From an optimization exercise on the open Yosys and OpenROAD flow, aimed at small area; shortcuts taken in it are not production practice. Function was checked by simulation only, so behaviour that the tests miss may differ from the original. The series may have gaps, and a smaller design here may also do less where the tests do not look.

run_1/clock_map.png
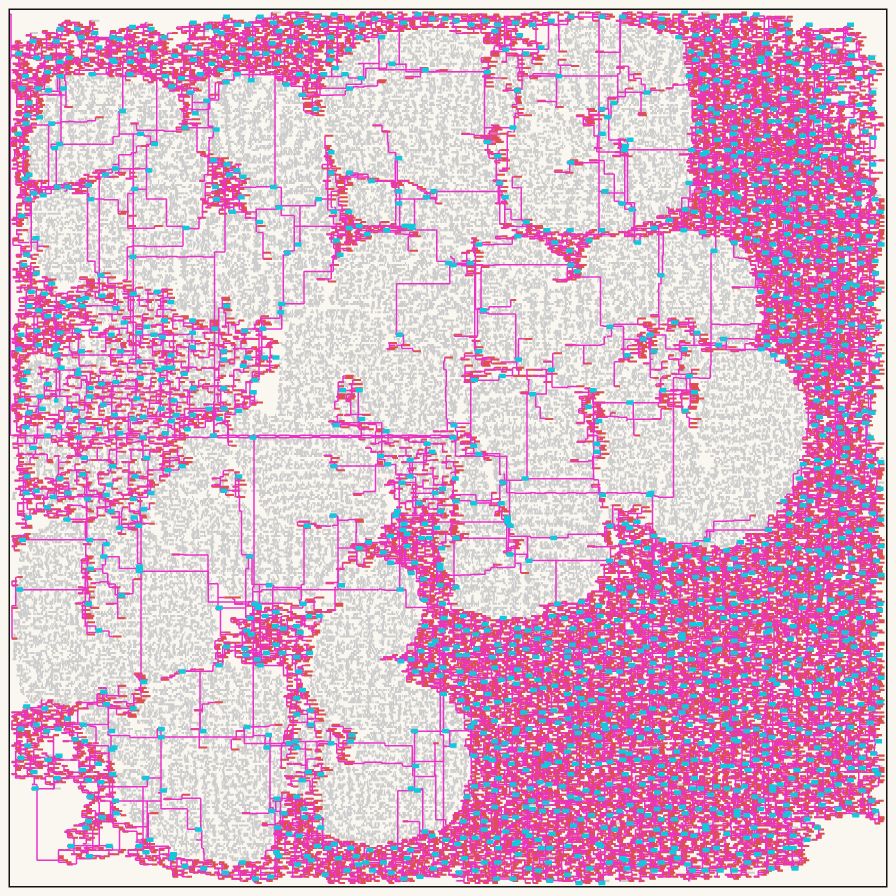
run_1/final_congestion.png
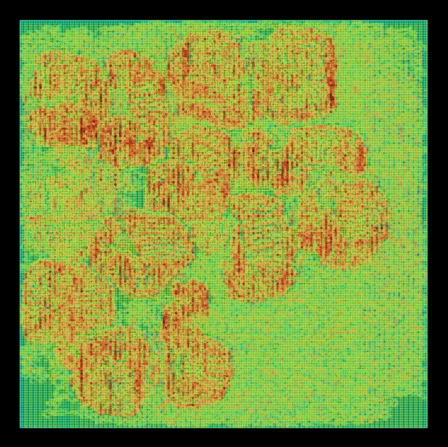
run_1/zoom.png
Window x 858 to 883, y 858 to 883 µm. Cells in gray, sequential cells in the stronger gray; small squares are vias.
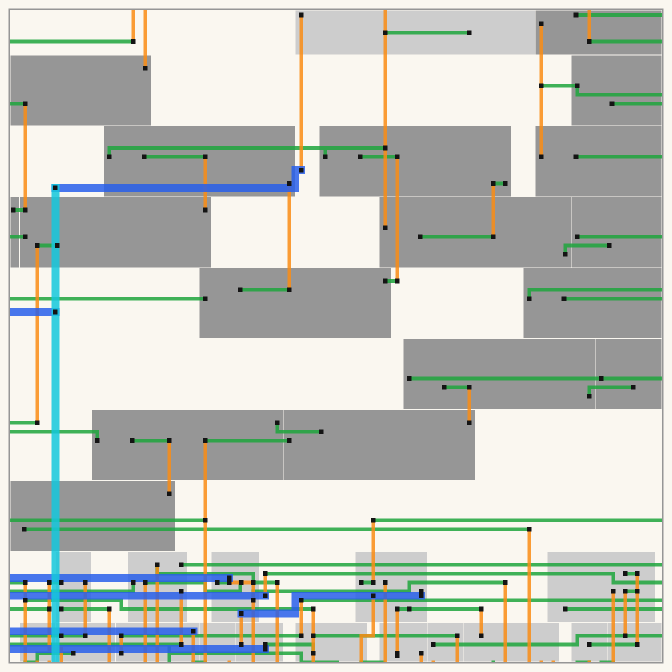
run_1/wire_density.png
Bar = 200 µm. The die is cut into 29 by 29 equal tiles; white is low, dark blue is high, scaled to the fullest tile. Values are wire area over tile area, all layers added.
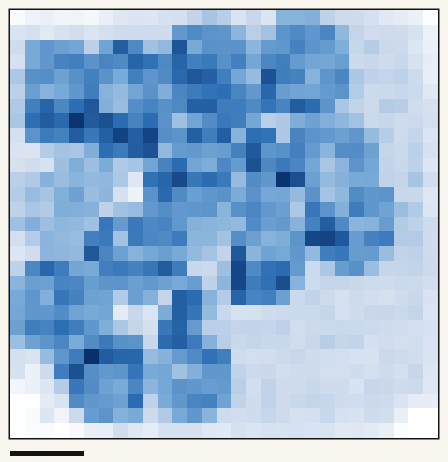
### flow/config.mk
export PLATFORM = sky130hd
export DESIGN_NAME = top
export DESIGN_NICKNAME = top
export VERILOG_FILES = /design/flow/design.v
export SDC_FILE = /design/flow/constraint.sdc
export NUM_CORES = 8
export LEC_CHECK = 0
export CAP_MARGIN = 20
export CORE_MARGIN = 2
export CORE_UTILIZATION = 50
export PLACE_DENSITY = 0.6
export SLEW_MARGIN = 20
### flow/constraint.sdc
create_clock -name core_clock -period 110.0 [get_ports {CLK}]
set_input_delay 22.0000 -clock core_clock [delete_from_list [all_inputs] [get_ports {CLK}]]
set_output_delay 22.0000 -clock core_clock [all_outputs]
set_load 0.01 [all_outputs]
### flow/design.v
`timescale 1ns / 1ps
module Metastable_Remover(
    input signal_in,
    output signal_out,
    input clk
    );
    parameter BARLEN=4;  
    reg [BARLEN-1:0] barieer; 
    always @(posedge clk) begin
        barieer<={signal_in,barieer[BARLEN-1:1]};
    end
    assign signal_out=barieer[0];
endmodule
`timescale 1ns / 1ps
module Bounce_Remover(
    si,
    so,
    clk,
    rst
    );
    input  wire si;
    output reg so;
    input  wire clk;
    input  wire rst;
    parameter WAITBW=4;  
    reg si0;
    always @(posedge clk) si0<=rst ? 1'b0 : si;
    wire si_rise, si_fall;
    assign si_rise = (~si0)&si;
    assign si_fall  = si0&(~si);
    reg [WAITBW-1:0] waitcount;
    wire [WAITBW-1:0] all0;
    assign all0=0;
    always @(posedge clk) 
    if (rst) begin
        so<=0;
        waitcount<=0;
    end else if (waitcount>0) begin
        waitcount<=waitcount-1;
    end else if (si_rise) begin
        so<=1;
        waitcount<=~all0;
    end else if (si_fall) begin
        so<=0;
        waitcount<=~all0;
    end 
endmodule
`timescale 1ns / 1ps
module mixer(
        input wire ref_pulse,
        input wire pdm_pulse,
        output wire mixer_out
    );
    assign mixer_out = ref_pulse ^ pdm_pulse;
endmodule
`timescale 1ns / 1ps
module counter_new(
        input pulse,
        input CLK,
        input wire rst,
        input wire rst_count,
        output wire[15:0] result
    );
    reg[4:0] clk_count;
    reg[15:0] pulseCount;
    reg[15:0] countResult;
    reg[1:0] pulseRead;
    reg[4:0] rst_num;
    parameter TIMING = 5'd10;
    always@(posedge CLK) begin
        clk_count <= clk_count + 1'b1;
        if (rst) begin
            clk_count <= 0;
            pulseCount <= 0;
            countResult <= 0;
            pulseRead <= 0;
            rst_num <= 0;
        end
        else if (clk_count == TIMING) begin
            pulseRead[1] <= pulseRead[0];
            pulseRead[0] <= pulse;
            if (pulseRead == 2'b1) begin
                countResult <= pulseCount;
                pulseCount <= 0;
                rst_num <= 0;
            end
            else begin
                pulseCount <= pulseCount + 1'b1;
            end
            clk_count <= 0;
        end
        else begin
            if (rst_count == 1) begin
                if (rst_num == 0) begin
                end
                rst_num <= rst_num + 1'b1;
            end
        end
    end
    assign result = countResult;
endmodule
`timescale 1ns / 1ps
module Period_Measurer
  (si,Diff_fre_h,Diff_fre_l,init,locked,clk,rst);
   parameter COUNTBW  = 20;
   parameter BASEBW   = 12;
   input  wire si;
   output reg [COUNTBW-1:0] Diff_fre_h;
   output reg [COUNTBW-1:0] Diff_fre_l;
   input  wire init;
   output reg locked;
   input  wire clk;
   input  wire rst;
   reg [COUNTBW-1:0]  count_h,count_l;
   reg si0;
   always @(posedge clk) si0<=rst ? 1'b0 : si;
   wire si_rise, si_fall;
   assign si_rise = (~si0)&si;
   assign si_fall  = si0&(~si);
   always @(posedge clk)
     if (rst) begin
	count_h<=0;
	count_l<=0;
     end else
     begin
	if (si==1) begin
	   count_h<=count_h+1;
	end else if (si_fall) begin
	   period_h<=count_h;
	   count_h<=0;
	end
	if (si==0) begin
	   count_l<=count_l+1;
	end else if (si_rise) begin
	   period_l<=count_l;
	   count_l<=0;
	end
     end
   reg [BASEBW+COUNTBW-1:0]  base_h,base_l;
   reg [BASEBW-1:0] 	     basecount;  
	reg [COUNTBW-1:0] freq_count_stage1_h;
	reg [COUNTBW-1:0] freq_count_stage1_l;
	reg [COUNTBW-1:0] target_freq_stage1_h;
	reg [COUNTBW-1:0] target_freq_stage1_l;
	reg [COUNTBW-1:0] target_count_stage2_h;
	reg [COUNTBW-1:0] target_count_stage2_l;
	reg [COUNTBW-1:0] period_base_h,period_base_l;
	reg [COUNTBW-1:0] period_h,period_l;
   wire [BASEBW-1:0] 	     all0;
   assign all0=0;
   parameter DIFFFREQUENCY = 500;
   parameter STATE_BASE_INIT  = 0;
   parameter STATE_BASE_ACC   = 1;
   parameter STATE_BASE_AVG   = 2;
   parameter STATE_FREQ  = 3;
   parameter STATE_ADD_DIFF = 4;
   parameter STATE_COUNT = 5;
   parameter STATE_DONE = 6;
   reg [2:0] stt_base;
   reg count;
   always @(posedge clk)
     if (init | rst) begin
	count<=0;
	locked<=0;
	base_h<=0;
	base_l<=0;
	basecount<=~all0;
	stt_base<=STATE_BASE_INIT;
     end else begin
       case (stt_base)
	 STATE_BASE_INIT: begin  
	    if (si_rise)
	      stt_base<=STATE_BASE_ACC;
	 end
	 STATE_BASE_ACC: begin  
	    if (si_fall) begin
	       base_h<=base_h+count_h;
	    end
	    if (si_rise) begin
	       base_l<=base_l+count_l;
	       if (basecount>0) begin
		  basecount<=basecount-1;
	       end else begin
		  stt_base<=STATE_BASE_AVG;
	       end
	    end
	 end
	 STATE_BASE_AVG: begin  
	    period_base_h<=base_h[BASEBW+COUNTBW-1:BASEBW];
	    period_base_l<=base_l[BASEBW+COUNTBW-1:BASEBW];
	    stt_base<=STATE_FREQ;
	 end
	 STATE_FREQ: begin
		if (count == 0) begin
			freq_count_stage1_h <= 50000000 / period_base_h;
			freq_count_stage1_l <= 50000000 / period_base_l;
			count <= 1;
		end 
		else begin
			stt_base <= STATE_ADD_DIFF;
			count <= 0;
		end
	 end
	 STATE_ADD_DIFF: begin
		if (count == 0) begin
			target_freq_stage1_h <= freq_count_stage1_h + DIFFFREQUENCY*2;
			target_freq_stage1_l <= freq_count_stage1_l + DIFFFREQUENCY*2;
			count <= 1;
		end
		else begin
			stt_base <= STATE_COUNT;
			count <= 0;
		end
	 end
	 STATE_COUNT: begin
		if (count == 0) begin
			target_count_stage2_h <= 50000000 / target_freq_stage1_h;
			target_count_stage2_l <= 50000000 / target_freq_stage1_l;
			count <= 1;
		end
		else begin
			stt_base <= STATE_DONE;
			count <= 0;
		end
	 end
	 STATE_DONE: begin
		Diff_fre_h <= target_count_stage2_h;
		Diff_fre_l <= target_count_stage2_l;
		locked <= 1;
	 end
       endcase
    end
endmodule
`timescale 1ns / 1ps
module output_pulse(Diff_fre_h,Diff_fre_l,so,CLK,rst,locked);
    parameter COUNTBW = 20;
    input wire [COUNTBW-1:0] Diff_fre_h;
    input wire [COUNTBW-1:0] Diff_fre_l;
    input wire CLK;
    input wire rst;
    input wire locked;
    output wire so;
    reg so_reg;
    reg [1:0] sig_stt;
    reg [COUNTBW-1:0] counter;
    parameter HIGH_SIGNAL = 1;
    parameter LOW_SIGNAL = 2;
    parameter START = 3;
    always @(posedge CLK) begin
        if (locked & ~rst) begin
            if (sig_stt == 0) begin
                sig_stt <= START;
            end
            case (sig_stt)
            HIGH_SIGNAL: begin
                counter <= counter + 1;
                so_reg <= 1;
                if (counter == Diff_fre_h-1) begin
                    sig_stt <= LOW_SIGNAL;
                    counter <= 0;
                end
            end
            LOW_SIGNAL: begin
                counter <= counter +1;
                so_reg <= 0;
                if(counter==Diff_fre_l-1)begin
                    sig_stt <= HIGH_SIGNAL;
                    counter <= 0;
                end
            end
            START: begin
                sig_stt <= HIGH_SIGNAL;
            end
            endcase
        end
        else begin
            counter <= 0;
            sig_stt <= 0;
            so_reg <= 0;
        end
    end
    assign so = so_reg;
endmodule
`timescale 1ns / 1ps
module dfil_new(
    input wire indata,
    input CLK,
    input rst,
    output wire out
);
    reg [4999:0] filter;
    reg fil;
    reg [29:0] reg_sum;
    parameter STACK = 0;
    parameter WATING = 1;
    parameter GENERATE_PULSE = 2;
    parameter WATING_TIME = 16'd0;
    parameter WATING_SUM = 5'b11111;
    always@(posedge CLK)begin
        filter <= {filter[4998:0], indata & ~rst};
        if (rst) begin
            reg_sum <= 30'b0;
        end
        else if (filter[0] == 1 & filter[4999] == 0) begin
            reg_sum <= reg_sum + 1;    
        end
        else if (filter[0] == 0 & filter[4999] == 1) begin
            reg_sum <= reg_sum - 1;
        end
        else begin
            reg_sum <= reg_sum;
        end
    end
    always @(negedge CLK) begin
        if (rst) begin
            fil <= 1'b0;
        end
        else begin
        if(reg_sum > 30'd4500)begin
            fil <= 1'b1;
        end
        if(reg_sum < 30'd500)begin
            fil <= 1'b0;
        end
        end
    end
    assign out = fil;
endmodule
`timescale 1ns / 1ps
module UART(input[7:0] UARTDATA, input CLK, input rst, input START, output reg UARTTX);
    reg[7:0] uartTxBuff;
    reg[8:0] clkCount;
    reg[3:0] dataCount;
    reg sendStBit;
    parameter UARTTIMING = 9'd100;  
    always@(posedge CLK) begin
        if (rst) begin
            uartTxBuff <= 8'b0;
            clkCount <= 9'b0;
            dataCount <= 4'b0;
            sendStBit <= 0;
            UARTTX <= 1'b1;
        end
        else if (sendStBit) begin
            if (clkCount != UARTTIMING) begin
                clkCount <= clkCount + 9'b1;
            end
            else begin
                clkCount <= 9'b0;  
                dataCount <= dataCount + 4'b1;  
                UARTTX <= uartTxBuff[0];  
                uartTxBuff[7:0] <= {1'b1, uartTxBuff[7:1]};  
                if (dataCount == 4'b1001) begin
                    sendStBit <= 0;
                    clkCount <= 9'b0;
                    dataCount <= 4'b0;
                end
            end
        end
        else if (START) begin
            sendStBit <= 1;
            uartTxBuff[7:0] <= UARTDATA[7:0];
            UARTTX <= 0;
        end
    end
endmodule
`timescale 1ns / 1ps
module top(
        input CLK,
        input rst,
        input c1,
        input c2,
        input c3,
        input init,
        output Bounce_Remover_outc1,
        output Bounce_Remover_outc2,
        output Bounce_Remover_outc3,
        output mixer_out1,
        output mixer_out2,
        output mixer_out3,
        output so1,
        output so2,
        output so3,
        output dfil_new_out1,
        output dfil_new_out2,
        output dfil_new_out3,
        output UARTTX
    );
    wire binarization_out1;
    wire binarization_out2;
    wire binarization_out3;
    wire Metastable_Remover_outc1;
    wire Metastable_Remover_outc2;
    wire Metastable_Remover_outc3;
    wire Metastable_Remover_outrefc1;
    wire Metastable_Remover_outrefc2;
    wire Metastable_Remover_outrefc3;
    wire Bounce_Remover_outrefc1;
    wire Bounce_Remover_outrefc2;
    wire Bounce_Remover_outrefc3;
    wire[15:0] result1;
    wire[15:0] result2;
    wire[15:0] result3;
    wire rst_count1;
    wire rst_count2;
    wire rst_count3;
    wire division_CLK1;
    wire division_CLK2;
    wire division_CLK3;
    reg[7:0] UARTDATA;
    reg[16:0] sendtiming;
    reg[16:0] addtiming;
    reg[15:0] SENDDATA;
    reg[15:0] sensordata1;
    reg[15:0] sensordata2;
    reg[15:0] sensordata3;
    reg START;
    reg[1:0] shift;
    reg rst_countResult1;
    reg rst_countResult2;
    reg rst_countResult3;
    wire locked1;
    wire locked2;
    wire locked3;
    wire [19:0] Diff_fre_h1;
    wire [19:0] Diff_fre_l1;
    wire [19:0] Diff_fre_h2;
    wire [19:0] Diff_fre_l2;
    wire [19:0] Diff_fre_h3;
    wire [19:0] Diff_fre_l3;
    parameter PULSETIMING1 = 13'd1500;
    parameter PULSETIMING2 = 13'd2000;
    UART UART(
        .UARTDATA(UARTDATA),
        .CLK(CLK),
        .rst(rst),
        .START(START),
        .UARTTX(UARTTX)
    );
    Metastable_Remover Metastable_Remover_Sensor1(
        .signal_in(c1),
        .signal_out(Metastable_Remover_outc1),
        .clk(CLK)
    );
    Bounce_Remover Bounce_Remover_Sensor1(
        .si(Metastable_Remover_outc1),
        .so(Bounce_Remover_outc1),
        .clk(CLK),
        .rst(rst)
    );
    mixer mixer1(
        .ref_pulse(so1),
        .pdm_pulse(Bounce_Remover_outc1),
        .mixer_out(mixer_out1)
    );
    counter_new counter_new1(
        .pulse(dfil_new_out1),
        .CLK(CLK),
        .rst(rst),
        .rst_count(rst_count1),
        .result(result1)
    );
    Period_Measurer Period_Measurer1(
       .si(Bounce_Remover_outc1),
       .Diff_fre_h(Diff_fre_h1),
       .Diff_fre_l(Diff_fre_l1),
       .init(init),
       .locked(locked1),
       .clk(CLK),
       .rst(rst)
    );
    output_pulse output_pulse1(
        .Diff_fre_h(Diff_fre_h1),
        .Diff_fre_l(Diff_fre_l1),
        .so(so1),
        .CLK(CLK),
        .rst(rst),
        .locked(locked1)
    );
    dfil_new dfil_new1(
        .indata(mixer_out1),
        .CLK(CLK),
        .rst(rst),
        .out(dfil_new_out1)
    );
    Metastable_Remover Metastable_Remover_Sensor2(
        .signal_in(c2),
        .signal_out(Metastable_Remover_outc2),
        .clk(CLK)
    );
    Bounce_Remover Bounce_Remover_Sensor2(
        .si(Metastable_Remover_outc2),
        .so(Bounce_Remover_outc2),
        .clk(CLK),
        .rst(rst)
    );
    mixer mixer2(
        .ref_pulse(so2),
        .pdm_pulse(Bounce_Remover_outc2),
        .mixer_out(mixer_out2)
    );
    counter_new counter_new2(
        .pulse(dfil_new_out2),
        .CLK(CLK),
        .rst(rst),
        .rst_count(rst_count2),
        .result(result2)
    );
    Period_Measurer Period_Measurer2(
       .si(Bounce_Remover_outc2),
       .Diff_fre_h(Diff_fre_h2),
       .Diff_fre_l(Diff_fre_l2),
       .init(init),
       .locked(locked2),
       .clk(CLK),
       .rst(rst)
    );
    output_pulse output_pulse2(
        .Diff_fre_h(Diff_fre_h2),
        .Diff_fre_l(Diff_fre_l2),
        .so(so2),
        .CLK(CLK),
        .rst(rst),
        .locked(locked2)
    );
    dfil_new dfil_new2(
        .indata(mixer_out2),
        .CLK(CLK),
        .rst(rst),
        .out(dfil_new_out2)
    );
    Metastable_Remover Metastable_Remover_Sensor3(
        .signal_in(c3),
        .signal_out(Metastable_Remover_outc3),
        .clk(CLK)
    );
    Bounce_Remover Bounce_Remover_Sensor3(
        .si(Metastable_Remover_outc3),
        .so(Bounce_Remover_outc3),
        .clk(CLK),
        .rst(rst)
    );
    mixer mixer3(
        .ref_pulse(so3),
        .pdm_pulse(Bounce_Remover_outc3),
        .mixer_out(mixer_out3)
    );
    counter_new counter_new3(
        .pulse(dfil_new_out3),
        .CLK(CLK),
        .rst(rst),
        .rst_count(rst_count3),
        .result(result3)
    );
    Period_Measurer Period_Measurer3(
       .si(Bounce_Remover_outc3),
       .Diff_fre_h(Diff_fre_h3),
       .Diff_fre_l(Diff_fre_l3),
       .init(init),
       .locked(locked3),
       .clk(CLK),
       .rst(rst)
    );
    output_pulse output_pulse3(
        .Diff_fre_h(Diff_fre_h3),
        .Diff_fre_l(Diff_fre_l3),
        .so(so3),
        .CLK(CLK),
        .rst(rst),
        .locked(locked3)
    );
    dfil_new dfil_new3(
        .indata(mixer_out3),
        .CLK(CLK),
        .rst(rst),
        .out(dfil_new_out3)
    );
    always@(posedge CLK) begin
        if (rst) begin
            UARTDATA <= 0;
            sendtiming <= 0;
            addtiming <= 0;
            SENDDATA <= 0;
            sensordata1 <= 0;
            sensordata2 <= 0;
            sensordata3 <= 0;
            START <= 0;
            shift <= 0;
            rst_countResult1 <= 0;
            rst_countResult2 <= 0;
            rst_countResult3 <= 0;
        end
        else begin
        if (addtiming == 17'd49999) begin
            sensordata1 <= result1;
            sensordata2 <= result2;
            sensordata3 <= result3;
            rst_countResult1 <= 1;
            rst_countResult2 <= 1;
            rst_countResult3 <= 1;
        end
        else if (addtiming == 17'd50000)begin
            addtiming <= 0;
            rst_countResult1 <= 0;
            rst_countResult2 <= 0;
            rst_countResult3 <= 0;
        end
        if (sendtiming == 17'd12500) begin
            if (shift == 0) begin
                SENDDATA <= 16'hffff;
                shift <= 2'b01;
            end
            else if (shift == 2'b01) begin
                SENDDATA <= sensordata1;
                shift <= 2'b10;
            end
            else if (shift == 2'b10) begin
                SENDDATA <= sensordata2;
                shift <= 2'b11;
            end
            else if (shift == 2'b11) begin
                SENDDATA <= sensordata3;
                shift <= 0;
            end
            sendtiming <= 0;
            START <= 0;
        end
        else if (sendtiming == 17'd1) begin
            UARTDATA <= SENDDATA[7:0];
            sendtiming <= sendtiming + 1'b1;
            addtiming <= addtiming + 1'b1;
            START <= 1'b1;
        end
        else if (sendtiming == 17'd6251) begin
            UARTDATA <= SENDDATA[15:8];
            sendtiming <= sendtiming + 1'b1;
            addtiming <= addtiming + 1'b1;
            START <= 1'b1;
        end
        else begin
            sendtiming <= sendtiming + 1'b1;
            addtiming <= addtiming + 1'b1;
            START <= 0;
        end
        if (addtiming == 17'd50000) begin
            addtiming <= 0;
        end
        end
    end
    assign rst_count1 = rst_countResult1;
    assign rst_count2 = rst_countResult2;
    assign rst_count3 = rst_countResult3;
endmodule
### flow/run.sh
#!/bin/bash
# synth_recipe.tcl (not shown) runs the flow's synth.tcl, then flattens the netlist and writes it again
# the make line also repeats each setting of config.mk as NAME=value (left out here)
make -C /OpenROAD-flow-scripts/flow DESIGN_CONFIG=/design/flow/config.mk WORK_HOME=/design/flow/orfs CLKGATE_MAP_FILE= SYNTH_SCRIPT=/design/flow/synth_recipe.tcl finish
==> metrics.md, run 1 <==
| Metric | Value |
|---|---|
| Area after DPL | about 0.7 mm² |
| Area contributors post-synth | sky130_fd_sc_hd__dfxtp_1 (47%), sky130_fd_sc_hd__ha_1 (9.9%), sky130_fd_sc_hd__a21oi_1 (3.5%), sky130_fd_sc_hd__xnor2_1 (3.4%), sky130_fd_sc_hd__nor2_1 (2.9%) |
| Number of synthesized flops with an enable pin | 600 |
| Width of the chip | ~1200 µm |
| First drt pass iteration count | 9 |
| Number of buffers and inverters on the critical path | 34 |
| Max-slew violations | 0 |
| Post-route fraction of the period consumed by the critical path | 0.874 |
| Initial antenna violation count | 40 |
| Register bit count reported by yosys | approximately 16000 |
| Detailed Route Iter0 Violations | between 30000 and 40000 |
| DRC violation count after routing | 0 |
| Number of top-level pins | 19 |
| Worst Path Max Fanout | 39 |
| Syn. warnings | 8 |
| Starting density of the core | 0.500 |
| Commonest non-fill, non-tap cells in the layout | sky130_fd_sc_hd__dfxtp_1 (15805), sky130_fd_sc_hd__ha_1 (5281), sky130_fd_sc_hd__nor2_1 (5173), sky130_fd_sc_hd__nand2_1 (4769), sky130_fd_sc_hd__a21oi_1 (4697) |
| Hold Crit Start | dfil_new3.filter[3897]$_DFF_P_ |
| Registers with the most flip-flops | dfil_new1.filter: 5000 flops, dfil_new2.filter: 5000 flops, dfil_new3.filter: 5000 flops |
| Critical Path Stages | around 390 |
| Post_cts resized | 0 |
| Nets@finish | about 72000 |
| Hold Slack | approximately 0.20 ns |
| First-pass GRT wire length | ~2400000 µm |
| Share of final-layout standard cells stronger than drive strength 1 | 0.0824 |
| Launching element of the worst setup path | Period_Measurer1.target_freq_stage1_l[13]$_DFFE_PP_ |
| Worst setup SP type | register |
| Post-detailed-route via-to-cell ratio | about 5.5 |
| Commonest cells in the synthesized netlist | sky130_fd_sc_hd__dfxtp_1 (15807), sky130_fd_sc_hd__ha_1 (5282), sky130_fd_sc_hd__nor2_1 (5185) |
| Most area-hungry cell type in the Yosys netlist | sky130_fd_sc_hd__dfxtp_1 |
| Family with the most delay on the worst path | compound AO/OA/AOI/OAI gates |
| Count of cells along the worst register-to-register path | 389 |
| Outcome | finished clean |
| Total Die Area | 1.35 mm² |
| Max-cap check violation count | 0 |
| Post-CTS clock slew at the launch and capture registers of the worst setup and hold paths | approximately 0.06 ns |
| Final hold violations | 0 |
| CTS buffer count | approximately 1600 |
| Worst setup margin | around 14 ns |
| Distinct cell type count of the synthesized netlist | 171 |
| Register-to-Register Setup Slack | around 14 ns |
| Count of antenna-violating nets left after detailed routing | 0 |
| Number of cells in the finished layout apart from fillers | 86024 |
| Placed instance count | between 80000 and 90000 |
| Yosys top cell area share | 0.473 |
| Cell count after synthesis | around 66000 |
| Worst setup path end | Period_Measurer1.target_count_stage2_l[0]$_DFFE_PP_ |
| Most instantiated flip-flop cell in the synthesis netlist | sky130_fd_sc_hd__dfxtp_1 |
| Core outline area | approximately 1.3 mm² |
| Largest net degree at the start of global routing | 71 |
| Worst hold-check path type | reg2reg |
| Crit path capture type | register |
| Number of cells on the worst hold path | 0 |
| DP Worst Slack | about 15 ns |
| Worst reg2reg path endpoint | Period_Measurer1.target_count_stage2_l[0]$_DFFE_PP_ |
| Clock root buffer | sky130_fd_sc_hd__clkbuf_16 |
| Relative area change from synthesis to final layout | 11.0% |
| Setup repair after global routing missed its margin | false |
| # clock sinks | ~16000 |
| Via count of the first global-routing pass | 444919 |
| Final critical-path required period | 96.16 ns |
| Sequential element share of the synthesized area | 0.500 |
| Destination of the worst hold path | dfil_new3.filter[3898]$_DFF_P_ |
| CTS Buffer Depth | 6 |
| Post-CTS Setup Bufs | 0 |
| CTS tree | yes |
| Cell repeated most along the worst path | sky130_fd_sc_hd__o21a_1 |
| Post-route design area | 0.743 mm² |
| Fill cell instance count of the final layout | 117471 |
| Max-slew headroom | 0.205 |
| Post-synth design cell area | roughly 0.67 mm² |
| Site Rows | ~430 |
| Most common cell in the synthesized netlist | sky130_fd_sc_hd__dfxtp_1 |
| Remaining global-route overflow | 0 |
| Post-layout util | 0.556 |
| Quantity of hold-fixing buffers added after cts | 0 |
| Peak clock frequency supported by timing | 10.4 MHz |
| Final weighted congestion in routability-driven placement | between 0.9 and 1 |
| Arrival time worst endpoint | 97.15 ns |
| Count of input and output buffers | 18 |
| DP Wirelength | ~1100000 µm |
| Setup-violating endpoint count in the final report | 0 |
| Synth async-reset ratio | 0 |
| Maximum cell stage delay along the critical path | 0.85 ns |
About clock_map.png:
[flip-flops] red | count: 16407
[cells driving clock nets] cyan | count: 1578
[clock wires] magenta | length: 173 mm
flops lie: spread over the die
routed clock nets: 1579
maximum clock skew at final layout: 0.142 ns
clk latency of the worst-skew pair: 1.34 ns

About final_congestion.png:
grt met2 use: 0.337
Global Route Usage Sum: 0.217
met3 Resource Use GR: 0.0258
wire length per cell: 17.6 µm
global-route layer with the greatest usage: met2

About zoom.png:
[met3] blue
[met4] cyan
[met1] green
[met2] orange
cells with their middle in the window: 30
most frequent: dfxtp_1 (13), nor2_1 (3), nand2_1 (2)
sequential cells in the window: 13
netlist names of flops here include: dfil_new3.filter (13)

About wire_density.png:
emptiest ninth of the die: bottom right
tiles over half the peak: 44%
mean over tiles: 0.18
fullest tile: 0.41
count of vias placed by the detailed router: 470584
final WL: 1520000 µm

[run 1: layer usage]
metal	up-vias	wire, µm	global-route usage
met5	-	83	0
met4	12	41600	0.0592
met3	2404	73300	0.0258
met2	9625	644000	0.337
met1	219355	759000	0.318
li1	239188	-	-
[run 1: cells by family after synthesis]
logic type / synth area share
AO/OA/AOI/OAI: 0.172
XOR/XNOR: 0.0508
adder cells (fa/ha/maj): 0.0991
buffers and inverters: 0.0206
flip-flops: 0.500
multiplexers: 0.0287
other: 0.00000561
AND/OR/NAND/NOR: 0.129
[run 1: layout make-up]
| type | count | area [µm²] | share of cell area |
|---|---|---|---|
| antenna | 24 | 60.1 | 0.0000809 |
| multi-input combinational | 46323 | 321000 | 0.432 |
| clock inverter | 543 | 6470 | 0.00871 |
| sequential | 16407 | 334000 | 0.450 |
| inverter | 2186 | 8210 | 0.0111 |
| timing repair buffer | 587 | 4500 | 0.00606 |
| clock buffer | 2234 | 45700 | 0.0615 |
| tap | 17720 | 22200 | 0.0299 |
## Run 2: files that changed since run 1, shown whole
==> flow/design.v <==
`timescale 1ns / 1ps
module Metastable_Remover(
    input signal_in,
    output signal_out,
    input clk
    );
    parameter BARLEN=4;  
    reg [BARLEN-1:0] barieer; 
    always @(posedge clk) begin
        barieer<={signal_in,barieer[BARLEN-1:1]};
    end
    assign signal_out=barieer[0];
endmodule
`timescale 1ns / 1ps
module Bounce_Remover(
    si,
    so,
    clk,
    rst
    );
    input  wire si;
    output reg so;
    input  wire clk;
    input  wire rst;
    parameter WAITBW=4;  
    reg si0;
    always @(posedge clk) si0<=rst ? 1'b0 : si;
    wire si_rise, si_fall;
    assign si_rise = (~si0)&si;
    assign si_fall  = si0&(~si);
    reg [WAITBW-1:0] waitcount;
    wire [WAITBW-1:0] all0;
    assign all0=0;
    always @(posedge clk) 
    if (rst) begin
        so<=0;
        waitcount<=0;
    end else if (waitcount>0) begin
        waitcount<=waitcount-1;
    end else if (si_rise) begin
        so<=1;
        waitcount<=~all0;
    end else if (si_fall) begin
        so<=0;
        waitcount<=~all0;
    end 
endmodule
`timescale 1ns / 1ps
module mixer(
        input wire ref_pulse,
        input wire pdm_pulse,
        output wire mixer_out
    );
    assign mixer_out = ref_pulse ^ pdm_pulse;
endmodule
module counter_new(
        input pulse,
        input CLK,
        input wire rst,
        input wire tick,
        output wire [15:0] result
    );
    reg [15:0] pulseCount;
    reg [15:0] countResult;
    reg [1:0] pulseRead;
    always @(posedge CLK)
        if (rst) begin
            pulseCount <= 16'd0;
            countResult <= 16'd0;
            pulseRead <= 2'd0;
        end else if (tick) begin
            pulseRead <= {pulseRead[0], pulse};
            if (pulseRead == 2'b01) begin
                countResult <= pulseCount;
                pulseCount <= 16'd0;
            end else
                pulseCount <= pulseCount + 1'b1;
        end
    assign result = countResult;
endmodule
module Period_Measurer(si, si0, Dh, Dl, init, locked, clk, rst);
   input  wire si;
   output reg  si0;
   output reg [15:0] Dh;
   output reg [15:0] Dl;
   input  wire init;
   output reg  locked;
   input  wire clk;
   input  wire rst;
   localparam [25:0] NUM = 26'd50000000;
   always @(posedge clk) si0 <= rst ? 1'b0 : si;
   wire si_rise = ~si0 & si;
   reg [31:0] base_h, base_l;
   reg [11:0] basecount;
   reg [1:0]  stt;           
   reg [2:0]  ph;            
   reg [4:0]  j;             
   reg [19:0] R;             
   reg [19:0] Q;             
   wire last = (stt == 2'd1) & si_rise & (basecount == 12'd0);
   wire [19:0] th  = Q + 20'd1000;
   wire [19:0] dv  = (ph == 3'd1) ? base_h[31:12] :
                     (ph == 3'd3) ? base_l[31:12] : th;
   wire [20:0] T   = {R, NUM[j]};
   wire [20:0] Tm  = T - {1'b0, dv};
   wire        qb  = ~Tm[20];
   wire [19:0] Rn  = qb ? Tm[19:0] : T[19:0];
   always @(posedge clk)
     if (init | rst) begin
        stt       <= 2'd0;
        locked    <= 1'b0;
        base_h    <= 32'd0;
        base_l    <= 32'd0;
        basecount <= 12'hfff;
        ph        <= 3'd0;
     end else begin
        case (stt)
          2'd0: if (si_rise) begin
                   stt    <= 2'd1;
                   base_h <= base_h + 1'b1;
                end
          2'd1: begin
                   if (si & ~last) base_h <= base_h + 1'b1;
                   if (~si)        base_l <= base_l + 1'b1;
                   if (si_rise) begin
                      if (basecount != 12'd0) basecount <= basecount - 1'b1;
                      else stt <= 2'd2;
                   end
                end
          default: ;
        endcase
        if (last) begin
           ph <= 3'd1;
           j  <= 5'd21;
           R  <= NUM[25:22];
           Dh <= 16'hffff;
           Dl <= 16'hffff;
        end else if (ph != 3'd0) begin
           R <= Rn;
           j <= j - 1'b1;
           if (ph == 3'd1 || ph == 3'd3) Q <= {Q[18:0], qb};
           if (ph == 3'd2) Dh <= {Dh[14:0], qb};
           if (ph == 3'd4) Dl <= {Dl[14:0], qb};
           if (ph == 3'd1 && j == 5'd14) locked <= 1'b1;
           if (j == 5'd0) begin
              ph <= (ph == 3'd4) ? 3'd0 : ph + 1'b1;
              if (ph == 3'd1 || ph == 3'd3) begin
                 j <= 5'd15;
                 R <= NUM[25:16];
              end else begin
                 j <= 5'd21;
                 R <= NUM[25:22];
              end
           end
        end
     end
endmodule
module output_pulse(Dh, Dl, so, CLK, rst, locked, rise, fall_done);
    input wire [15:0] Dh;
    input wire [15:0] Dl;
    input wire CLK;
    input wire rst;
    input wire locked;
    output wire so;
    output wire rise;
    output wire fall_done;
    reg so_reg;
    reg [1:0] st;
    reg [15:0] cnt;
    wire [15:0] cn = cnt + 1'b1;
    wire g = locked & ~rst;
    assign rise = g & (st == 2'd0);
    assign fall_done = (st == 2'd0) & (cnt == 16'd5000);
    always @(posedge CLK)
        if (g) begin
            case (st)
            2'd0: st <= 2'd3;
            2'd1: begin
                cnt <= cn;
                so_reg <= 1'b1;
                if (cn == Dh) begin st <= 2'd2; cnt <= 16'd0; end
            end
            2'd2: begin
                cnt <= cn;
                so_reg <= 1'b0;
                if (cn == Dl) begin st <= 2'd1; cnt <= 16'd0; end
            end
            2'd3: st <= 2'd1;
            endcase
        end else begin
            st <= 2'd0;
            so_reg <= 1'b0;
            if (rst | fall_done) cnt <= 16'd0;
            else if (st != 2'd0) cnt <= 16'd1;
            else if (cnt != 16'd0) cnt <= cn;
        end
    assign so = so_reg;
endmodule
module lag_pulse(Dh, Dl, so, CLK, rst, rise, fall_done);
    input wire [15:0] Dh;
    input wire [15:0] Dl;
    input wire CLK;
    input wire rst;
    input wire rise;
    input wire fall_done;
    output wire so;
    reg so_reg;
    reg [1:0] st;
    reg [15:0] cnt;
    wire [15:0] cn = cnt + 1'b1;
    always @(posedge CLK)
        if (rst | fall_done) begin
            st <= 2'd0;
            cnt <= 16'd0;
            so_reg <= 1'b0;
        end else begin
            case (st)
            2'd0: begin
                if (cnt == 16'd5000) begin st <= 2'd3; cnt <= 16'd0; end
                else if (cnt != 16'd0 || rise) cnt <= cn;
            end
            2'd1: begin
                cnt <= cn;
                so_reg <= 1'b1;
                if (cn == Dh) begin st <= 2'd2; cnt <= 16'd0; end
            end
            2'd2: begin
                cnt <= cn;
                so_reg <= 1'b0;
                if (cn == Dl) begin st <= 2'd1; cnt <= 16'd0; end
            end
            2'd3: st <= 2'd1;
            endcase
        end
    assign so = so_reg;
endmodule
module dfil_new #(parameter K = 20, parameter BW = 5, parameter L = 1245) (
    input wire indata,       
    input wire B,            
    input wire B0,           
    input wire so_d,         
    input wire [BW-1:0] W,   
    input wire bnd,          
    input wire rok,          
    input CLK,
    input rst,
    output wire out
);
    reg [BW-1:0] er;
    wire [BW-1:0] en = er + ((B ^ B0) ? W : {BW{1'b0}});
    always @(posedge CLK) er <= (rst | bnd) ? {BW{1'b0}} : en;
    reg [L-1:0] ring;
    always @(posedge CLK) begin
        ring <= {ring[L-2:0], ring[L-1]};
        if (rst | bnd) ring[BW-1:0] <= rst ? {BW{1'b0}} : en;
    end
    wire [BW-1:0] rd = {ring[BW-2:0], ring[L-1]};
    reg [BW-1:0] dr;
    reg [3:0] dcd;
    reg Bdr;
    wire free = (dcd == 4'd0);
    wire [BW:0] dm = {1'b0, dr} - {1'b0, W};
    wire e = free & ~dm[BW];
    wire Bd = Bdr ^ e;
    always @(posedge CLK)
        if (rst) begin
            dr <= {BW{1'b0}};
            dcd <= 4'd0;
            Bdr <= 1'b0;
        end else begin
            Bdr <= Bd;
            dcd <= e ? 4'd15 : (free ? 4'd0 : dcd - 1'b1);
            dr <= bnd ? rd : (e ? dm[BW-1:0] : dr);
        end
    wire x = indata & ~rst;
    reg xd1;
    always @(posedge CLK) xd1 <= x;
    wire xd = (so_d ^ Bd) & rok;
    reg [12:0] sum;
    always @(posedge CLK) sum <= rst ? 13'd0 : sum + {12'd0, xd1} - {12'd0, xd};
    reg fil;
    always @(negedge CLK)
        if (rst) fil <= 1'b0;
        else begin
            if (sum > 13'd4500) fil <= 1'b1;
            if (sum < 13'd500) fil <= 1'b0;
        end
    assign out = fil;
endmodule
module UART(input [15:0] DATA, input hi, input CLK, input rst, input START, output reg UARTTX);
    reg [6:0] clkCount;
    reg [3:0] dataCount;
    reg sendStBit;
    wire [7:0] byte_ = hi ? DATA[15:8] : DATA[7:0];
    always @(posedge CLK)
        if (rst) begin
            clkCount <= 7'd0;
            dataCount <= 4'd0;
            sendStBit <= 1'b0;
            UARTTX <= 1'b1;
        end else if (sendStBit) begin
            if (clkCount != 7'd100)
                clkCount <= clkCount + 1'b1;
            else begin
                clkCount <= 7'd0;
                dataCount <= dataCount + 1'b1;
                UARTTX <= dataCount[3] | byte_[dataCount[2:0]];
                if (dataCount == 4'd9) begin
                    sendStBit <= 1'b0;
                    dataCount <= 4'd0;
                end
            end
        end else if (START) begin
            sendStBit <= 1'b1;
            UARTTX <= 1'b0;
        end
endmodule
`timescale 1ns / 1ps
module top(
        input CLK,
        input rst,
        input c1,
        input c2,
        input c3,
        input init,
        output Bounce_Remover_outc1,
        output Bounce_Remover_outc2,
        output Bounce_Remover_outc3,
        output mixer_out1,
        output mixer_out2,
        output mixer_out3,
        output so1,
        output so2,
        output so3,
        output dfil_new_out1,
        output dfil_new_out2,
        output dfil_new_out3,
        output UARTTX
    );
    localparam K = 20;       
    localparam BW = 5;       
    localparam L = 1245;     
    reg [4:0] pos;
    always @(posedge CLK) pos <= (rst || pos == K - 1) ? 5'd0 : pos + 1'b1;
    wire bnd = (pos == K - 1);
    reg [BW-1:0] W;
    always @(*)
        case (pos)
            5'd0: W = 5'd26;
            5'd1: W = 5'd22;
            5'd2: W = 5'd19;
            default: W = 5'd20 - pos;
        endcase
    reg [12:0] rcnt;
    always @(posedge CLK) rcnt <= rst ? 13'd0 : (rcnt == 13'd5000 ? rcnt : rcnt + 1'b1);
    wire rok = (rcnt == 13'd5000);
    reg [3:0] clk_count;
    always @(posedge CLK) clk_count <= (rst || clk_count == 4'd10) ? 4'd0 : clk_count + 1'b1;
    wire tick = (clk_count == 4'd10);
    wire [15:0] result1, result2, result3;
    channel #(.K(K), .BW(BW), .L(L)) ch1 (.CLK(CLK), .rst(rst), .init(init), .c(c1),
        .W(W), .bnd(bnd), .rok(rok), .tick(tick),
        .B(Bounce_Remover_outc1), .mix(mixer_out1), .so(so1), .fil(dfil_new_out1), .result(result1));
    channel #(.K(K), .BW(BW), .L(L)) ch2 (.CLK(CLK), .rst(rst), .init(init), .c(c2),
        .W(W), .bnd(bnd), .rok(rok), .tick(tick),
        .B(Bounce_Remover_outc2), .mix(mixer_out2), .so(so2), .fil(dfil_new_out2), .result(result2));
    channel #(.K(K), .BW(BW), .L(L)) ch3 (.CLK(CLK), .rst(rst), .init(init), .c(c3),
        .W(W), .bnd(bnd), .rok(rok), .tick(tick),
        .B(Bounce_Remover_outc3), .mix(mixer_out3), .so(so3), .fil(dfil_new_out3), .result(result3));
    reg [13:0] sendtiming;
    reg [15:0] addtiming;
    reg [15:0] SENDDATA;
    reg [15:0] sensordata1, sensordata2, sensordata3;
    reg START;
    reg [1:0] shift;
    always @(posedge CLK)
        if (rst) begin
            sendtiming <= 14'd0;
            addtiming <= 16'd0;
            SENDDATA <= 16'd0;
            sensordata1 <= 16'd0;
            sensordata2 <= 16'd0;
            sensordata3 <= 16'd0;
            START <= 1'b0;
            shift <= 2'd0;
        end else begin
            if (addtiming == 16'd49999) begin
                sensordata1 <= result1;
                sensordata2 <= result2;
                sensordata3 <= result3;
            end
            if (sendtiming == 14'd12500) begin
                case (shift)
                    2'd0: SENDDATA <= 16'hffff;
                    2'd1: SENDDATA <= sensordata1;
                    2'd2: SENDDATA <= sensordata2;
                    2'd3: SENDDATA <= sensordata3;
                endcase
                shift <= shift + 1'b1;
                sendtiming <= 14'd0;
                START <= 1'b0;
            end else begin
                sendtiming <= sendtiming + 1'b1;
                addtiming <= addtiming + 1'b1;
                START <= (sendtiming == 14'd1) | (sendtiming == 14'd6251);
            end
            if (addtiming == 16'd50000) addtiming <= 16'd0;
        end
    UART UART(.DATA(SENDDATA), .hi(sendtiming[12]), .CLK(CLK), .rst(rst), .START(START), .UARTTX(UARTTX));
endmodule
module channel #(parameter K = 20, parameter BW = 5, parameter L = 1245) (
    input CLK, input rst, input init, input c,
    input [BW-1:0] W, input bnd, input rok, input tick,
    output B, output mix, output so, output fil, output [15:0] result
);
    wire sync, B0, locked, rise, fall_done, so_d;
    wire [15:0] Dh, Dl;
    Metastable_Remover mr(.signal_in(c), .signal_out(sync), .clk(CLK));
    Bounce_Remover br(.si(sync), .so(B), .clk(CLK), .rst(rst));
    Period_Measurer pm(.si(B), .si0(B0), .Dh(Dh), .Dl(Dl), .init(init), .locked(locked), .clk(CLK), .rst(rst));
    output_pulse op(.Dh(Dh), .Dl(Dl), .so(so), .CLK(CLK), .rst(rst), .locked(locked), .rise(rise), .fall_done(fall_done));
    lag_pulse lp(.Dh(Dh), .Dl(Dl), .so(so_d), .CLK(CLK), .rst(rst), .rise(rise), .fall_done(fall_done));
    mixer mx(.ref_pulse(so), .pdm_pulse(B), .mixer_out(mix));
    dfil_new #(.K(K), .BW(BW), .L(L)) df(.indata(mix), .B(B), .B0(B0), .so_d(so_d), .W(W), .bnd(bnd), .rok(rok),
        .CLK(CLK), .rst(rst), .out(fil));
    counter_new cn(.pulse(fil), .CLK(CLK), .rst(rst), .tick(tick), .result(result));
endmodule
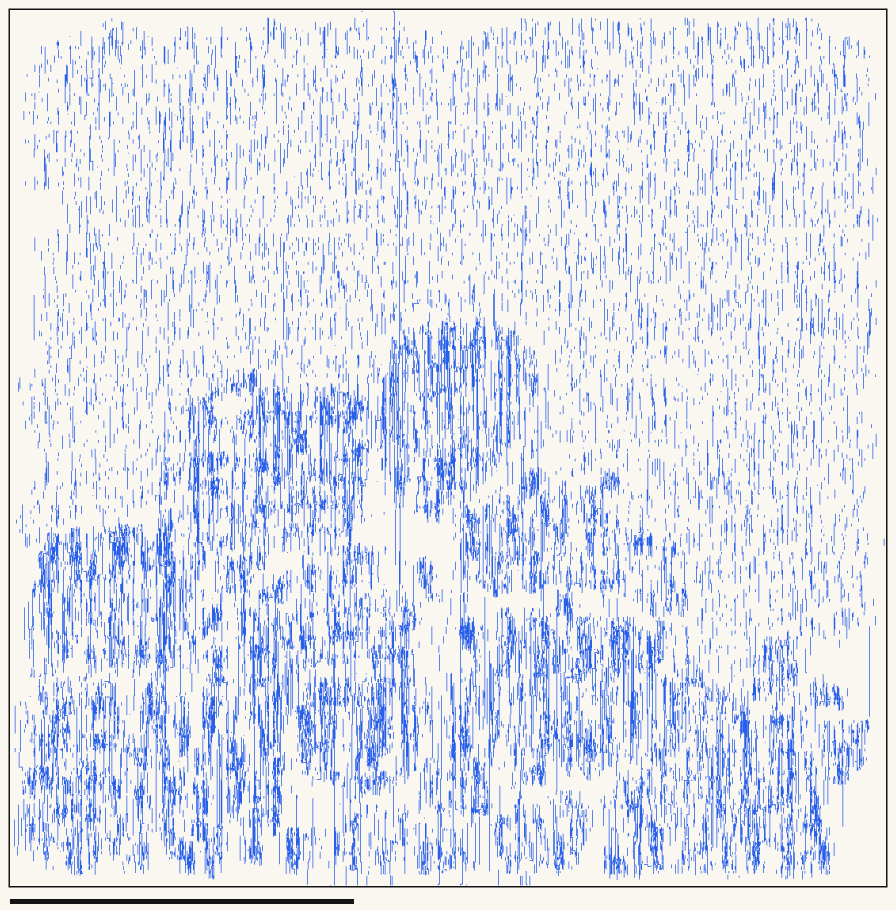
run_2/met2.png
Bar = 200 µm.
longest straight run: 163 µm
wire length on this layer: 81.3 mm
share of all routed wire: 42%
count of vias placed by the detailed router: 64507
final WL: 192000 µm
grt met2 use: 0.222

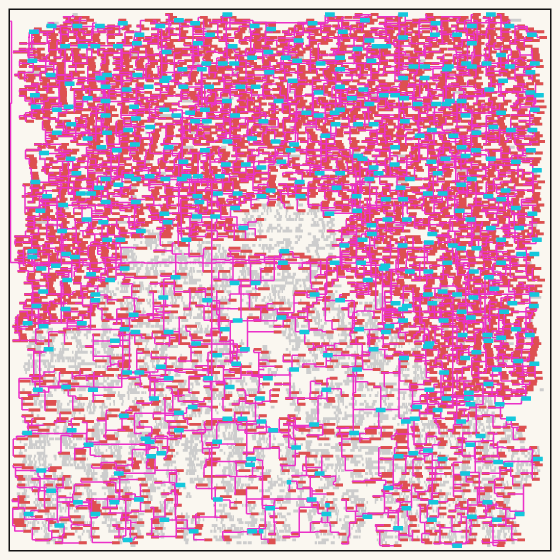
run_2/clock_map.png
[flip-flops] red | count: 4683
[clock wires] magenta | length: 47.5 mm
[cells driving clock nets] cyan | count: 441
flops lie: spread over the die

==> run 2 against run 1 <==
  * Still clean
  * Via count decreased by 86%
  * Die area decreased by 81%
  * Global-route usage decreased by 6.8 points
  * Wire length decreased by 87%
  * Largest cell class unchanged
  * Highest routed layer is now met4
==> metrics.md, run 2 <==
| Metric | Value |
|---|---|
| Post-synth design cell area | roughly 0.13 mm² |
| Register bit count reported by yosys | about 4700 |
| Multi-input combinational cell area | roughly 0.029 mm² |
| Starting density of the core | 0.502 |
| Most instantiated flip-flop cell in the synthesis netlist | sky130_fd_sc_hd__dfxtp_1 |
| Met2 Routed Length | 81300 µm |
| Register-to-Register Setup Slack | approximately 53 ns |
| Post-CTS clock slew at the launch and capture registers of the worst setup and hold paths | roughly 0.060 ns |
| Number of top-level pins | 19 |
| DRC violation count after routing | 0 |
| Post-route design area | 0.146 mm² |
| Hold Crit Start | ch1.df.ring[1064]$_DFF_P_ |
| Area contributors post-synth | sky130_fd_sc_hd__dfxtp_1 (69%), sky130_fd_sc_hd__edfxtp_1 (6.6%), sky130_fd_sc_hd__ha_1 (2.8%), sky130_fd_sc_hd__xor2_1 (2.2%), sky130_fd_sc_hd__nor2_1 (2.1%) |
| Setup-violating endpoint count in the final report | 0 |
| Area after DPL | approximately 0.13 mm² |
| Detailed Route Iter0 Violations | between 3000 and 4000 |
| Sequential element share of the synthesized area | 0.758 |
| Crit path capture type | primary output |
| Count of input and output buffers | 18 |
| Launching element of the worst setup path | ch1.df.fil$_SDFFE_NP0N_ |
| Outcome | finished clean |
| Maximum cell stage delay along the critical path | roughly 0.57 ns |
| Initial antenna violation count | 2 |
| Worst reg2reg path endpoint | ch3.df.fil$_SDFFE_NP0N_ |
| Via count of the first global-routing pass | 64560 |
| Worst setup margin | slightly above 30 ns |
| Post-detailed-route via-to-cell ratio | 4.75 |
| Total Die Area | ~0.26 mm² |
| Registers with the most flip-flops | ch1.df.ring: 1245 flops, ch2.df.ring: 1245 flops, ch3.df.ring: 1245 flops |
| Cell count after synthesis | approximately 9600 |
| Final hold violations | 0 |
| Maximum clock skew at final layout | 0.137 ns |
| DP Worst Slack | between 30 and 40 ns |
| Worst hold-check path type | reg2reg |
| Sequential cell area | 0.0965 mm² |
| First drt pass iteration count | 5 |
| Yosys top cell area share | 0.692 |
| Synth async-reset ratio | 0 |
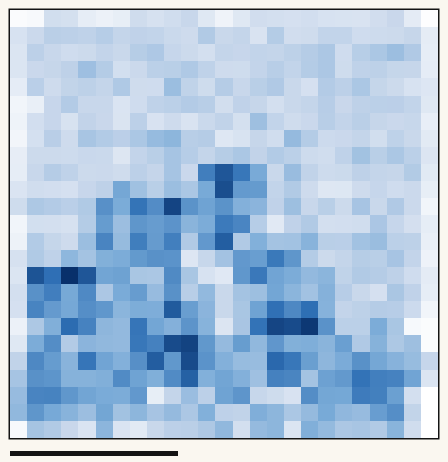
run_2/wire_density.png
Bar = 200 µm. The die is cut into 25 by 25 equal tiles; white is low, dark blue is high, scaled to the fullest tile. Values are wire area over tile area, all layers added.
tiles over half the peak: 21%
nearly empty tiles: 0.60%
fullest tile: 0.33
mean over tiles: 0.12
wire length per cell: 14.2 µm
Global Route Usage Sum: 0.149

run 2: cell count changes in the layout (fill, tap and decap cells not counted), sizes merged, moves of 1795 or more:
| cell | delta |
|---|---|
| o21ai | -3172 |
| a21oi | -4237 |
| nand2 | -4185 |
| a21o | -1795 |
| xnor2 | -2317 |
| ha | -5001 |
| o21a | -1859 |
| inv | -1986 |
| dfxtp | -11403 |
| nor2 | -4483 |
run 2: final cells by class:
| cell class | count | area share |
|---|---|---|
| Antenna cell | 1 | 0.0000172 |
| Clock buffer | 635 | 0.0874 |
| Clock inverter | 159 | 0.0121 |
| Inverter | 241 | 0.00621 |
| Multi-Input combinational cell | 4435 | 0.199 |
| Sequential cell | 4683 | 0.663 |
| Tap cell | 3366 | 0.0289 |
| Timing Repair Buffer | 67 | 0.00387 |
run 2: cells by family (layout without fill, tap and decap cells):
kind of cell	count (synthesis)	after routing	share of synthesized area
AND/OR/NAND/NOR	2321	2321	0.0875
buffers and inverters	513	1102	0.0157
AO/OA/AOI/OAI	1081	1081	0.0522
adder cells (fa/ha/maj)	293	293	0.0292
other	0	1	0
multiplexers	88	88	0.00745
flip-flops	4683	4683	0.758
XOR/XNOR	652	652	0.0501
==> run 3: a larger rewrite; changed files in full <==
==> flow/design.v <==
`timescale 1ns / 1ps
module Metastable_Remover(
    input signal_in,
    output signal_out,
    input clk
    );
    parameter BARLEN=4;  
    reg [BARLEN-1:0] barieer; 
    always @(posedge clk) begin
        barieer<={signal_in,barieer[BARLEN-1:1]};
    end
    assign signal_out=barieer[0];
endmodule
`timescale 1ns / 1ps
module Bounce_Remover(
    si,
    so,
    clk,
    rst
    );
    input  wire si;
    output reg so;
    input  wire clk;
    input  wire rst;
    parameter WAITBW=4;  
    reg si0;
    always @(posedge clk) si0<=rst ? 1'b0 : si;
    wire si_rise, si_fall;
    assign si_rise = (~si0)&si;
    assign si_fall  = si0&(~si);
    reg [WAITBW-1:0] waitcount;
    wire [WAITBW-1:0] all0;
    assign all0=0;
    always @(posedge clk) 
    if (rst) begin
        so<=0;
        waitcount<=0;
    end else if (waitcount>0) begin
        waitcount<=waitcount-1;
    end else if (si_rise) begin
        so<=1;
        waitcount<=~all0;
    end else if (si_fall) begin
        so<=0;
        waitcount<=~all0;
    end 
endmodule
`timescale 1ns / 1ps
module mixer(
        input wire ref_pulse,
        input wire pdm_pulse,
        output wire mixer_out
    );
    assign mixer_out = ref_pulse ^ pdm_pulse;
endmodule
module rc_add #(parameter W = 8) (input [W-1:0] a, input [W-1:0] b, input ci, output [W-1:0] s, output co);
    wire [W:0] c;
    assign c[0] = ci;
    genvar i;
    generate for (i = 0; i < W; i = i + 1) begin : g
        assign s[i] = a[i] ^ b[i] ^ c[i];
        assign c[i+1] = (a[i] & b[i]) | (c[i] & (a[i] ^ b[i]));
    end endgenerate
    assign co = c[W];
endmodule
module rc_inc #(parameter W = 8) (input [W-1:0] a, input ci, output [W-1:0] s);
    wire [W:0] c;
    assign c[0] = ci;
    genvar i;
    generate for (i = 0; i < W; i = i + 1) begin : g
        assign s[i] = a[i] ^ c[i];
        assign c[i+1] = a[i] & c[i];
    end endgenerate
endmodule
module counter_new(
        input pulse,
        input CLK,
        input wire rst,
        input wire tick,
        output wire [15:0] result
    );
    reg [15:0] pulseCount;
    reg [15:0] countResult;
    reg [1:0] pulseRead;
    wire [15:0] pc_inc;
    rc_inc #(16) u_inc(.a(pulseCount), .ci(1'b1), .s(pc_inc));
    always @(posedge CLK)
        if (rst) begin
            pulseCount <= 16'd0;
            countResult <= 16'd0;
            pulseRead <= 2'd0;
        end else if (tick) begin
            pulseRead <= {pulseRead[0], pulse};
            if (pulseRead == 2'b01) begin
                countResult <= pulseCount;
                pulseCount <= 16'd0;
            end else
                pulseCount <= pc_inc;
        end
    assign result = countResult;
endmodule
module Period_Measurer(si, si0, Dh, Dl, init, locked, clk, rst);
   input  wire si;
   output reg  si0;
   output reg [15:0] Dh;
   output reg [15:0] Dl;
   input  wire init;
   output reg  locked;
   input  wire clk;
   input  wire rst;
   localparam [25:0] NUM = 26'd50000000;
   always @(posedge clk) si0 <= rst ? 1'b0 : si;
   wire si_rise = ~si0 & si;
   reg [31:0] base_h, base_l;
   reg [11:0] bc;            
   reg [1:0]  stt;           
   reg [1:0]  ph;            
   reg [19:0] R;             
   wire last = (stt == 2'd1) & si_rise & (bc == 12'd0);
   wire cnt_h = ((stt == 2'd0) & si_rise) | ((stt == 2'd1) & si & ~last);
   wire cnt_l = (stt == 2'd1) & ~si;
   wire [31:0] bh_inc, bl_inc;
   rc_inc #(32) u_bh(.a(base_h), .ci(cnt_h), .s(bh_inc));
   rc_inc #(32) u_bl(.a(base_l), .ci(cnt_l), .s(bl_inc));
   wire div = (stt == 2'd2);
   wire [19:0] Q   = {base_l[7:0], base_h[11:0]};
   wire [19:0] th;
   rc_add #(20) u_th(.a(Q), .b(20'd1000), .ci(1'b0), .s(th), .co());
   wire [19:0] dv  = ph[0] ? th : (ph[1] ? base_l[31:12] : base_h[31:12]);
   wire [20:0] T   = {R, NUM[bc[4:0]]};
   wire [20:0] Tm;
   wire        qb;
   rc_add #(21) u_sub(.a(T), .b(~{1'b0, dv}), .ci(1'b1), .s(Tm), .co(qb));
   wire [19:0] Rn  = qb ? Tm[19:0] : T[19:0];
   wire qsh = div & ~ph[0];
   wire jz = (bc[4:0] == 5'd0);
   wire [11:0] bc_dec;
   rc_add #(12) u_bc(.a(bc), .b(12'hfff), .ci(1'b0), .s(bc_dec), .co());
   always @(posedge clk)
     if (init | rst) begin
        stt    <= 2'd0;
        locked <= 1'b0;
        base_h <= 32'd0;
        base_l <= 32'd0;
        bc     <= 12'hfff;
     end else begin
        base_h[31:12] <= bh_inc[31:12];
        base_h[11:0]  <= qsh ? {base_h[10:0], qb} : bh_inc[11:0];
        base_l[31:8]  <= bl_inc[31:8];
        base_l[7:0]   <= qsh ? {base_l[6:0], base_h[11]} : bl_inc[7:0];
        case (stt)
          2'd0: if (si_rise) stt <= 2'd1;
          2'd1: if (si_rise) begin
                   if (bc != 12'd0) bc <= bc_dec;
                   else begin
                      stt <= 2'd2;
                      ph  <= 2'd0;
                      bc  <= 12'd21;
                      R   <= NUM[25:22];
                      Dh  <= 16'hffff;
                      Dl  <= 16'hffff;
                   end
                end
          2'd2: begin
                   bc <= bc_dec;
                   R  <= Rn;
                   if (ph == 2'd1) Dh <= {Dh[14:0], qb};
                   if (ph == 2'd3) Dl <= {Dl[14:0], qb};
                   if (ph == 2'd0 && bc[4:0] == 5'd14) locked <= 1'b1;
                   if (jz) begin
                      ph <= ph + 1'b1;
                      if (ph == 2'd3) stt <= 2'd3;
                      bc <= ph[0] ? 12'd21 : 12'd15;
                      R  <= ph[0] ? {16'd0, NUM[25:22]} : {10'd0, NUM[25:16]};
                   end
                end
          default: ;
        endcase
     end
endmodule
module output_pulse(Dh, Dl, so, CLK, rst, locked, rise, fall_done);
    input wire [15:0] Dh;
    input wire [15:0] Dl;
    input wire CLK;
    input wire rst;
    input wire locked;
    output wire so;
    output wire rise;
    output wire fall_done;
    reg so_reg;
    reg [1:0] st;
    reg [15:0] cnt;
    wire [15:0] cn;
    rc_inc #(16) u_inc(.a(cnt), .ci(1'b1), .s(cn));
    wire g = locked & ~rst;
    assign rise = g & (st == 2'd0);
    assign fall_done = (st == 2'd0) & (cnt == 16'd5000);
    always @(posedge CLK)
        if (g) begin
            case (st)
            2'd0: st <= 2'd3;
            2'd1: begin
                cnt <= cn;
                so_reg <= 1'b1;
                if (cn == Dh) begin st <= 2'd2; cnt <= 16'd0; end
            end
            2'd2: begin
                cnt <= cn;
                so_reg <= 1'b0;
                if (cn == Dl) begin st <= 2'd1; cnt <= 16'd0; end
            end
            2'd3: st <= 2'd1;
            endcase
        end else begin
            st <= 2'd0;
            so_reg <= 1'b0;
            if (rst | fall_done) cnt <= 16'd0;
            else if (st != 2'd0) cnt <= 16'd1;
            else if (cnt != 16'd0) cnt <= cn;
        end
    assign so = so_reg;
endmodule
module lag_pulse(Dh, Dl, so, CLK, rst, rise, fall_done);
    input wire [15:0] Dh;
    input wire [15:0] Dl;
    input wire CLK;
    input wire rst;
    input wire rise;
    input wire fall_done;
    output wire so;
    reg so_reg;
    reg [1:0] st;
    reg [15:0] cnt;
    wire [15:0] cn;
    rc_inc #(16) u_inc(.a(cnt), .ci(1'b1), .s(cn));
    always @(posedge CLK)
        if (rst | fall_done) begin
            st <= 2'd0;
            cnt <= 16'd0;
            so_reg <= 1'b0;
        end else begin
            case (st)
            2'd0: begin
                if (cnt == 16'd5000) begin st <= 2'd3; cnt <= 16'd0; end
                else if (cnt != 16'd0 || rise) cnt <= cn;
            end
            2'd1: begin
                cnt <= cn;
                so_reg <= 1'b1;
                if (cn == Dh) begin st <= 2'd2; cnt <= 16'd0; end
            end
            2'd2: begin
                cnt <= cn;
                so_reg <= 1'b0;
                if (cn == Dl) begin st <= 2'd1; cnt <= 16'd0; end
            end
            2'd3: st <= 2'd1;
            endcase
        end
    assign so = so_reg;
endmodule
module dfil_new #(parameter K = 125, parameter BW = 25, parameter L = 975) (
    input wire indata,       
    input wire B,            
    input wire B0,           
    input wire so_d,         
    input wire [BW-1:0] W,   
    input wire bnd,          
    input wire rok,          
    input CLK,
    input rst,
    output wire out
);
    reg [BW-1:0] er;
    wire [BW-1:0] en;
    rc_add #(BW) u_enc(.a(er), .b((B ^ B0) ? W : {BW{1'b0}}), .ci(1'b0), .s(en), .co());
    always @(posedge CLK) er <= (rst | bnd) ? {BW{1'b0}} : en;
    reg [L-1:0] ring;
    always @(posedge CLK) begin
        ring <= {ring[L-2:0], ring[L-1]};
        if (rst | bnd) ring[BW-1:0] <= rst ? {BW{1'b0}} : en;
    end
    wire [BW-1:0] rd = {ring[BW-2:0], ring[L-1]};
    reg [BW-1:0] dr;
    reg [3:0] dcd;
    reg Bdr;
    wire free = (dcd == 4'd0);
    wire [BW-1:0] dm;
    wire ge;
    rc_add #(BW) u_dec(.a(dr), .b(~W), .ci(1'b1), .s(dm), .co(ge));
    wire e = free & ge;
    wire Bd = Bdr ^ e;
    always @(posedge CLK)
        if (rst) begin
            dr <= {BW{1'b0}};
            dcd <= 4'd0;
            Bdr <= 1'b0;
        end else begin
            Bdr <= Bd;
            dcd <= e ? 4'd15 : (free ? 4'd0 : dcd - 1'b1);
            dr <= bnd ? rd : (e ? dm : dr);
        end
    wire x = indata & ~rst;
    reg xd1;
    always @(posedge CLK) xd1 <= x;
    wire xd = (so_d ^ Bd) & rok;
    reg [12:0] sum;
    wire dn = xd & ~xd1;
    wire [12:0] sum_n;
    rc_add #(13) u_sum(.a(sum), .b({{12{dn}}, xd ^ xd1}), .ci(1'b0), .s(sum_n), .co());
    always @(posedge CLK) sum <= rst ? 13'd0 : sum_n;
    wire gt4500, ge500;
    rc_add #(13) u_c1(.a(sum), .b(~13'd4501), .ci(1'b1), .s(), .co(gt4500));
    rc_add #(13) u_c2(.a(sum), .b(~13'd500), .ci(1'b1), .s(), .co(ge500));
    reg fil;
    always @(negedge CLK)
        if (rst) fil <= 1'b0;
        else begin
            if (gt4500) fil <= 1'b1;
            if (~ge500) fil <= 1'b0;
        end
    assign out = fil;
endmodule
module UART(input [15:0] DATA, input hi, input CLK, input rst, input START, output reg UARTTX);
    reg [6:0] clkCount;
    reg [3:0] dataCount;
    reg sendStBit;
    wire [7:0] byte_ = hi ? DATA[15:8] : DATA[7:0];
    always @(posedge CLK)
        if (rst) begin
            clkCount <= 7'd0;
            dataCount <= 4'd0;
            sendStBit <= 1'b0;
            UARTTX <= 1'b1;
        end else if (sendStBit) begin
            if (clkCount != 7'd100)
                clkCount <= clkCount + 1'b1;
            else begin
                clkCount <= 7'd0;
                dataCount <= dataCount + 1'b1;
                UARTTX <= dataCount[3] | byte_[dataCount[2:0]];
                if (dataCount == 4'd9) begin
                    sendStBit <= 1'b0;
                    dataCount <= 4'd0;
                end
            end
        end else if (START) begin
            sendStBit <= 1'b1;
            UARTTX <= 1'b0;
        end
endmodule
`timescale 1ns / 1ps
module top(
        input CLK,
        input rst,
        input c1,
        input c2,
        input c3,
        input init,
        output Bounce_Remover_outc1,
        output Bounce_Remover_outc2,
        output Bounce_Remover_outc3,
        output mixer_out1,
        output mixer_out2,
        output mixer_out3,
        output so1,
        output so2,
        output so3,
        output dfil_new_out1,
        output dfil_new_out2,
        output dfil_new_out3,
        output UARTTX
    );
    localparam K = 125;      
    localparam BW = 25;      
    localparam L = 975;      
    reg [6:0] pos;
    always @(posedge CLK) pos <= (rst || pos == K - 1) ? 7'd0 : pos + 1'b1;
    wire bnd = (pos == K - 1);
    reg [BW-1:0] W;
    always @(*)
        case (pos)
            7'd0: W = 25'd28706082;
            7'd1: W = 25'd25178258;
            7'd2: W = 25'd22083390;
            7'd3: W = 25'd19368558;
            7'd4: W = 25'd16987318;
            7'd5: W = 25'd14898887;
            7'd6: W = 25'd13067435;
            7'd7: W = 25'd11461471;
            7'd8: W = 25'd10053311;
            7'd9: W = 25'd8818617;
            7'd10: W = 25'd7735997;
            7'd11: W = 25'd6786657;
            7'd12: W = 25'd5954097;
            7'd13: W = 25'd5223844;
            7'd14: W = 25'd4583216;
            7'd15: W = 25'd4021112;
            7'd16: W = 25'd3527824;
            7'd17: W = 25'd3094868;
            7'd18: W = 25'd2714832;
            7'd19: W = 25'd2381240;
            7'd20: W = 25'd2088431;
            7'd21: W = 25'd1831452;
            7'd22: W = 25'd1605964;
            7'd23: W = 25'd1408160;
            7'd24: W = 25'd1234694;
            7'd25: W = 25'd1082620;
            7'd26: W = 25'd949340;
            7'd27: W = 25'd832560;
            7'd28: W = 25'd730253;
            7'd29: W = 25'd640628;
            7'd30: W = 25'd562104;
            7'd31: W = 25'd493288;
            7'd32: W = 25'd432956;
            7'd33: W = 25'd380036;
            7'd34: W = 25'd333592;
            7'd35: W = 25'd292809;
            7'd36: W = 25'd256979;
            7'd37: W = 25'd225488;
            7'd38: W = 25'd197804;
            7'd39: W = 25'd173466;
            7'd40: W = 25'd152074;
            7'd41: W = 25'd133280;
            7'd42: W = 25'd116780;
            7'd43: W = 25'd102307;
            7'd44: W = 25'd89625;
            7'd45: W = 25'd78524;
            7'd46: W = 25'd68816;
            7'd47: W = 25'd60332;
            7'd48: W = 25'd52920;
            7'd49: W = 25'd46444;
            7'd50: W = 25'd40783;
            7'd51: W = 25'd35830;
            7'd52: W = 25'd31491;
            7'd53: W = 25'd27684;
            7'd54: W = 25'd24338;
            7'd55: W = 25'd21392;
            7'd56: W = 25'd18794;
            7'd57: W = 25'd16500;
            7'd58: W = 25'd14473;
            7'd59: W = 25'd12682;
            7'd60: W = 25'd11101;
            7'd61: W = 25'd9708;
            7'd62: W = 25'd8484;
            7'd63: W = 25'd7412;
            7'd64: W = 25'd6476;
            7'd65: W = 25'd5661;
            7'd66: W = 25'd4953;
            7'd67: W = 25'd4339;
            7'd68: W = 25'd3807;
            7'd69: W = 25'd3346;
            7'd70: W = 25'd2946;
            7'd71: W = 25'd2598;
            7'd72: W = 25'd2294;
            7'd73: W = 25'd2027;
            7'd74: W = 25'd1791;
            7'd75: W = 25'd1581;
            7'd76: W = 25'd1393;
            7'd77: W = 25'd1224;
            7'd78: W = 25'd1072;
            7'd79: W = 25'd936;
            7'd80: W = 25'd815;
            7'd81: W = 25'd708;
            7'd82: W = 25'd614;
            7'd83: W = 25'd532;
            7'd84: W = 25'd461;
            7'd85: W = 25'd400;
            7'd86: W = 25'd348;
            7'd87: W = 25'd304;
            7'd88: W = 25'd267;
            7'd89: W = 25'd236;
            7'd90: W = 25'd210;
            7'd91: W = 25'd188;
            7'd92: W = 25'd169;
            7'd93: W = 25'd152;
            7'd94: W = 25'd136;
            7'd95: W = 25'd121;
            7'd96: W = 25'd107;
            7'd97: W = 25'd94;
            7'd98: W = 25'd82;
            7'd99: W = 25'd71;
            7'd100: W = 25'd61;
            7'd101: W = 25'd52;
            7'd102: W = 25'd44;
            7'd103: W = 25'd37;
            7'd104: W = 25'd31;
            7'd105: W = 25'd26;
            7'd106: W = 25'd22;
            7'd107: W = 25'd19;
            7'd108: W = 25'd17;
            7'd109: W = 25'd16;
            7'd110: W = 25'd15;
            7'd111: W = 25'd14;
            7'd112: W = 25'd13;
            7'd113: W = 25'd12;
            7'd114: W = 25'd11;
            7'd115: W = 25'd10;
            7'd116: W = 25'd9;
            7'd117: W = 25'd8;
            7'd118: W = 25'd7;
            7'd119: W = 25'd6;
            7'd120: W = 25'd5;
            7'd121: W = 25'd4;
            7'd122: W = 25'd3;
            7'd123: W = 25'd2;
            7'd124: W = 25'd1;
            default: W = 25'd0;
        endcase
    reg [12:0] rcnt;
    wire [12:0] rcnt_n;
    rc_inc #(13) u_rc(.a(rcnt), .ci(1'b1), .s(rcnt_n));
    always @(posedge CLK) rcnt <= rst ? 13'd0 : (rcnt == 13'd5000 ? rcnt : rcnt_n);
    wire rok = (rcnt == 13'd5000);
    reg [3:0] clk_count;
    always @(posedge CLK) clk_count <= (rst || clk_count == 4'd10) ? 4'd0 : clk_count + 1'b1;
    wire tick = (clk_count == 4'd10);
    wire [15:0] result1, result2, result3;
    channel #(.K(K), .BW(BW), .L(L)) ch1 (.CLK(CLK), .rst(rst), .init(init), .c(c1),
        .W(W), .bnd(bnd), .rok(rok), .tick(tick),
        .B(Bounce_Remover_outc1), .mix(mixer_out1), .so(so1), .fil(dfil_new_out1), .result(result1));
    channel #(.K(K), .BW(BW), .L(L)) ch2 (.CLK(CLK), .rst(rst), .init(init), .c(c2),
        .W(W), .bnd(bnd), .rok(rok), .tick(tick),
        .B(Bounce_Remover_outc2), .mix(mixer_out2), .so(so2), .fil(dfil_new_out2), .result(result2));
    channel #(.K(K), .BW(BW), .L(L)) ch3 (.CLK(CLK), .rst(rst), .init(init), .c(c3),
        .W(W), .bnd(bnd), .rok(rok), .tick(tick),
        .B(Bounce_Remover_outc3), .mix(mixer_out3), .so(so3), .fil(dfil_new_out3), .result(result3));
    reg [13:0] sendtiming;
    reg [15:0] addtiming;
    reg [15:0] SENDDATA;
    reg [15:0] sensordata1, sensordata2, sensordata3;
    reg START;
    reg [1:0] shift;
    wire [13:0] st_n;
    wire [15:0] at_n;
    rc_inc #(14) u_st(.a(sendtiming), .ci(1'b1), .s(st_n));
    rc_inc #(16) u_at(.a(addtiming), .ci(1'b1), .s(at_n));
    always @(posedge CLK)
        if (rst) begin
            sendtiming <= 14'd0;
            addtiming <= 16'd0;
            SENDDATA <= 16'd0;
            sensordata1 <= 16'd0;
            sensordata2 <= 16'd0;
            sensordata3 <= 16'd0;
            START <= 1'b0;
            shift <= 2'd0;
        end else begin
            if (addtiming == 16'd49999) begin
                sensordata1 <= result1;
                sensordata2 <= result2;
                sensordata3 <= result3;
            end
            if (sendtiming == 14'd12500) begin
                case (shift)
                    2'd0: SENDDATA <= 16'hffff;
                    2'd1: SENDDATA <= sensordata1;
                    2'd2: SENDDATA <= sensordata2;
                    2'd3: SENDDATA <= sensordata3;
                endcase
                shift <= shift + 1'b1;
                sendtiming <= 14'd0;
                START <= 1'b0;
            end else begin
                sendtiming <= st_n;
                addtiming <= at_n;
                START <= (sendtiming == 14'd1) | (sendtiming == 14'd6251);
            end
            if (addtiming == 16'd50000) addtiming <= 16'd0;
        end
    UART UART(.DATA(SENDDATA), .hi(sendtiming[12]), .CLK(CLK), .rst(rst), .START(START), .UARTTX(UARTTX));
endmodule
module channel #(parameter K = 125, parameter BW = 25, parameter L = 975) (
    input CLK, input rst, input init, input c,
    input [BW-1:0] W, input bnd, input rok, input tick,
    output B, output mix, output so, output fil, output [15:0] result
);
    wire sync, B0, locked, rise, fall_done, so_d;
    wire [15:0] Dh, Dl;
    Metastable_Remover mr(.signal_in(c), .signal_out(sync), .clk(CLK));
    Bounce_Remover br(.si(sync), .so(B), .clk(CLK), .rst(rst));
    Period_Measurer pm(.si(B), .si0(B0), .Dh(Dh), .Dl(Dl), .init(init), .locked(locked), .clk(CLK), .rst(rst));
    output_pulse op(.Dh(Dh), .Dl(Dl), .so(so), .CLK(CLK), .rst(rst), .locked(locked), .rise(rise), .fall_done(fall_done));
    lag_pulse lp(.Dh(Dh), .Dl(Dl), .so(so_d), .CLK(CLK), .rst(rst), .rise(rise), .fall_done(fall_done));
    mixer mx(.ref_pulse(so), .pdm_pulse(B), .mixer_out(mix));
    dfil_new #(.K(K), .BW(BW), .L(L)) df(.indata(mix), .B(B), .B0(B0), .so_d(so_d), .W(W), .bnd(bnd), .rok(rok),
        .CLK(CLK), .rst(rst), .out(fil));
    counter_new cn(.pulse(fil), .CLK(CLK), .rst(rst), .tick(tick), .result(result));
endmodule
==> flow/config.mk <==
export PLATFORM = sky130hd
export DESIGN_NAME = top
export DESIGN_NICKNAME = top
export VERILOG_FILES = /design/flow/design.v
export SDC_FILE = /design/flow/constraint.sdc
export NUM_CORES = 8
export LEC_CHECK = 0
export CAP_MARGIN = 20
export CORE_MARGIN = 2
export CORE_UTILIZATION = 50
export CTS_BUF_LIST = sky130_fd_sc_hd__clkbuf_8
export CTS_CLUSTER_DIAMETER = 60
export CTS_CLUSTER_SIZE = 20
export PLACE_DENSITY = 0.6
export SLEW_MARGIN = 20
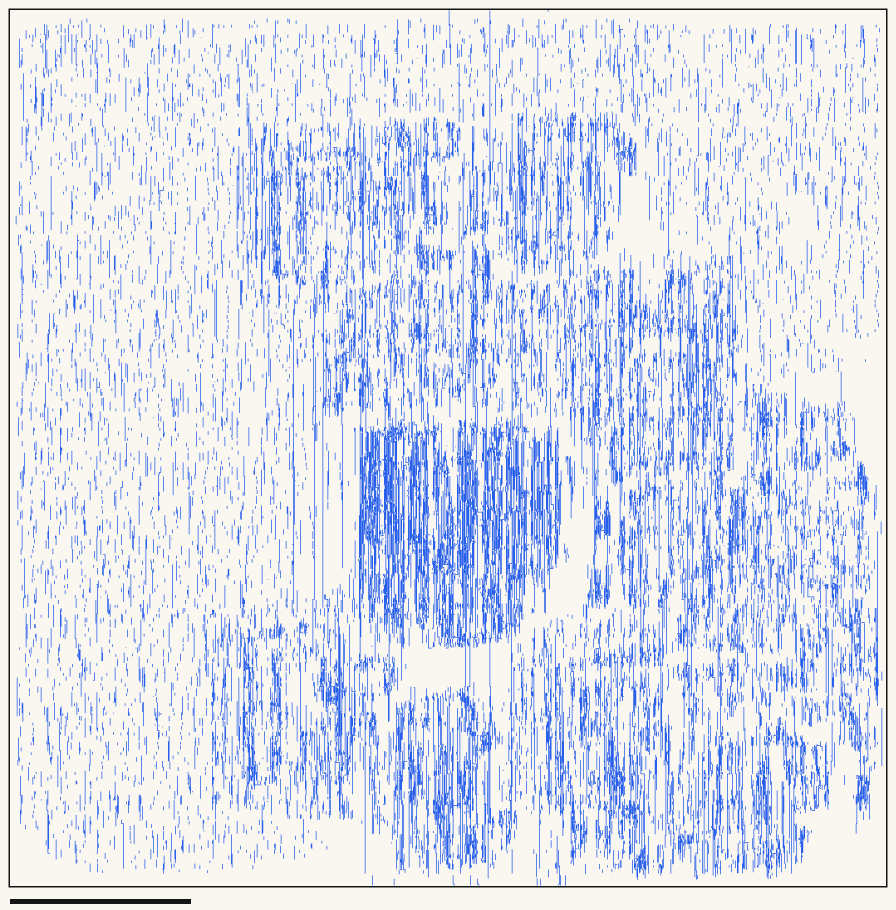
run_3/met2.png
Bar = 100 µm.
main direction: vertical
nets with wire on the layer: 8141
wire length on this layer: 85.2 mm
share of all routed wire: 44%
count of vias placed by the detailed router: 59675
final WL: 194000 µm

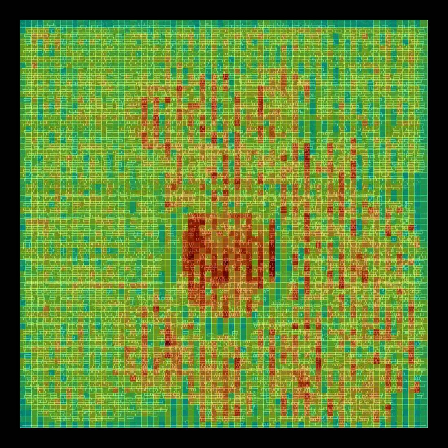
run_3/final_congestion.png
post-layout util: 0.538
grt met2 use: 0.257
wire length per cell: 16.1 µm
met3 Resource Use GR: 0.0283

==> run 3 against run 2 <==
  * Clock skew decreased by 0.021 ns
  * Still clean on timing, DRC and antenna
  * Area after synthesis shrank 9.2%
  * Final cell count down 11%
  * Critical path depth stayed put
  * Via count shrank 7.5%
  * Sequential share of layout area is 0.84 points lower
  * Highest routed layer is now met5
==> metrics.md, run 3 <==
| Metric | Value |
|---|---|
| Arrival time worst endpoint | about 57 ns |
| Worst setup SP type | register |
| Post-detailed-route via-to-cell ratio | approximately 4.9 |
| CTS Buffer Depth | 4 |
| Number of buffers and inverters on the critical path | 1 |
| Post-synth design cell area | roughly 0.12 mm² |
| Outcome | finished clean |
| Count of antenna-violating nets left after detailed routing | 0 |
| Area after DPL | 0.119 mm² |
| First-pass GRT wire length | ~320000 µm |
| Core outline area | approximately 0.23 mm² |
| Final weighted congestion in routability-driven placement | approximately 0.9 |
| Sequential element share of the synthesized area | 0.700 |
| Syn. warnings | 9 |
| Launching element of the worst setup path | ch2.df.fil$_SDFFE_NP0P_ |
| Family with the most delay on the worst path | buffers and inverters |
| Routed length on met3 | around 7800 µm |
| M1 wire length | ~96000 µm |
| Commonest cells in the synthesized netlist | sky130_fd_sc_hd__dfxtp_1 (3732), sky130_fd_sc_hd__nand2_1 (748), sky130_fd_sc_hd__ha_1 (555) |
| Most instantiated flip-flop cell in the synthesis netlist | sky130_fd_sc_hd__dfxtp_1 |
| Synth async-reset ratio | 0 |
| Max-slew violations | 0 |
| Critical Path Stages | 1 |
| Detailed Route Iter0 Violations | between 3000 and 4000 |
| CTS tree | yes |
| Most area-hungry cell type in the Yosys netlist | sky130_fd_sc_hd__dfxtp_1 |
| Crit path capture type | primary output |
| Via count of the first global-routing pass | 60414 |
| Global-route layer with the greatest usage | met2 |
| Destination of the worst hold path | ch1.df.ring[969]$_DFF_P_ |
| Starting density of the core | 0.503 |
| Placed instance count | ~12000 |
| Initial antenna violation count | 5 |
| Site Rows | 176 |
| Post-CTS clock slew at the launch and capture registers of the worst setup and hold paths | approximately 0.1 ns |
| Hold Crit Start | ch1.df.ring[968]$_DFF_P_ |
| Worst reg2reg path endpoint | ch3.df.fil$_SDFFE_NP0P_ |
| Setup repair after global routing missed its margin | false |
| Nets@finish | 9768 |
| Commonest non-fill, non-tap cells in the layout | sky130_fd_sc_hd__dfxtp_1 (3732), sky130_fd_sc_hd__nand2_1 (747), sky130_fd_sc_hd__ha_1 (555), sky130_fd_sc_hd__a21oi_1 (520), sky130_fd_sc_hd__nor2_1 (440) |
| Global Route met1 Usage | 0.237 |
| Worst hold-check path type | reg2reg |
| Largest net degree at the start of global routing | approximately 200 |
| Share of final-layout standard cells stronger than drive strength 1 | 0.0574 |
| Final hold violations | 0 |
| Post-CTS Setup Bufs | 0 |
| Register-to-Register Setup Slack | 53.62 ns |
| Count of input and output buffers | 18 |
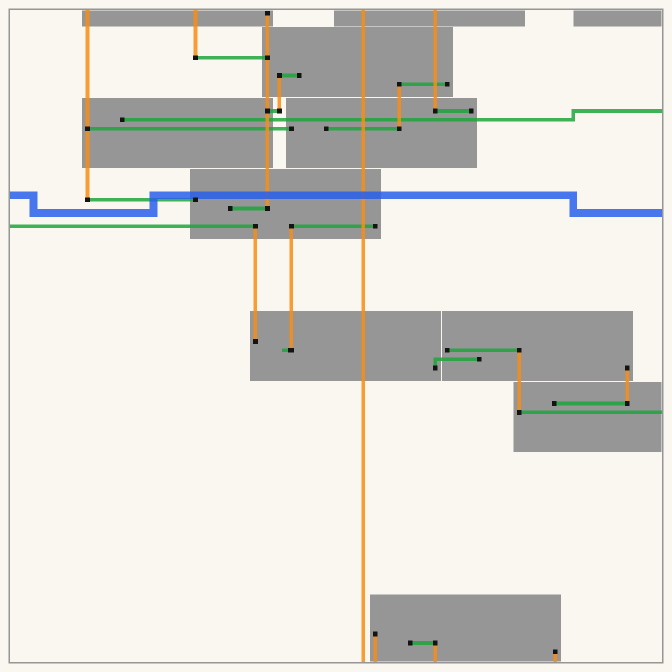
run_3/zoom.png
Window x 351 to 376, y 351 to 376 µm. Cells in gray, sequential cells in the stronger gray; small squares are vias.
[met2] orange
[met1] green
[met3] blue
cells with their middle in the window: 8
most frequent: dfxtp_1 (8)
sequential cells in the window: 8
netlist names of flops here include: ch1.df.ring (4), ch3.df.ring (3)

## run 3: cell types whose count changed in the layout (fill, tap and decap cells not counted), sizes merged, moves of 79 or more
| cell | previous run | this run |
|---|---|---|
| a22o | 2 | 87 |
| and2 | 35 | 147 |
| clkbuf | 636 | 285 |
| dfxtp | 4404 | 3732 |
| fa | 9 | 232 |
| ha | 281 | 555 |
| inv | 258 | 405 |
| nand2 | 590 | 749 |
| nand3 | 194 | 45 |
| nor2 | 727 | 447 |
| o211ai | 23 | 102 |
| xnor2 | 290 | 123 |
| xor2 | 313 | 128 |
## run 3: cells by family after synthesis
logic type / after synthesis / synth area share
DFF: 3942 / 0.700
AOI/OAI and AO/OA: 1261 / 0.0700
buffers and inverters: 688 / 0.0236
adders and majority gates: 787 / 0.100
muxes: 95 / 0.00913
xor gates and xnor gates: 251 / 0.0193
and+or+nand+nor: 1910 / 0.0777
## run 3: cell type report
type                    count  area [µm²]
fillers                 19394      106000
flip-flops and latches   3942       81000
multi-input cells        4304       32100
clock buffers             285        3920
well taps                3026        3790
inverters                 353        1330
clock inverters            87         875
repair buffers             93         773
diodes                      4        10.0
==> inputs of run 4 (changes only) <==
--- a/flow/design.v
+++ b/flow/design.v
@@ -31,2 +31,4 @@
     reg [WAITBW-1:0] waitcount;
+    wire [WAITBW-1:0] wait_dec;
+    rc_add #(WAITBW) u_dec(.a(waitcount), .b({WAITBW{1'b1}}), .ci(1'b0), .s(wait_dec), .co());
     wire [WAITBW-1:0] all0;
@@ -37,4 +39,4 @@
         waitcount<=0;
-    end else if (waitcount>0) begin
-        waitcount<=waitcount-1;
+    end else if (|waitcount) begin
+        waitcount<=wait_dec;
     end else if (si_rise) begin
@@ -280,3 +282,3 @@
         ring <= {ring[L-2:0], ring[L-1]};
-        if (rst | bnd) ring[BW-1:0] <= rst ? {BW{1'b0}} : en;
+        if (rst | bnd) ring[BW-1:0] <= en;    
     end
@@ -287,2 +289,4 @@
     wire free = (dcd == 4'd0);
+    wire [3:0] dcd_dec;
+    rc_add #(4) u_dcd(.a(dcd), .b(4'hf), .ci(1'b0), .s(dcd_dec), .co());
     wire [BW-1:0] dm;
@@ -292,5 +296,4 @@
     wire Bd = Bdr ^ e;
-    always @(posedge CLK)
-        if (rst) begin
-            dr <= {BW{1'b0}};
+    always @(posedge CLK) begin
+        if (~rok) begin
             dcd <= 4'd0;
@@ -299,5 +302,6 @@
             Bdr <= Bd;
-            dcd <= e ? 4'd15 : (free ? 4'd0 : dcd - 1'b1);
-            dr <= bnd ? rd : (e ? dm : dr);
+            dcd <= e ? 4'd15 : (free ? 4'd0 : dcd_dec);
         end
+        dr <= bnd ? rd : (e ? dm : dr);
+    end
     wire x = indata & ~rst;
@@ -328,2 +332,6 @@
     wire [7:0] byte_ = hi ? DATA[15:8] : DATA[7:0];
+    wire [6:0] cc_n;
+    wire [3:0] dc_n;
+    rc_inc #(7) u_cc(.a(clkCount), .ci(1'b1), .s(cc_n));
+    rc_inc #(4) u_dc(.a(dataCount), .ci(1'b1), .s(dc_n));
     always @(posedge CLK)
@@ -336,6 +344,6 @@
             if (clkCount != 7'd100)
-                clkCount <= clkCount + 1'b1;
+                clkCount <= cc_n;
             else begin
                 clkCount <= 7'd0;
-                dataCount <= dataCount + 1'b1;
+                dataCount <= dc_n;
                 UARTTX <= dataCount[3] | byte_[dataCount[2:0]];
@@ -377,3 +385,5 @@
     reg [6:0] pos;
-    always @(posedge CLK) pos <= (rst || pos == K - 1) ? 7'd0 : pos + 1'b1;
+    wire [6:0] pos_n;
+    rc_inc #(7) u_pos(.a(pos), .ci(1'b1), .s(pos_n));
+    always @(posedge CLK) pos <= (rst || pos == K - 1) ? 7'd0 : pos_n;
     wire bnd = (pos == K - 1);
@@ -515,3 +525,5 @@
     reg [3:0] clk_count;
-    always @(posedge CLK) clk_count <= (rst || clk_count == 4'd10) ? 4'd0 : clk_count + 1'b1;
+    wire [3:0] cc_n;
+    rc_inc #(4) u_cc(.a(clk_count), .ci(1'b1), .s(cc_n));
+    always @(posedge CLK) clk_count <= (rst || clk_count == 4'd10) ? 4'd0 : cc_n;
     wire tick = (clk_count == 4'd10);
--- a/flow/config.mk
+++ b/flow/config.mk
@@ -11,4 +11,4 @@
 export CTS_BUF_LIST = sky130_fd_sc_hd__clkbuf_8
-export CTS_CLUSTER_DIAMETER = 60
-export CTS_CLUSTER_SIZE = 20
+export CTS_CLUSTER_DIAMETER = 80
+export CTS_CLUSTER_SIZE = 16
 export PLACE_DENSITY = 0.6
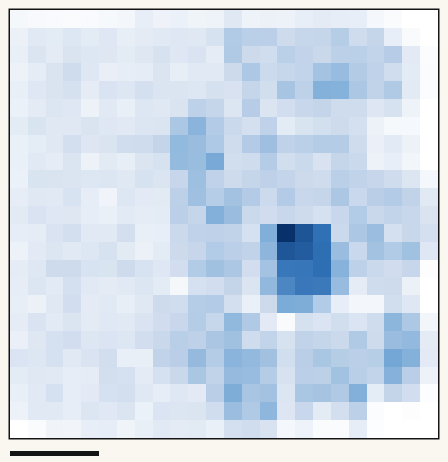
run_4/wire_density.png
Bar = 100 µm. The die is cut into 24 by 24 equal tiles; white is low, dark blue is high, scaled to the fullest tile. Values are wire area over tile area, all layers added.
nearly empty tiles: 3.8%
tiles over half the peak: 2.3%
mean over tiles: 0.12
fullest tile: 0.58
wire length per cell: 15.3 µm
final WL: 179000 µm
Global Route Usage Sum: 0.157

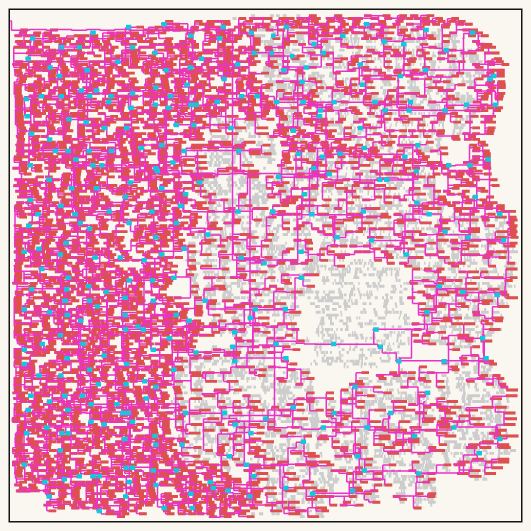
run_4/clock_map.png
[clock wires] magenta | length: 38.5 mm
[flip-flops] red | count: 3942
[cells driving clock nets] cyan | count: 303
flops lie: spread over the die
clk latency of the worst-skew pair: 1.04 ns

==> run 4 against run 3 <==
  * Still clean
  * Via count down 5.2%
  * Wire length down 7.7%
  * First-iteration DRC count down 4.4%
  * Core utilization up 0.050 points
  * Critical endpoint is now dfil_new_out3
  * Largest cell class unchanged
==> metrics.md, run 4 <==
| Metric | Value |
|---|---|
| Met2 Routed Length | slightly below 80000 µm |
| Max-cap check violation count | 0 |
| Family with the most delay on the worst path | buffers and inverters |
| Share of cell area taken by flip-flops and latches | 0.668 |
| M1 wire length | a little under 90000 µm |
| Number of clock buffers in the layout | between 300 and 400 |
| Tap cell count | around 3000 |
| Critical path start-end classification | reg2out |
| Detailed Route Iter0 Violations | about 3000 |
| Width of the chip | 483 µm |
| Commonest non-fill, non-tap cell in the layout | sky130_fd_sc_hd__dfxtp_1 |
| Setup-violating endpoint count in the final report | 0 |
| Post-CTS clock slew at the launch and capture registers of the worst setup and hold paths | 0.09 ns |
| Yosys top cell area share | 0.639 |
| Count of input and output buffers | 18 |
| Remaining global-route overflow | 0 |
| Arrival time worst endpoint | ~57 ns |
| Starting density of the core | 0.503 |
| Crit-path slowest cell | sky130_fd_sc_hd__clkdlybuf4s50_1 |
| Relative area change from synthesis to final layout | 6.95% |
| Cell count after synthesis | around 8600 |
| CTS buffer count | 300 |
| Most instantiated flip-flop cell in the synthesis netlist | sky130_fd_sc_hd__dfxtp_1 |
| Number of cells on the worst hold path | 0 |
| Syn. warnings | 9 |
| Post_cts resized | 0 |
| Worst path cell trace | clkdlybuf4s50_1 |
| Setup repair after global routing missed its margin | false |
| # clock sinks | 3942 |
| Multi-input combinational cell area | approximately 0.031 mm² |
| Sequential element share of the synthesized area | 0.714 |
| Final antenna diode count | 8 |
| Met3 Resource Use GR | 0.0308 |
| Commonest cells in the synthesized netlist | sky130_fd_sc_hd__dfxtp_1 (3657), sky130_fd_sc_hd__nand2_1 (805), sky130_fd_sc_hd__ha_1 (568) |
| Number of synthesized flops with an enable pin | ~290 |
| Routed length on met3 | 7430 µm |
| Uppermost metal layer occupied by signal nets | met4 |
| Max-slew headroom | 0.288 |
| Worst Path Max Fanout | 3 |
| Sequential cell count | ~3900 |
| Critical Path Stages | 1 |
| Worst hold-check path type | reg2reg |
| Multi-input gate share of the layout cell area | 0.251 |
| Synthesized-area fraction occupied by ao, oa, aoi and oai cells | 0.0557 |
| First-pass GRT wire length | 302000 µm |
| Most common cell in the synthesized netlist | sky130_fd_sc_hd__dfxtp_1 |
| Largest family of logic cells by synthesized area | adder cells |
| DRC violation count after routing | 0 |
| Number of buffers and inverters on the critical path | 1 |
| Die Height | 483 µm |
| Clock root buffer | sky130_fd_sc_hd__clkbuf_8 |
| Layout multi-input combinational cell count | roughly 4100 |
| Share of final-layout standard cells stronger than drive strength 1 | 0.0550 |
| Most area-hungry cell type in the Yosys netlist | sky130_fd_sc_hd__dfxtp_1 |
| Count of vias placed by the detailed router | 56557 |
| Commonest non-fill, non-tap cells in the layout | sky130_fd_sc_hd__dfxtp_1 (3657), sky130_fd_sc_hd__nand2_1 (805), sky130_fd_sc_hd__ha_1 (565), sky130_fd_sc_hd__a21oi_1 (460), sky130_fd_sc_hd__inv_1 (328) |
| Post-detailed-route via-to-cell ratio | 4.82 |
| DP Wirelength | approximately 110000 µm |
| Sequential cell area | a little over 0.08 mm² |
| Max-slew violations | 0 |
| Register bit count reported by yosys | a little under 4000 |
| CTS tree | yes |
| Crit path capture type | primary output |
| Via count of the first global-routing pass | about 58000 |
| Core outline area | ~0.23 mm² |
| Mean area per synthesized cell | 13.4 µm² |
| Fill cell instance count of the final layout | 18929 |
| Count of antenna-violating nets left after detailed routing | 0 |
| Quantity of hold-fixing buffers added after cts | 0 |
| Fraction of the mapped netlist area in adder cells | 0.103 |
| Synth async-reset ratio | 0 |
| First drt pass iteration count | 13 |
| Global Route met1 Usage | 0.222 |
| Bufs w/o clock | between 70 and 80 |
| Dominant kind of cell | flip-flops and latches |
| Maximum cell stage delay along the critical path | about 0.56 ns |
| Global-route layer with the greatest usage | met2 |
| Register-to-Register Setup Slack | 53.62 ns |
| Maximum clock skew at final layout | roughly 0.096 ns |
| Number of top-level pins | 19 |
| Fraction of synthesized area in multiplexers | 0.0101 |
| Non-clock buffer share of cell area | 0.00502 |
| Number of H-tree branching levels | 5 |
| Nets@finish | 9460 |
| Final hold violations | 0 |
| Registers with the most flip-flops | ch1.df.ring: 975 flops, ch2.df.ring: 975 flops, ch3.df.ring: 975 flops |
| CTS Buffer Depth | 4 |
| Setup TNS after final layout | 0 ns |
| Area contributors post-synth | sky130_fd_sc_hd__dfxtp_1 (64%), sky130_fd_sc_hd__edfxtp_1 (7.5%), sky130_fd_sc_hd__ha_1 (6.2%), sky130_fd_sc_hd__fa_1 (4.1%), sky130_fd_sc_hd__nand2_1 (2.6%) |
| Site Rows | roughly 180 |
| Distinct cell type count of the synthesized netlist | 95 |
| Post-synth design cell area | around 0.11 mm² |
| Clock network contribution to total cell area | 0.0375 |
| Count of cells along the worst register-to-register path | 5 |
| Outcome | finished clean |
| Post-CTS Setup Bufs | 0 |
| Final weighted congestion in routability-driven placement | 0.839 |
| Share of synthesized cell area in and, or, nand and nor gates | 0.0795 |
| Measured slew at the worst slew-check pin | 1.07 ns |
| Synthesized-area fraction occupied by xor and xnor cells | 0.0191 |
| Total Die Area | around 0.23 mm² |
| Initial antenna violation count | 3 |
| Critical path data required time | 88.00 ns |
| Non-clock inverter total of the final layout | approximately 280 |
| Largest net degree at the start of global routing | approximately 190 |
| Worst setup SP type | register |
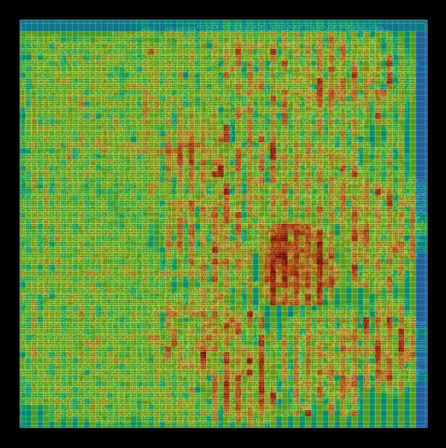
run_4/final_congestion.png
grt met2 use: 0.245
post-layout util: 0.538

[run 4: final timing paths]
| kind | start | end |
|---|---|---|
| setup / recovery | ch3.df.fil$_SDFFE_NP0P_ | dfil_new_out3 |
| hold / removal | ch1.df.ring[911]$_DFF_P_ | ch1.df.ring[912]$_DFF_P_ |
| setup reg to reg | ch1.df.sum[2]$_SDFF_PP0_ | ch1.df.fil$_SDFFE_NP0P_ |
| hold reg to reg | ch1.df.ring[911]$_DFF_P_ | ch1.df.ring[912]$_DFF_P_ |
[run 4: through the flow]
stage / hold slack [ns] / instance area (µm²) / worst slack [ns] / std cells
4_1_cts: 0.267 / 122000 / 30.98 / 11735
5_1_grt: 0.277 / 122000 / 30.96 / 11742
3_5_place_dp: 0.312 / 118000 / 31.79 / 11359
2_1_floorplan: 0.310 / 115000 / 31.73 / 8572
3_3_place_gp: 0.309 / 118000 / 31.79 / 11359
6_report: 0.279 / 122000 / 31.11 / 11743
==> inputs of run 5 (changes only) <==
--- a/flow/design.v
+++ b/flow/design.v
@@ -392,71 +392,71 @@
         case (pos)
-            7'd0: W = 25'd28706082;
-            7'd1: W = 25'd25178258;
-            7'd2: W = 25'd22083390;
-            7'd3: W = 25'd19368558;
-            7'd4: W = 25'd16987318;
-            7'd5: W = 25'd14898887;
-            7'd6: W = 25'd13067435;
-            7'd7: W = 25'd11461471;
-            7'd8: W = 25'd10053311;
-            7'd9: W = 25'd8818617;
-            7'd10: W = 25'd7735997;
-            7'd11: W = 25'd6786657;
-            7'd12: W = 25'd5954097;
-            7'd13: W = 25'd5223844;
-            7'd14: W = 25'd4583216;
-            7'd15: W = 25'd4021112;
-            7'd16: W = 25'd3527824;
-            7'd17: W = 25'd3094868;
-            7'd18: W = 25'd2714832;
-            7'd19: W = 25'd2381240;
-            7'd20: W = 25'd2088431;
-            7'd21: W = 25'd1831452;
-            7'd22: W = 25'd1605964;
-            7'd23: W = 25'd1408160;
-            7'd24: W = 25'd1234694;
-            7'd25: W = 25'd1082620;
-            7'd26: W = 25'd949340;
-            7'd27: W = 25'd832560;
-            7'd28: W = 25'd730253;
-            7'd29: W = 25'd640628;
-            7'd30: W = 25'd562104;
-            7'd31: W = 25'd493288;
-            7'd32: W = 25'd432956;
-            7'd33: W = 25'd380036;
-            7'd34: W = 25'd333592;
-            7'd35: W = 25'd292809;
-            7'd36: W = 25'd256979;
-            7'd37: W = 25'd225488;
-            7'd38: W = 25'd197804;
-            7'd39: W = 25'd173466;
-            7'd40: W = 25'd152074;
-            7'd41: W = 25'd133280;
-            7'd42: W = 25'd116780;
-            7'd43: W = 25'd102307;
-            7'd44: W = 25'd89625;
-            7'd45: W = 25'd78524;
-            7'd46: W = 25'd68816;
-            7'd47: W = 25'd60332;
-            7'd48: W = 25'd52920;
-            7'd49: W = 25'd46444;
-            7'd50: W = 25'd40783;
-            7'd51: W = 25'd35830;
-            7'd52: W = 25'd31491;
-            7'd53: W = 25'd27684;
-            7'd54: W = 25'd24338;
-            7'd55: W = 25'd21392;
-            7'd56: W = 25'd18794;
-            7'd57: W = 25'd16500;
-            7'd58: W = 25'd14473;
-            7'd59: W = 25'd12682;
-            7'd60: W = 25'd11101;
-            7'd61: W = 25'd9708;
-            7'd62: W = 25'd8484;
-            7'd63: W = 25'd7412;
-            7'd64: W = 25'd6476;
-            7'd65: W = 25'd5661;
-            7'd66: W = 25'd4953;
-            7'd67: W = 25'd4339;
-            7'd68: W = 25'd3807;
+            7'd0: W = 25'd28950528;
+            7'd1: W = 25'd25395200;
+            7'd2: W = 25'd22265856;
+            7'd3: W = 25'd19529728;
+            7'd4: W = 25'd17121280;
+            7'd5: W = 25'd15007744;
+            7'd6: W = 25'd13164544;
+            7'd7: W = 25'd11542528;
+            7'd8: W = 25'd10125312;
+            7'd9: W = 25'd8880128;
+            7'd10: W = 25'd7790592;
+            7'd11: W = 25'd6836224;
+            7'd12: W = 25'd5996544;
+            7'd13: W = 25'd5259264;
+            7'd14: W = 25'd4612096;
+            7'd15: W = 25'd4046848;
+            7'd16: W = 25'd3551232;
+            7'd17: W = 25'd3115008;
+            7'd18: W = 25'd2732032;
+            7'd19: W = 25'd2396160;
+            7'd20: W = 25'd2101248;
+            7'd21: W = 25'd1843200;
+            7'd22: W = 25'd1615872;
+            7'd23: W = 25'd1417216;
+            7'd24: W = 25'd1242112;
+            7'd25: W = 25'd1088512;
+            7'd26: W = 25'd953856;
+            7'd27: W = 25'd836608;
+            7'd28: W = 25'd733696;
+            7'd29: W = 25'd643584;
+            7'd30: W = 25'd564736;
+            7'd31: W = 25'd495616;
+            7'd32: W = 25'd434944;
+            7'd33: W = 25'd381696;
+            7'd34: W = 25'd335104;
+            7'd35: W = 25'd294144;
+            7'd36: W = 25'd258048;
+            7'd37: W = 25'd226432;
+            7'd38: W = 25'd198656;
+            7'd39: W = 25'd174208;
+            7'd40: W = 25'd152704;
+            7'd41: W = 25'd133760;
+            7'd42: W = 25'd117120;
+            7'd43: W = 25'd102592;
+            7'd44: W = 25'd89856;
+            7'd45: W = 25'd78720;
+            7'd46: W = 25'd68992;
+            7'd47: W = 25'd60480;
+            7'd48: W = 25'd53056;
+            7'd49: W = 25'd46560;
+            7'd50: W = 25'd40896;
+            7'd51: W = 25'd35936;
+            7'd52: W = 25'd31568;
+            7'd53: W = 25'd27760;
+            7'd54: W = 25'd24400;
+            7'd55: W = 25'd21440;
+            7'd56: W = 25'd18832;
+            7'd57: W = 25'd16528;
+            7'd58: W = 25'd14488;
+            7'd59: W = 25'd12696;
+            7'd60: W = 25'd11112;
+            7'd61: W = 25'd9712;
+            7'd62: W = 25'd8488;
+            7'd63: W = 25'd7416;
+            7'd64: W = 25'd6480;
+            7'd65: W = 25'd5664;
+            7'd66: W = 25'd4956;
+            7'd67: W = 25'd4340;
+            7'd68: W = 25'd3808;
             7'd69: W = 25'd3346;
==> flow/flow/run.sh (new file) <==
#!/bin/bash
# Layout flow: the standard flow (standard.sh, unchanged synthesis and
# steps) with one change to clock tree synthesis: small clkbuf_4 leaf buffers
# for clusters of at most 9 flip-flops, and no dummy loads. The full output
# of the flow goes to standard.log in the work folder.
set -euo pipefail
export CTS_ARGS="-sink_clustering_enable -repair_clock_nets -sink_clustering_size 9 -sink_clustering_max_diameter 60 -buf_list sky130_fd_sc_hd__clkbuf_4 -dont_use_dummy_load"
bash standard.sh > standard.log 2>&1
==> flow/standard.sh (new file) <==
#!/bin/bash
# synth_recipe.tcl (not shown) runs the flow's synth.tcl, then flattens the netlist and writes it again
# the make line also repeats each setting of config.mk as NAME=value (left out here)
make -C /OpenROAD-flow-scripts/flow DESIGN_CONFIG=/design/flow/config.mk WORK_HOME=/design/flow/orfs CLKGATE_MAP_FILE= SYNTH_SCRIPT=/design/flow/synth_recipe.tcl "${@:-finish}"
--- a/flow/config.mk
+++ b/flow/config.mk
@@ -10,5 +10,2 @@
 export CORE_UTILIZATION = 50
-export CTS_BUF_LIST = sky130_fd_sc_hd__clkbuf_8
-export CTS_CLUSTER_DIAMETER = 80
-export CTS_CLUSTER_SIZE = 16
 export PLACE_DENSITY = 0.6
removed: flow/run.sh
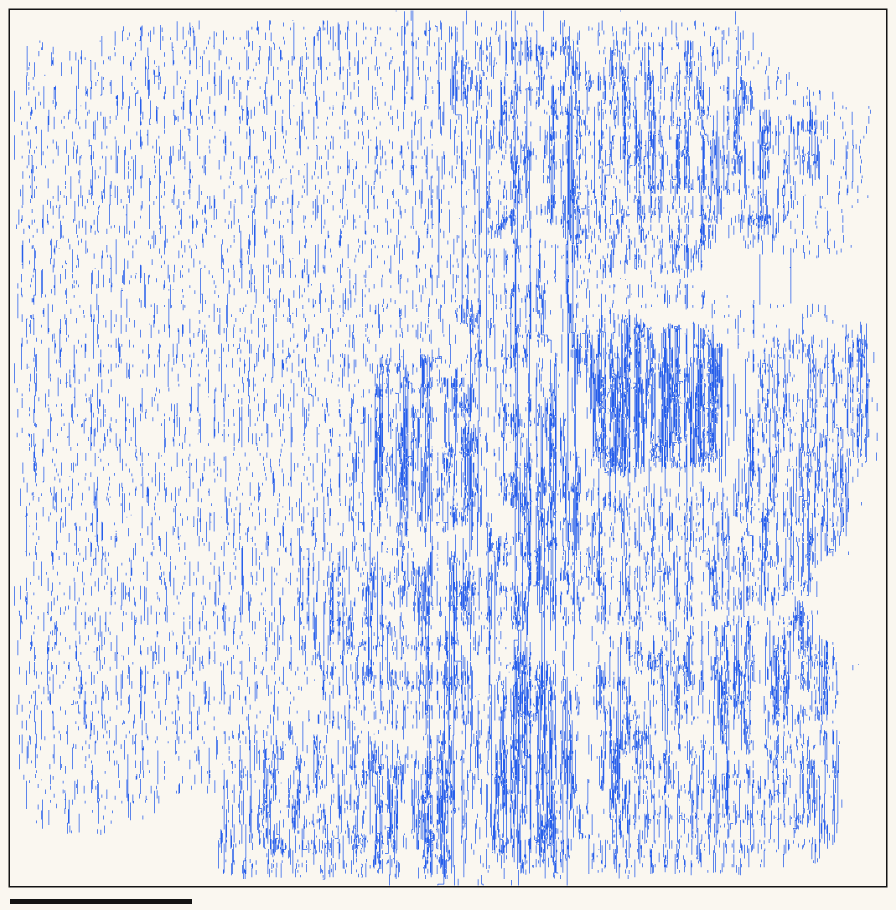
run_5/met2.png
Bar = 100 µm.
share of all routed wire: 44%
longest straight run: 212 µm
nets with wire on the layer: 7937
count of vias placed by the detailed router: 56552
grt met2 use: 0.239
final WL: 173000 µm

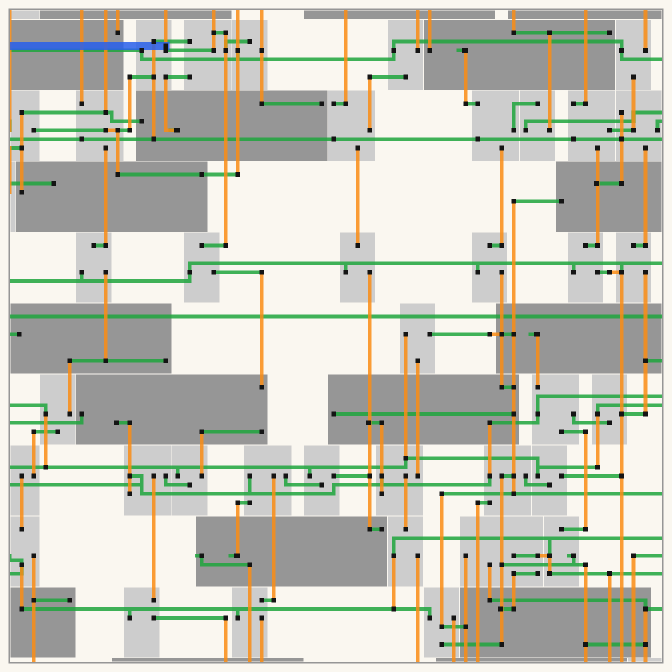
run_5/zoom.png
Window x 348 to 373, y 348 to 373 µm. Cells in gray, sequential cells in the stronger gray; small squares are vias.
[met2] orange
[met3] blue
[met1] green
sequential cells in the window: 11
most frequent: nand2_1 (24), a21oi_1 (12), dfxtp_1 (11)
cells with their middle in the window: 48
netlist names of flops here include: ch2.cn.countResult (5), sensordata2 (5)

==> run 5 against run 4 <==
  * Largest cell class unchanged
  * Clock skew is 0.13 ns higher
  * Register-to-register slack worse by 0.16 ns
  * Via count barely moved
  * Final area decreased by 1.4%
  * Wire length decreased by 3.3%
  * Die area down 0.79%
  * Core utilization down 0.24 points
  * Final cell count about the same
  * Critical endpoint is now dfil_new_out1
==> metrics.md, run 5 <==
| Metric | Value |
|---|---|
| Outcome | finished clean |
| Synth async-reset ratio | 0 |
| Post-detailed-route via-to-cell ratio | roughly 4.8 |
| CTS Buffer Depth | 4 |
| Met2 Routed Length | roughly 77000 µm |
| Final hold violations | 0 |
| Routed length on met3 | 7670 µm |
| Core outline area | approximately 0.23 mm² |
| Multi-input gate share of the layout cell area | 0.247 |
| Clk latency of the worst-skew pair | between 1 and 1.5 ns |
| Most common cell in the synthesized netlist | sky130_fd_sc_hd__dfxtp_1 |
| Multi-input combinational cell area | roughly 0.030 mm² |
| Most area-hungry cell type in the Yosys netlist | sky130_fd_sc_hd__dfxtp_1 |
| Register bit count reported by yosys | 3942 |
| Count of input and output buffers | 18 |
| Commonest non-fill, non-tap cells in the layout | sky130_fd_sc_hd__dfxtp_1 (3657), sky130_fd_sc_hd__nand2_1 (796), sky130_fd_sc_hd__ha_1 (565), sky130_fd_sc_hd__clkbuf_4 (491), sky130_fd_sc_hd__a21oi_1 (435) |
| Worst setup path end | dfil_new_out1 |
| Setup repair after global routing missed its margin | false |
| Mean area per synthesized cell | around 13 µm² |
| Destination of the worst hold path | ch1.df.ring[456]$_DFF_P_ |
| # clock sinks | just under 4000 |
| Commonest cells in the synthesized netlist | sky130_fd_sc_hd__dfxtp_1 (3657), sky130_fd_sc_hd__nand2_1 (797), sky130_fd_sc_hd__ha_1 (566) |
| Worst reg2reg path endpoint | ch2.df.fil$_SDFFE_NP0P_ |
| Global-route layer with the greatest usage | met2 |
| Final antenna diode count | 18 |
| Die Height | a little under 500 µm |
| Share of final-layout standard cells stronger than drive strength 1 | 0.0730 |
| Number of top-level pins | 19 |
| Commonest non-fill, non-tap cell in the layout | sky130_fd_sc_hd__dfxtp_1 |
| Register-to-Register Setup Slack | around 53 ns |
| First-pass GRT wire length | roughly 300000 µm |
| First drt pass iteration count | 5 |
| Registers with the most flip-flops | ch1.df.ring: 975 flops, ch2.df.ring: 975 flops, ch3.df.ring: 975 flops |
| Via count of the first global-routing pass | just under 60000 |
| Number of buffers and inverters on the critical path | 1 |
| Met3 Resource Use GR | 0.0347 |
| Post-CTS clock slew at the launch and capture registers of the worst setup and hold paths | about 0.1 ns |
| Launching element of the worst setup path | ch1.df.fil$_SDFFE_NP0P_ |
| Yosys top cell area share | 0.644 |
| Worst Path Max Fanout | 3 |
| CTS buffer count | around 490 |
| Clock network contribution to total cell area | 0.0306 |
| Measured slew at the worst slew-check pin | approximately 1.0 ns |
| Post-synth design cell area | approximately 0.11 mm² |
| M1 wire length | roughly 85000 µm |
| Post-layout util | 0.536 |
| Post_cts resized | 0 |
| Sequential cell area | approximately 0.08 mm² |
| Worst setup margin | 30.90 ns |
| Setup-violating endpoint count in the final report | 0 |
| Worst setup SP type | register |
| Critical path start-end classification | reg2out |
| Fill cell instance count of the final layout | 19049 |
| Maximum cell stage delay along the critical path | between 0.5 and 0.6 ns |
| Worst path cell trace | clkdlybuf4s50_1 |
| Clock root buffer | sky130_fd_sc_hd__clkbuf_4 |
| Uppermost metal layer occupied by signal nets | met4 |
| DRC violation count after routing | 0 |
| Width of the chip | a little under 500 µm |
| Tap cell count | approximately 3000 |
| Starting density of the core | 0.504 |
| Dominant kind of cell | flip-flops and latches |
| Share of cell area taken by flip-flops and latches | 0.677 |
| Global Route met1 Usage | 0.214 |
| Critical Path Stages | 1 |
| Family with the most delay on the worst path | buffers and inverters |
| Non-clock buffer share of cell area | 0.00507 |
| Hold Crit Start | ch1.df.ring[455]$_DFF_P_ |
| Sequential element share of the synthesized area | 0.720 |
| Final weighted congestion in routability-driven placement | ~0.86 |
| Remaining global-route overflow | 0 |
| Total Die Area | 0.231 mm² |
| Post-CTS Setup Bufs | 0 |
| Number of H-tree branching levels | 5 |
| Sequential cell count | roughly 3900 |
| Max-cap check violation count | 0 |
| Count of cells along the worst register-to-register path | 5 |
| Max-slew violations | 0 |
| Number of cells on the worst hold path | 0 |
| Critical path data required time | 88.00 ns |
| Count of antenna-violating nets left after detailed routing | 0 |
| Syn. warnings | 9 |
| Area contributors post-synth | sky130_fd_sc_hd__dfxtp_1 (64%), sky130_fd_sc_hd__edfxtp_1 (7.5%), sky130_fd_sc_hd__ha_1 (6.2%), sky130_fd_sc_hd__fa_1 (4.1%), sky130_fd_sc_hd__nand2_1 (2.6%) |
| Hold Slack | approximately 0.23 ns |
| Most instantiated flip-flop cell in the synthesis netlist | sky130_fd_sc_hd__dfxtp_1 |
| Setup TNS after final layout | 0 ns |
| Number of synthesized flops with an enable pin | around 290 |
| Layout multi-input combinational cell count | between 3000 and 4000 |
| Number of clock buffers in the layout | 491 |
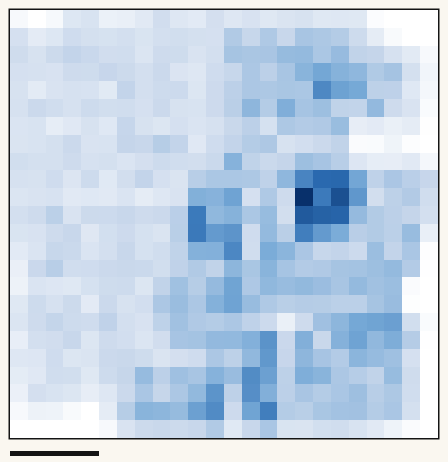
run_5/wire_density.png
Bar = 100 µm. The die is cut into 24 by 24 equal tiles; white is low, dark blue is high, scaled to the fullest tile. Values are wire area over tile area, all layers added.
tiles over half the peak: 6.8%
nearly empty tiles: 4.7%
mean over tiles: 0.12
fullest tile: 0.45
Global Route Usage Sum: 0.154
wire length per cell: 14.8 µm

[run 5: changes by cell type in the layout (fill, tap and decap cells not counted), sizes merged, moves of 9 or more]
| cell | previous run | this run |
|---|---|---|
| and2 | 224 | 236 |
| nor2b | 166 | 137 |
| xnor2 | 160 | 121 |
| a21oi | 461 | 436 |
| nor4 | 30 | 43 |
| clkbuf | 306 | 492 |
| a21boi | 3 | 16 |
| nand4 | 42 | 33 |
| inv | 333 | 285 |
| diode | 8 | 18 |
| xor2 | 87 | 128 |
| o21ai | 149 | 134 |
| and3 | 44 | 35 |
| o31a | 2 | 11 |
[run 5: per-stage QoR]
step,std cells,cell area (µm²)
global placement,11224,117000
CTS,11717,121000
global route,11731,121000
detailed placement,11224,117000
floorplan,8429,114000
finish,11736,121000
[run 5: cells by family after synthesis]
group                    synth area share
XOR/XNOR                           0.0192
AND/OR/NAND/NOR                    0.0773
multiplexers                       0.0101
AO/OA/AOI/OAI                      0.0521
buffers and inverters              0.0186
adder cells (fa/ha/maj)             0.103
flip-flops                          0.720
==> inputs of run 6 (changes only) <==
==> flow/run.sh (new file) <==
#!/bin/bash
# synth_recipe.tcl (not shown) runs the flow's synth.tcl, then flattens the netlist and writes it again
# the make line also repeats each setting of config.mk as NAME=value (left out here)
make -C /OpenROAD-flow-scripts/flow DESIGN_CONFIG=/design/flow/config.mk WORK_HOME=/design/flow/orfs CLKGATE_MAP_FILE= SYNTH_SCRIPT=/design/flow/synth_recipe.tcl finish
--- a/flow/config.mk
+++ b/flow/config.mk
@@ -10,2 +10,5 @@
 export CORE_UTILIZATION = 50
+export CTS_BUF_LIST = sky130_fd_sc_hd__clkbuf_8
+export CTS_CLUSTER_DIAMETER = 80
+export CTS_CLUSTER_SIZE = 16
 export PLACE_DENSITY = 0.6
removed: flow/flow/run.sh
removed: flow/standard.sh
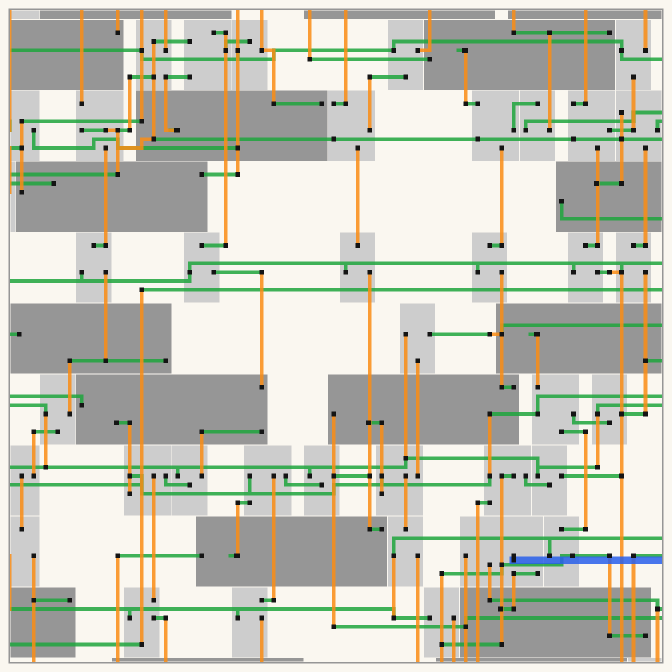
run_6/zoom.png
Window x 348 to 373, y 348 to 373 µm. Cells in gray, sequential cells in the stronger gray; small squares are vias.
[met1] green
[met2] orange
[met3] blue
netlist names of flops here include: ch2.cn.countResult (5), sensordata2 (5)
cells with their middle in the window: 48
most frequent: nand2_1 (24), a21oi_1 (12), dfxtp_1 (11)
sequential cells in the window: 11

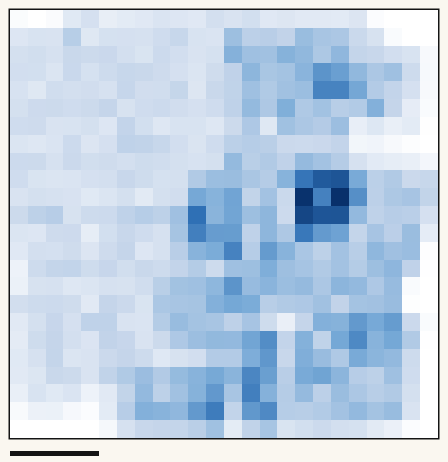
run_6/wire_density.png
Bar = 100 µm. The die is cut into 24 by 24 equal tiles; white is low, dark blue is high, scaled to the fullest tile. Values are wire area over tile area, all layers added.
tiles over half the peak: 8.3%
nearly empty tiles: 4.9%
mean over tiles: 0.12
Global Route Usage Sum: 0.152
count of vias placed by the detailed router: 55429

==> run 6 against run 5 <==
  * Worst setup slack gained 0.25 ns
  * Core utilization grew 0.37 points
  * Clock skew shrank 0.16 ns
  * Sequential share of layout area shrank 0.47 points
  * Final cell count shrank 1.2%
  * Area after synthesis is the same
  * Critical path depth is the same
  * Wire length shrank 0.97%
==> metrics.md, run 6 <==
| Metric | Value |
|---|---|
| Tap cell count | about 3000 |
| Final antenna diode count | 2 |
| Quantity of hold-fixing buffers added after cts | 0 |
| Bufs w/o clock | 75 |
| Yosys top cell area share | 0.644 |
| Non-clock inverter total of the final layout | between 200 and 300 |
| Commonest non-fill, non-tap cells in the layout | sky130_fd_sc_hd__dfxtp_1 (3657), sky130_fd_sc_hd__nand2_1 (796), sky130_fd_sc_hd__ha_1 (565), sky130_fd_sc_hd__a21oi_1 (435), sky130_fd_sc_hd__inv_1 (329) |
| Critical path data required time | between 80 and 90 ns |
| Distinct cell type count of the synthesized netlist | 90 |
| CTS Buffer Depth | 4 |
| Share of cell area taken by flip-flops and latches | 0.672 |
| Worst hold-check path type | reg2reg |
| Layout multi-input combinational cell count | slightly below 4000 |
| Outcome | finished clean |
| Setup repair after global routing missed its margin | false |
| Total Die Area | 0.231 mm² |
| Area after DPL | approximately 0.12 mm² |
| Wire length per cell | 14.8 µm |
| Number of clock buffers in the layout | ~310 |
| DP Worst Slack | between 30 and 40 ns |
| Nets@finish | approximately 9300 |
| Commonest non-fill, non-tap cell in the layout | sky130_fd_sc_hd__dfxtp_1 |
| Measured slew at the worst slew-check pin | 1.05 ns |
| Relative area change from synthesis to final layout | 7.04% |
| Synth async-reset ratio | 0 |
| Met3 Resource Use GR | 0.0276 |
| Number of top-level pins | 19 |
| Number of H-tree branching levels | 5 |
| Post-layout util | 0.540 |
| Worst path cell trace | clkdlybuf4s50_1 |
| Critical path start-end classification | reg2out |
| Remaining global-route overflow | 0 |
| Syn. warnings | 9 |
| Multi-input gate share of the layout cell area | 0.245 |
| Arrival time worst endpoint | ~57 ns |
| Global-route layer with the greatest usage | met2 |
| Setup TNS after final layout | 0 ns |
| Sequential element share of the synthesized area | 0.720 |
| Post-CTS Setup Bufs | 0 |
| Count of input and output buffers | 18 |
| Initial antenna violation count | 3 |
| Starting density of the core | 0.504 |
| Worst setup margin | between 30 and 40 ns |
| Maximum cell stage delay along the critical path | 0.57 ns |
| Dominant kind of cell | flip-flops and latches |
| Max-slew violations | 0 |
| Worst Path Max Fanout | 3 |
| Share of final-layout standard cells stronger than drive strength 1 | 0.0547 |
| Clock root buffer | sky130_fd_sc_hd__clkbuf_8 |
| First drt pass iteration count | 7 |
| Global Route met1 Usage | 0.215 |
| Via count of the first global-routing pass | around 57000 |
| Largest net degree at the start of global routing | 96 |
| Uppermost metal layer occupied by signal nets | met4 |
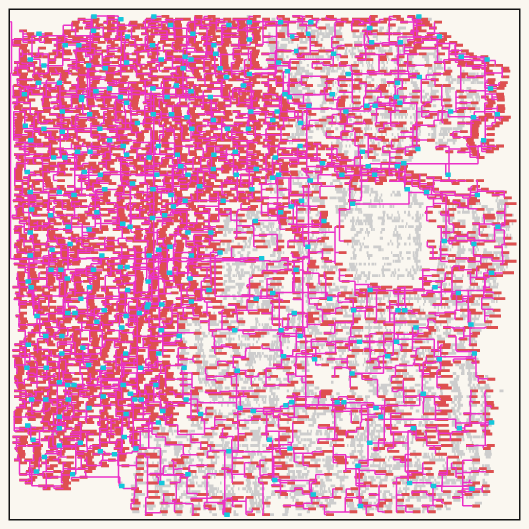
run_6/clock_map.png
[flip-flops] red | count: 3942
[clock wires] magenta | length: 38.7 mm
[cells driving clock nets] cyan | count: 302
flops lie: spread over the die
maximum clock skew at final layout: 0.0696 ns

run 6: cell count changes in the layout (fill, tap and decap cells not counted), sizes merged:
| cell | delta |
|---|---|
| clkbuf | -179 |
| clkinv | +4 |
| inv | +48 |
| clkinvlp | +6 |
| diode | -16 |
run 6: final timing paths:
path                                          startpoint                        to  slack [ns]  depth (start not counted)
worst max-delay path             ch1.df.fil$_SDFFE_NP0P_             dfil_new_out1       31.14                          1
worst min register to register  ch1.df.ring[353]$_DFF_P_  ch1.df.ring[354]$_DFF_P_        0.29                          0
worst max register to register  ch2.df.sum[2]$_SDFF_PP0_   ch2.df.fil$_SDFFE_NP0P_       53.62                          5
worst min-delay path            ch1.df.ring[353]$_DFF_P_  ch1.df.ring[354]$_DFF_P_        0.29                          0
run 6: logic make-up after synthesis:
group	synth area share
multiplexers	0.0101
buffers and inverters	0.0186
AND/OR/NAND/NOR	0.0773
AO/OA/AOI/OAI	0.0521
flip-flops	0.720
XOR/XNOR	0.0192
adder cells (fa/ha/maj)	0.103
run 6: worst register-to-register path: cells and delay by family (launching register included):
family         cells  cell delay (ns)
AO/OA/AOI/OAI      5             0.82
flip-flops         1             0.35

==> gallery <==
The metal 2 layer.
panel A
Bar = 100 µm.
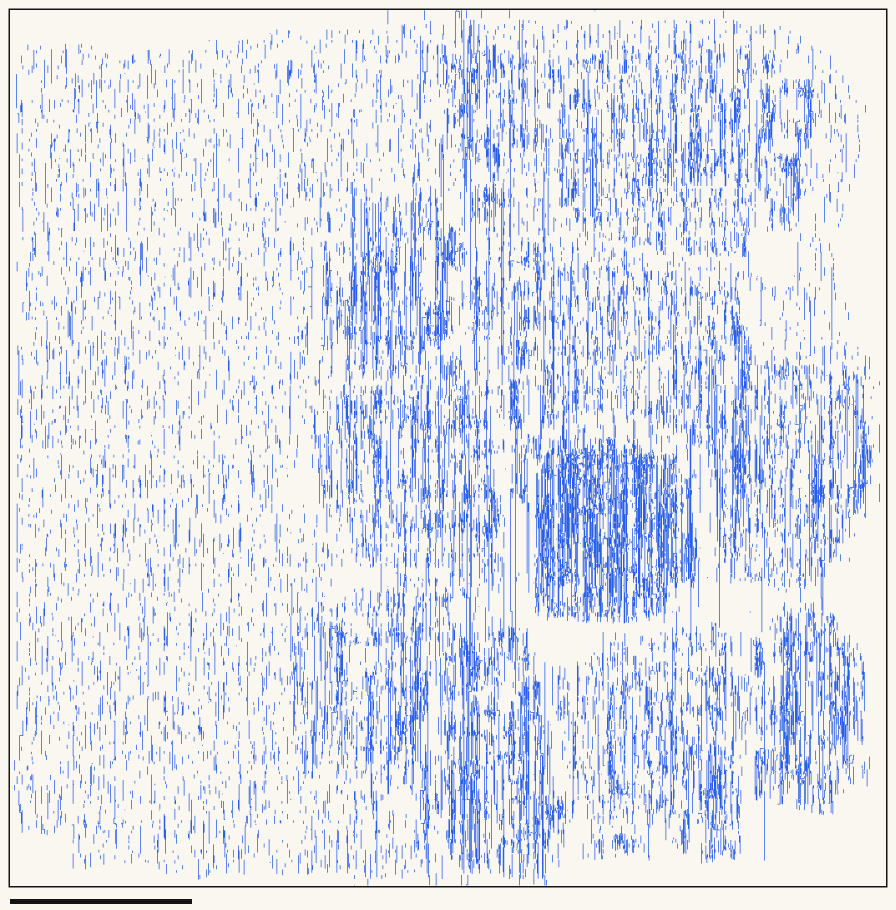
panel B
Bar = 100 µm.
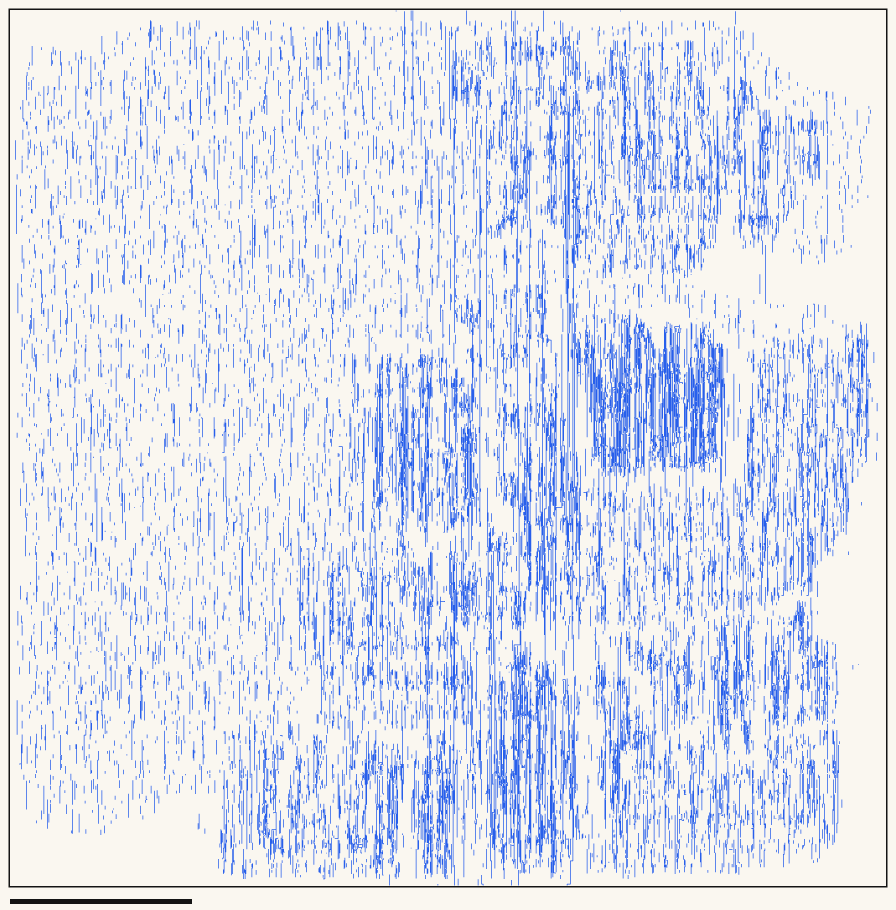
panel C
Bar = 200 µm.
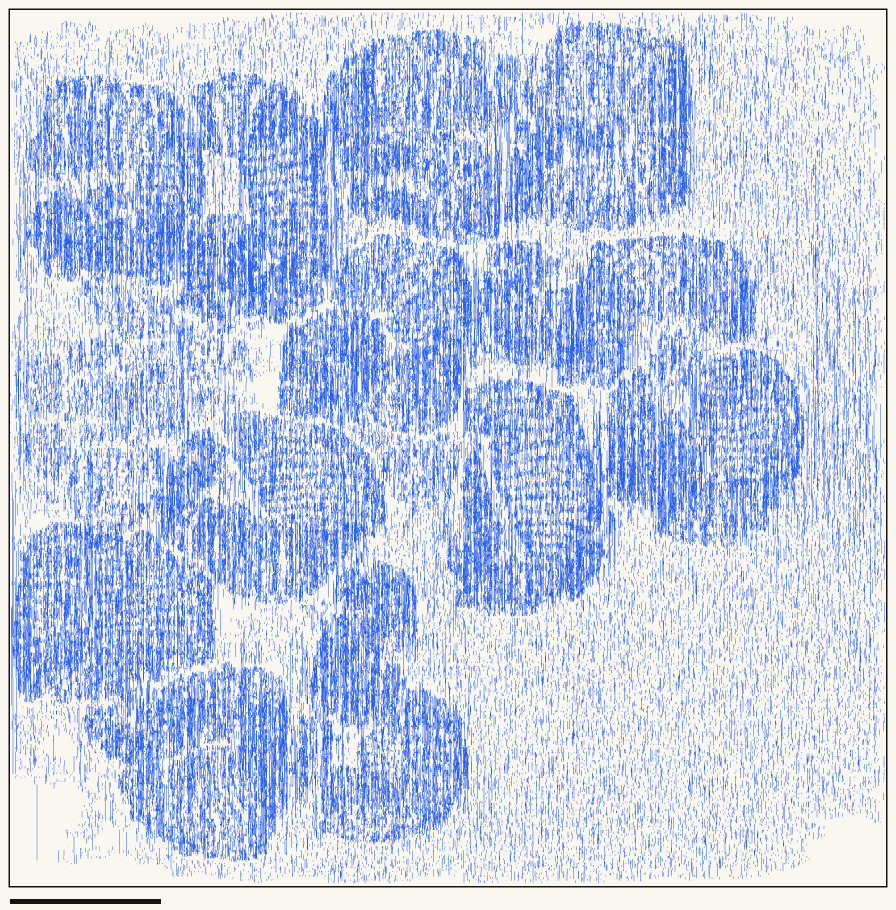
Of these, largest die: panel C
Run 4 is panel A.
Run 6 is panel B.
Run 1 is panel C.


==> layout pictures side by side <==
Track usage over the die.
image #1
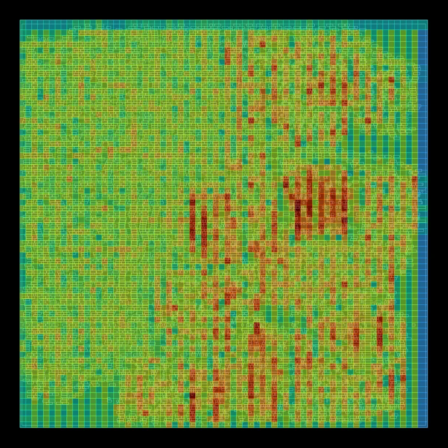
image #2
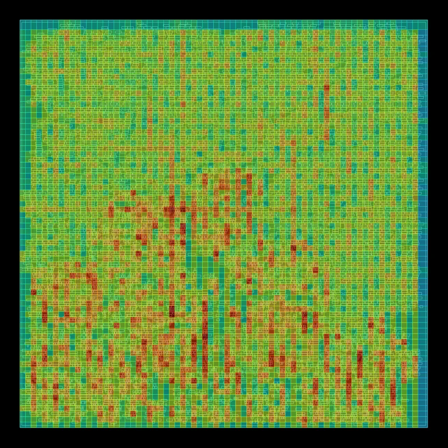
run 6 -> image #1
run 2 -> image #2

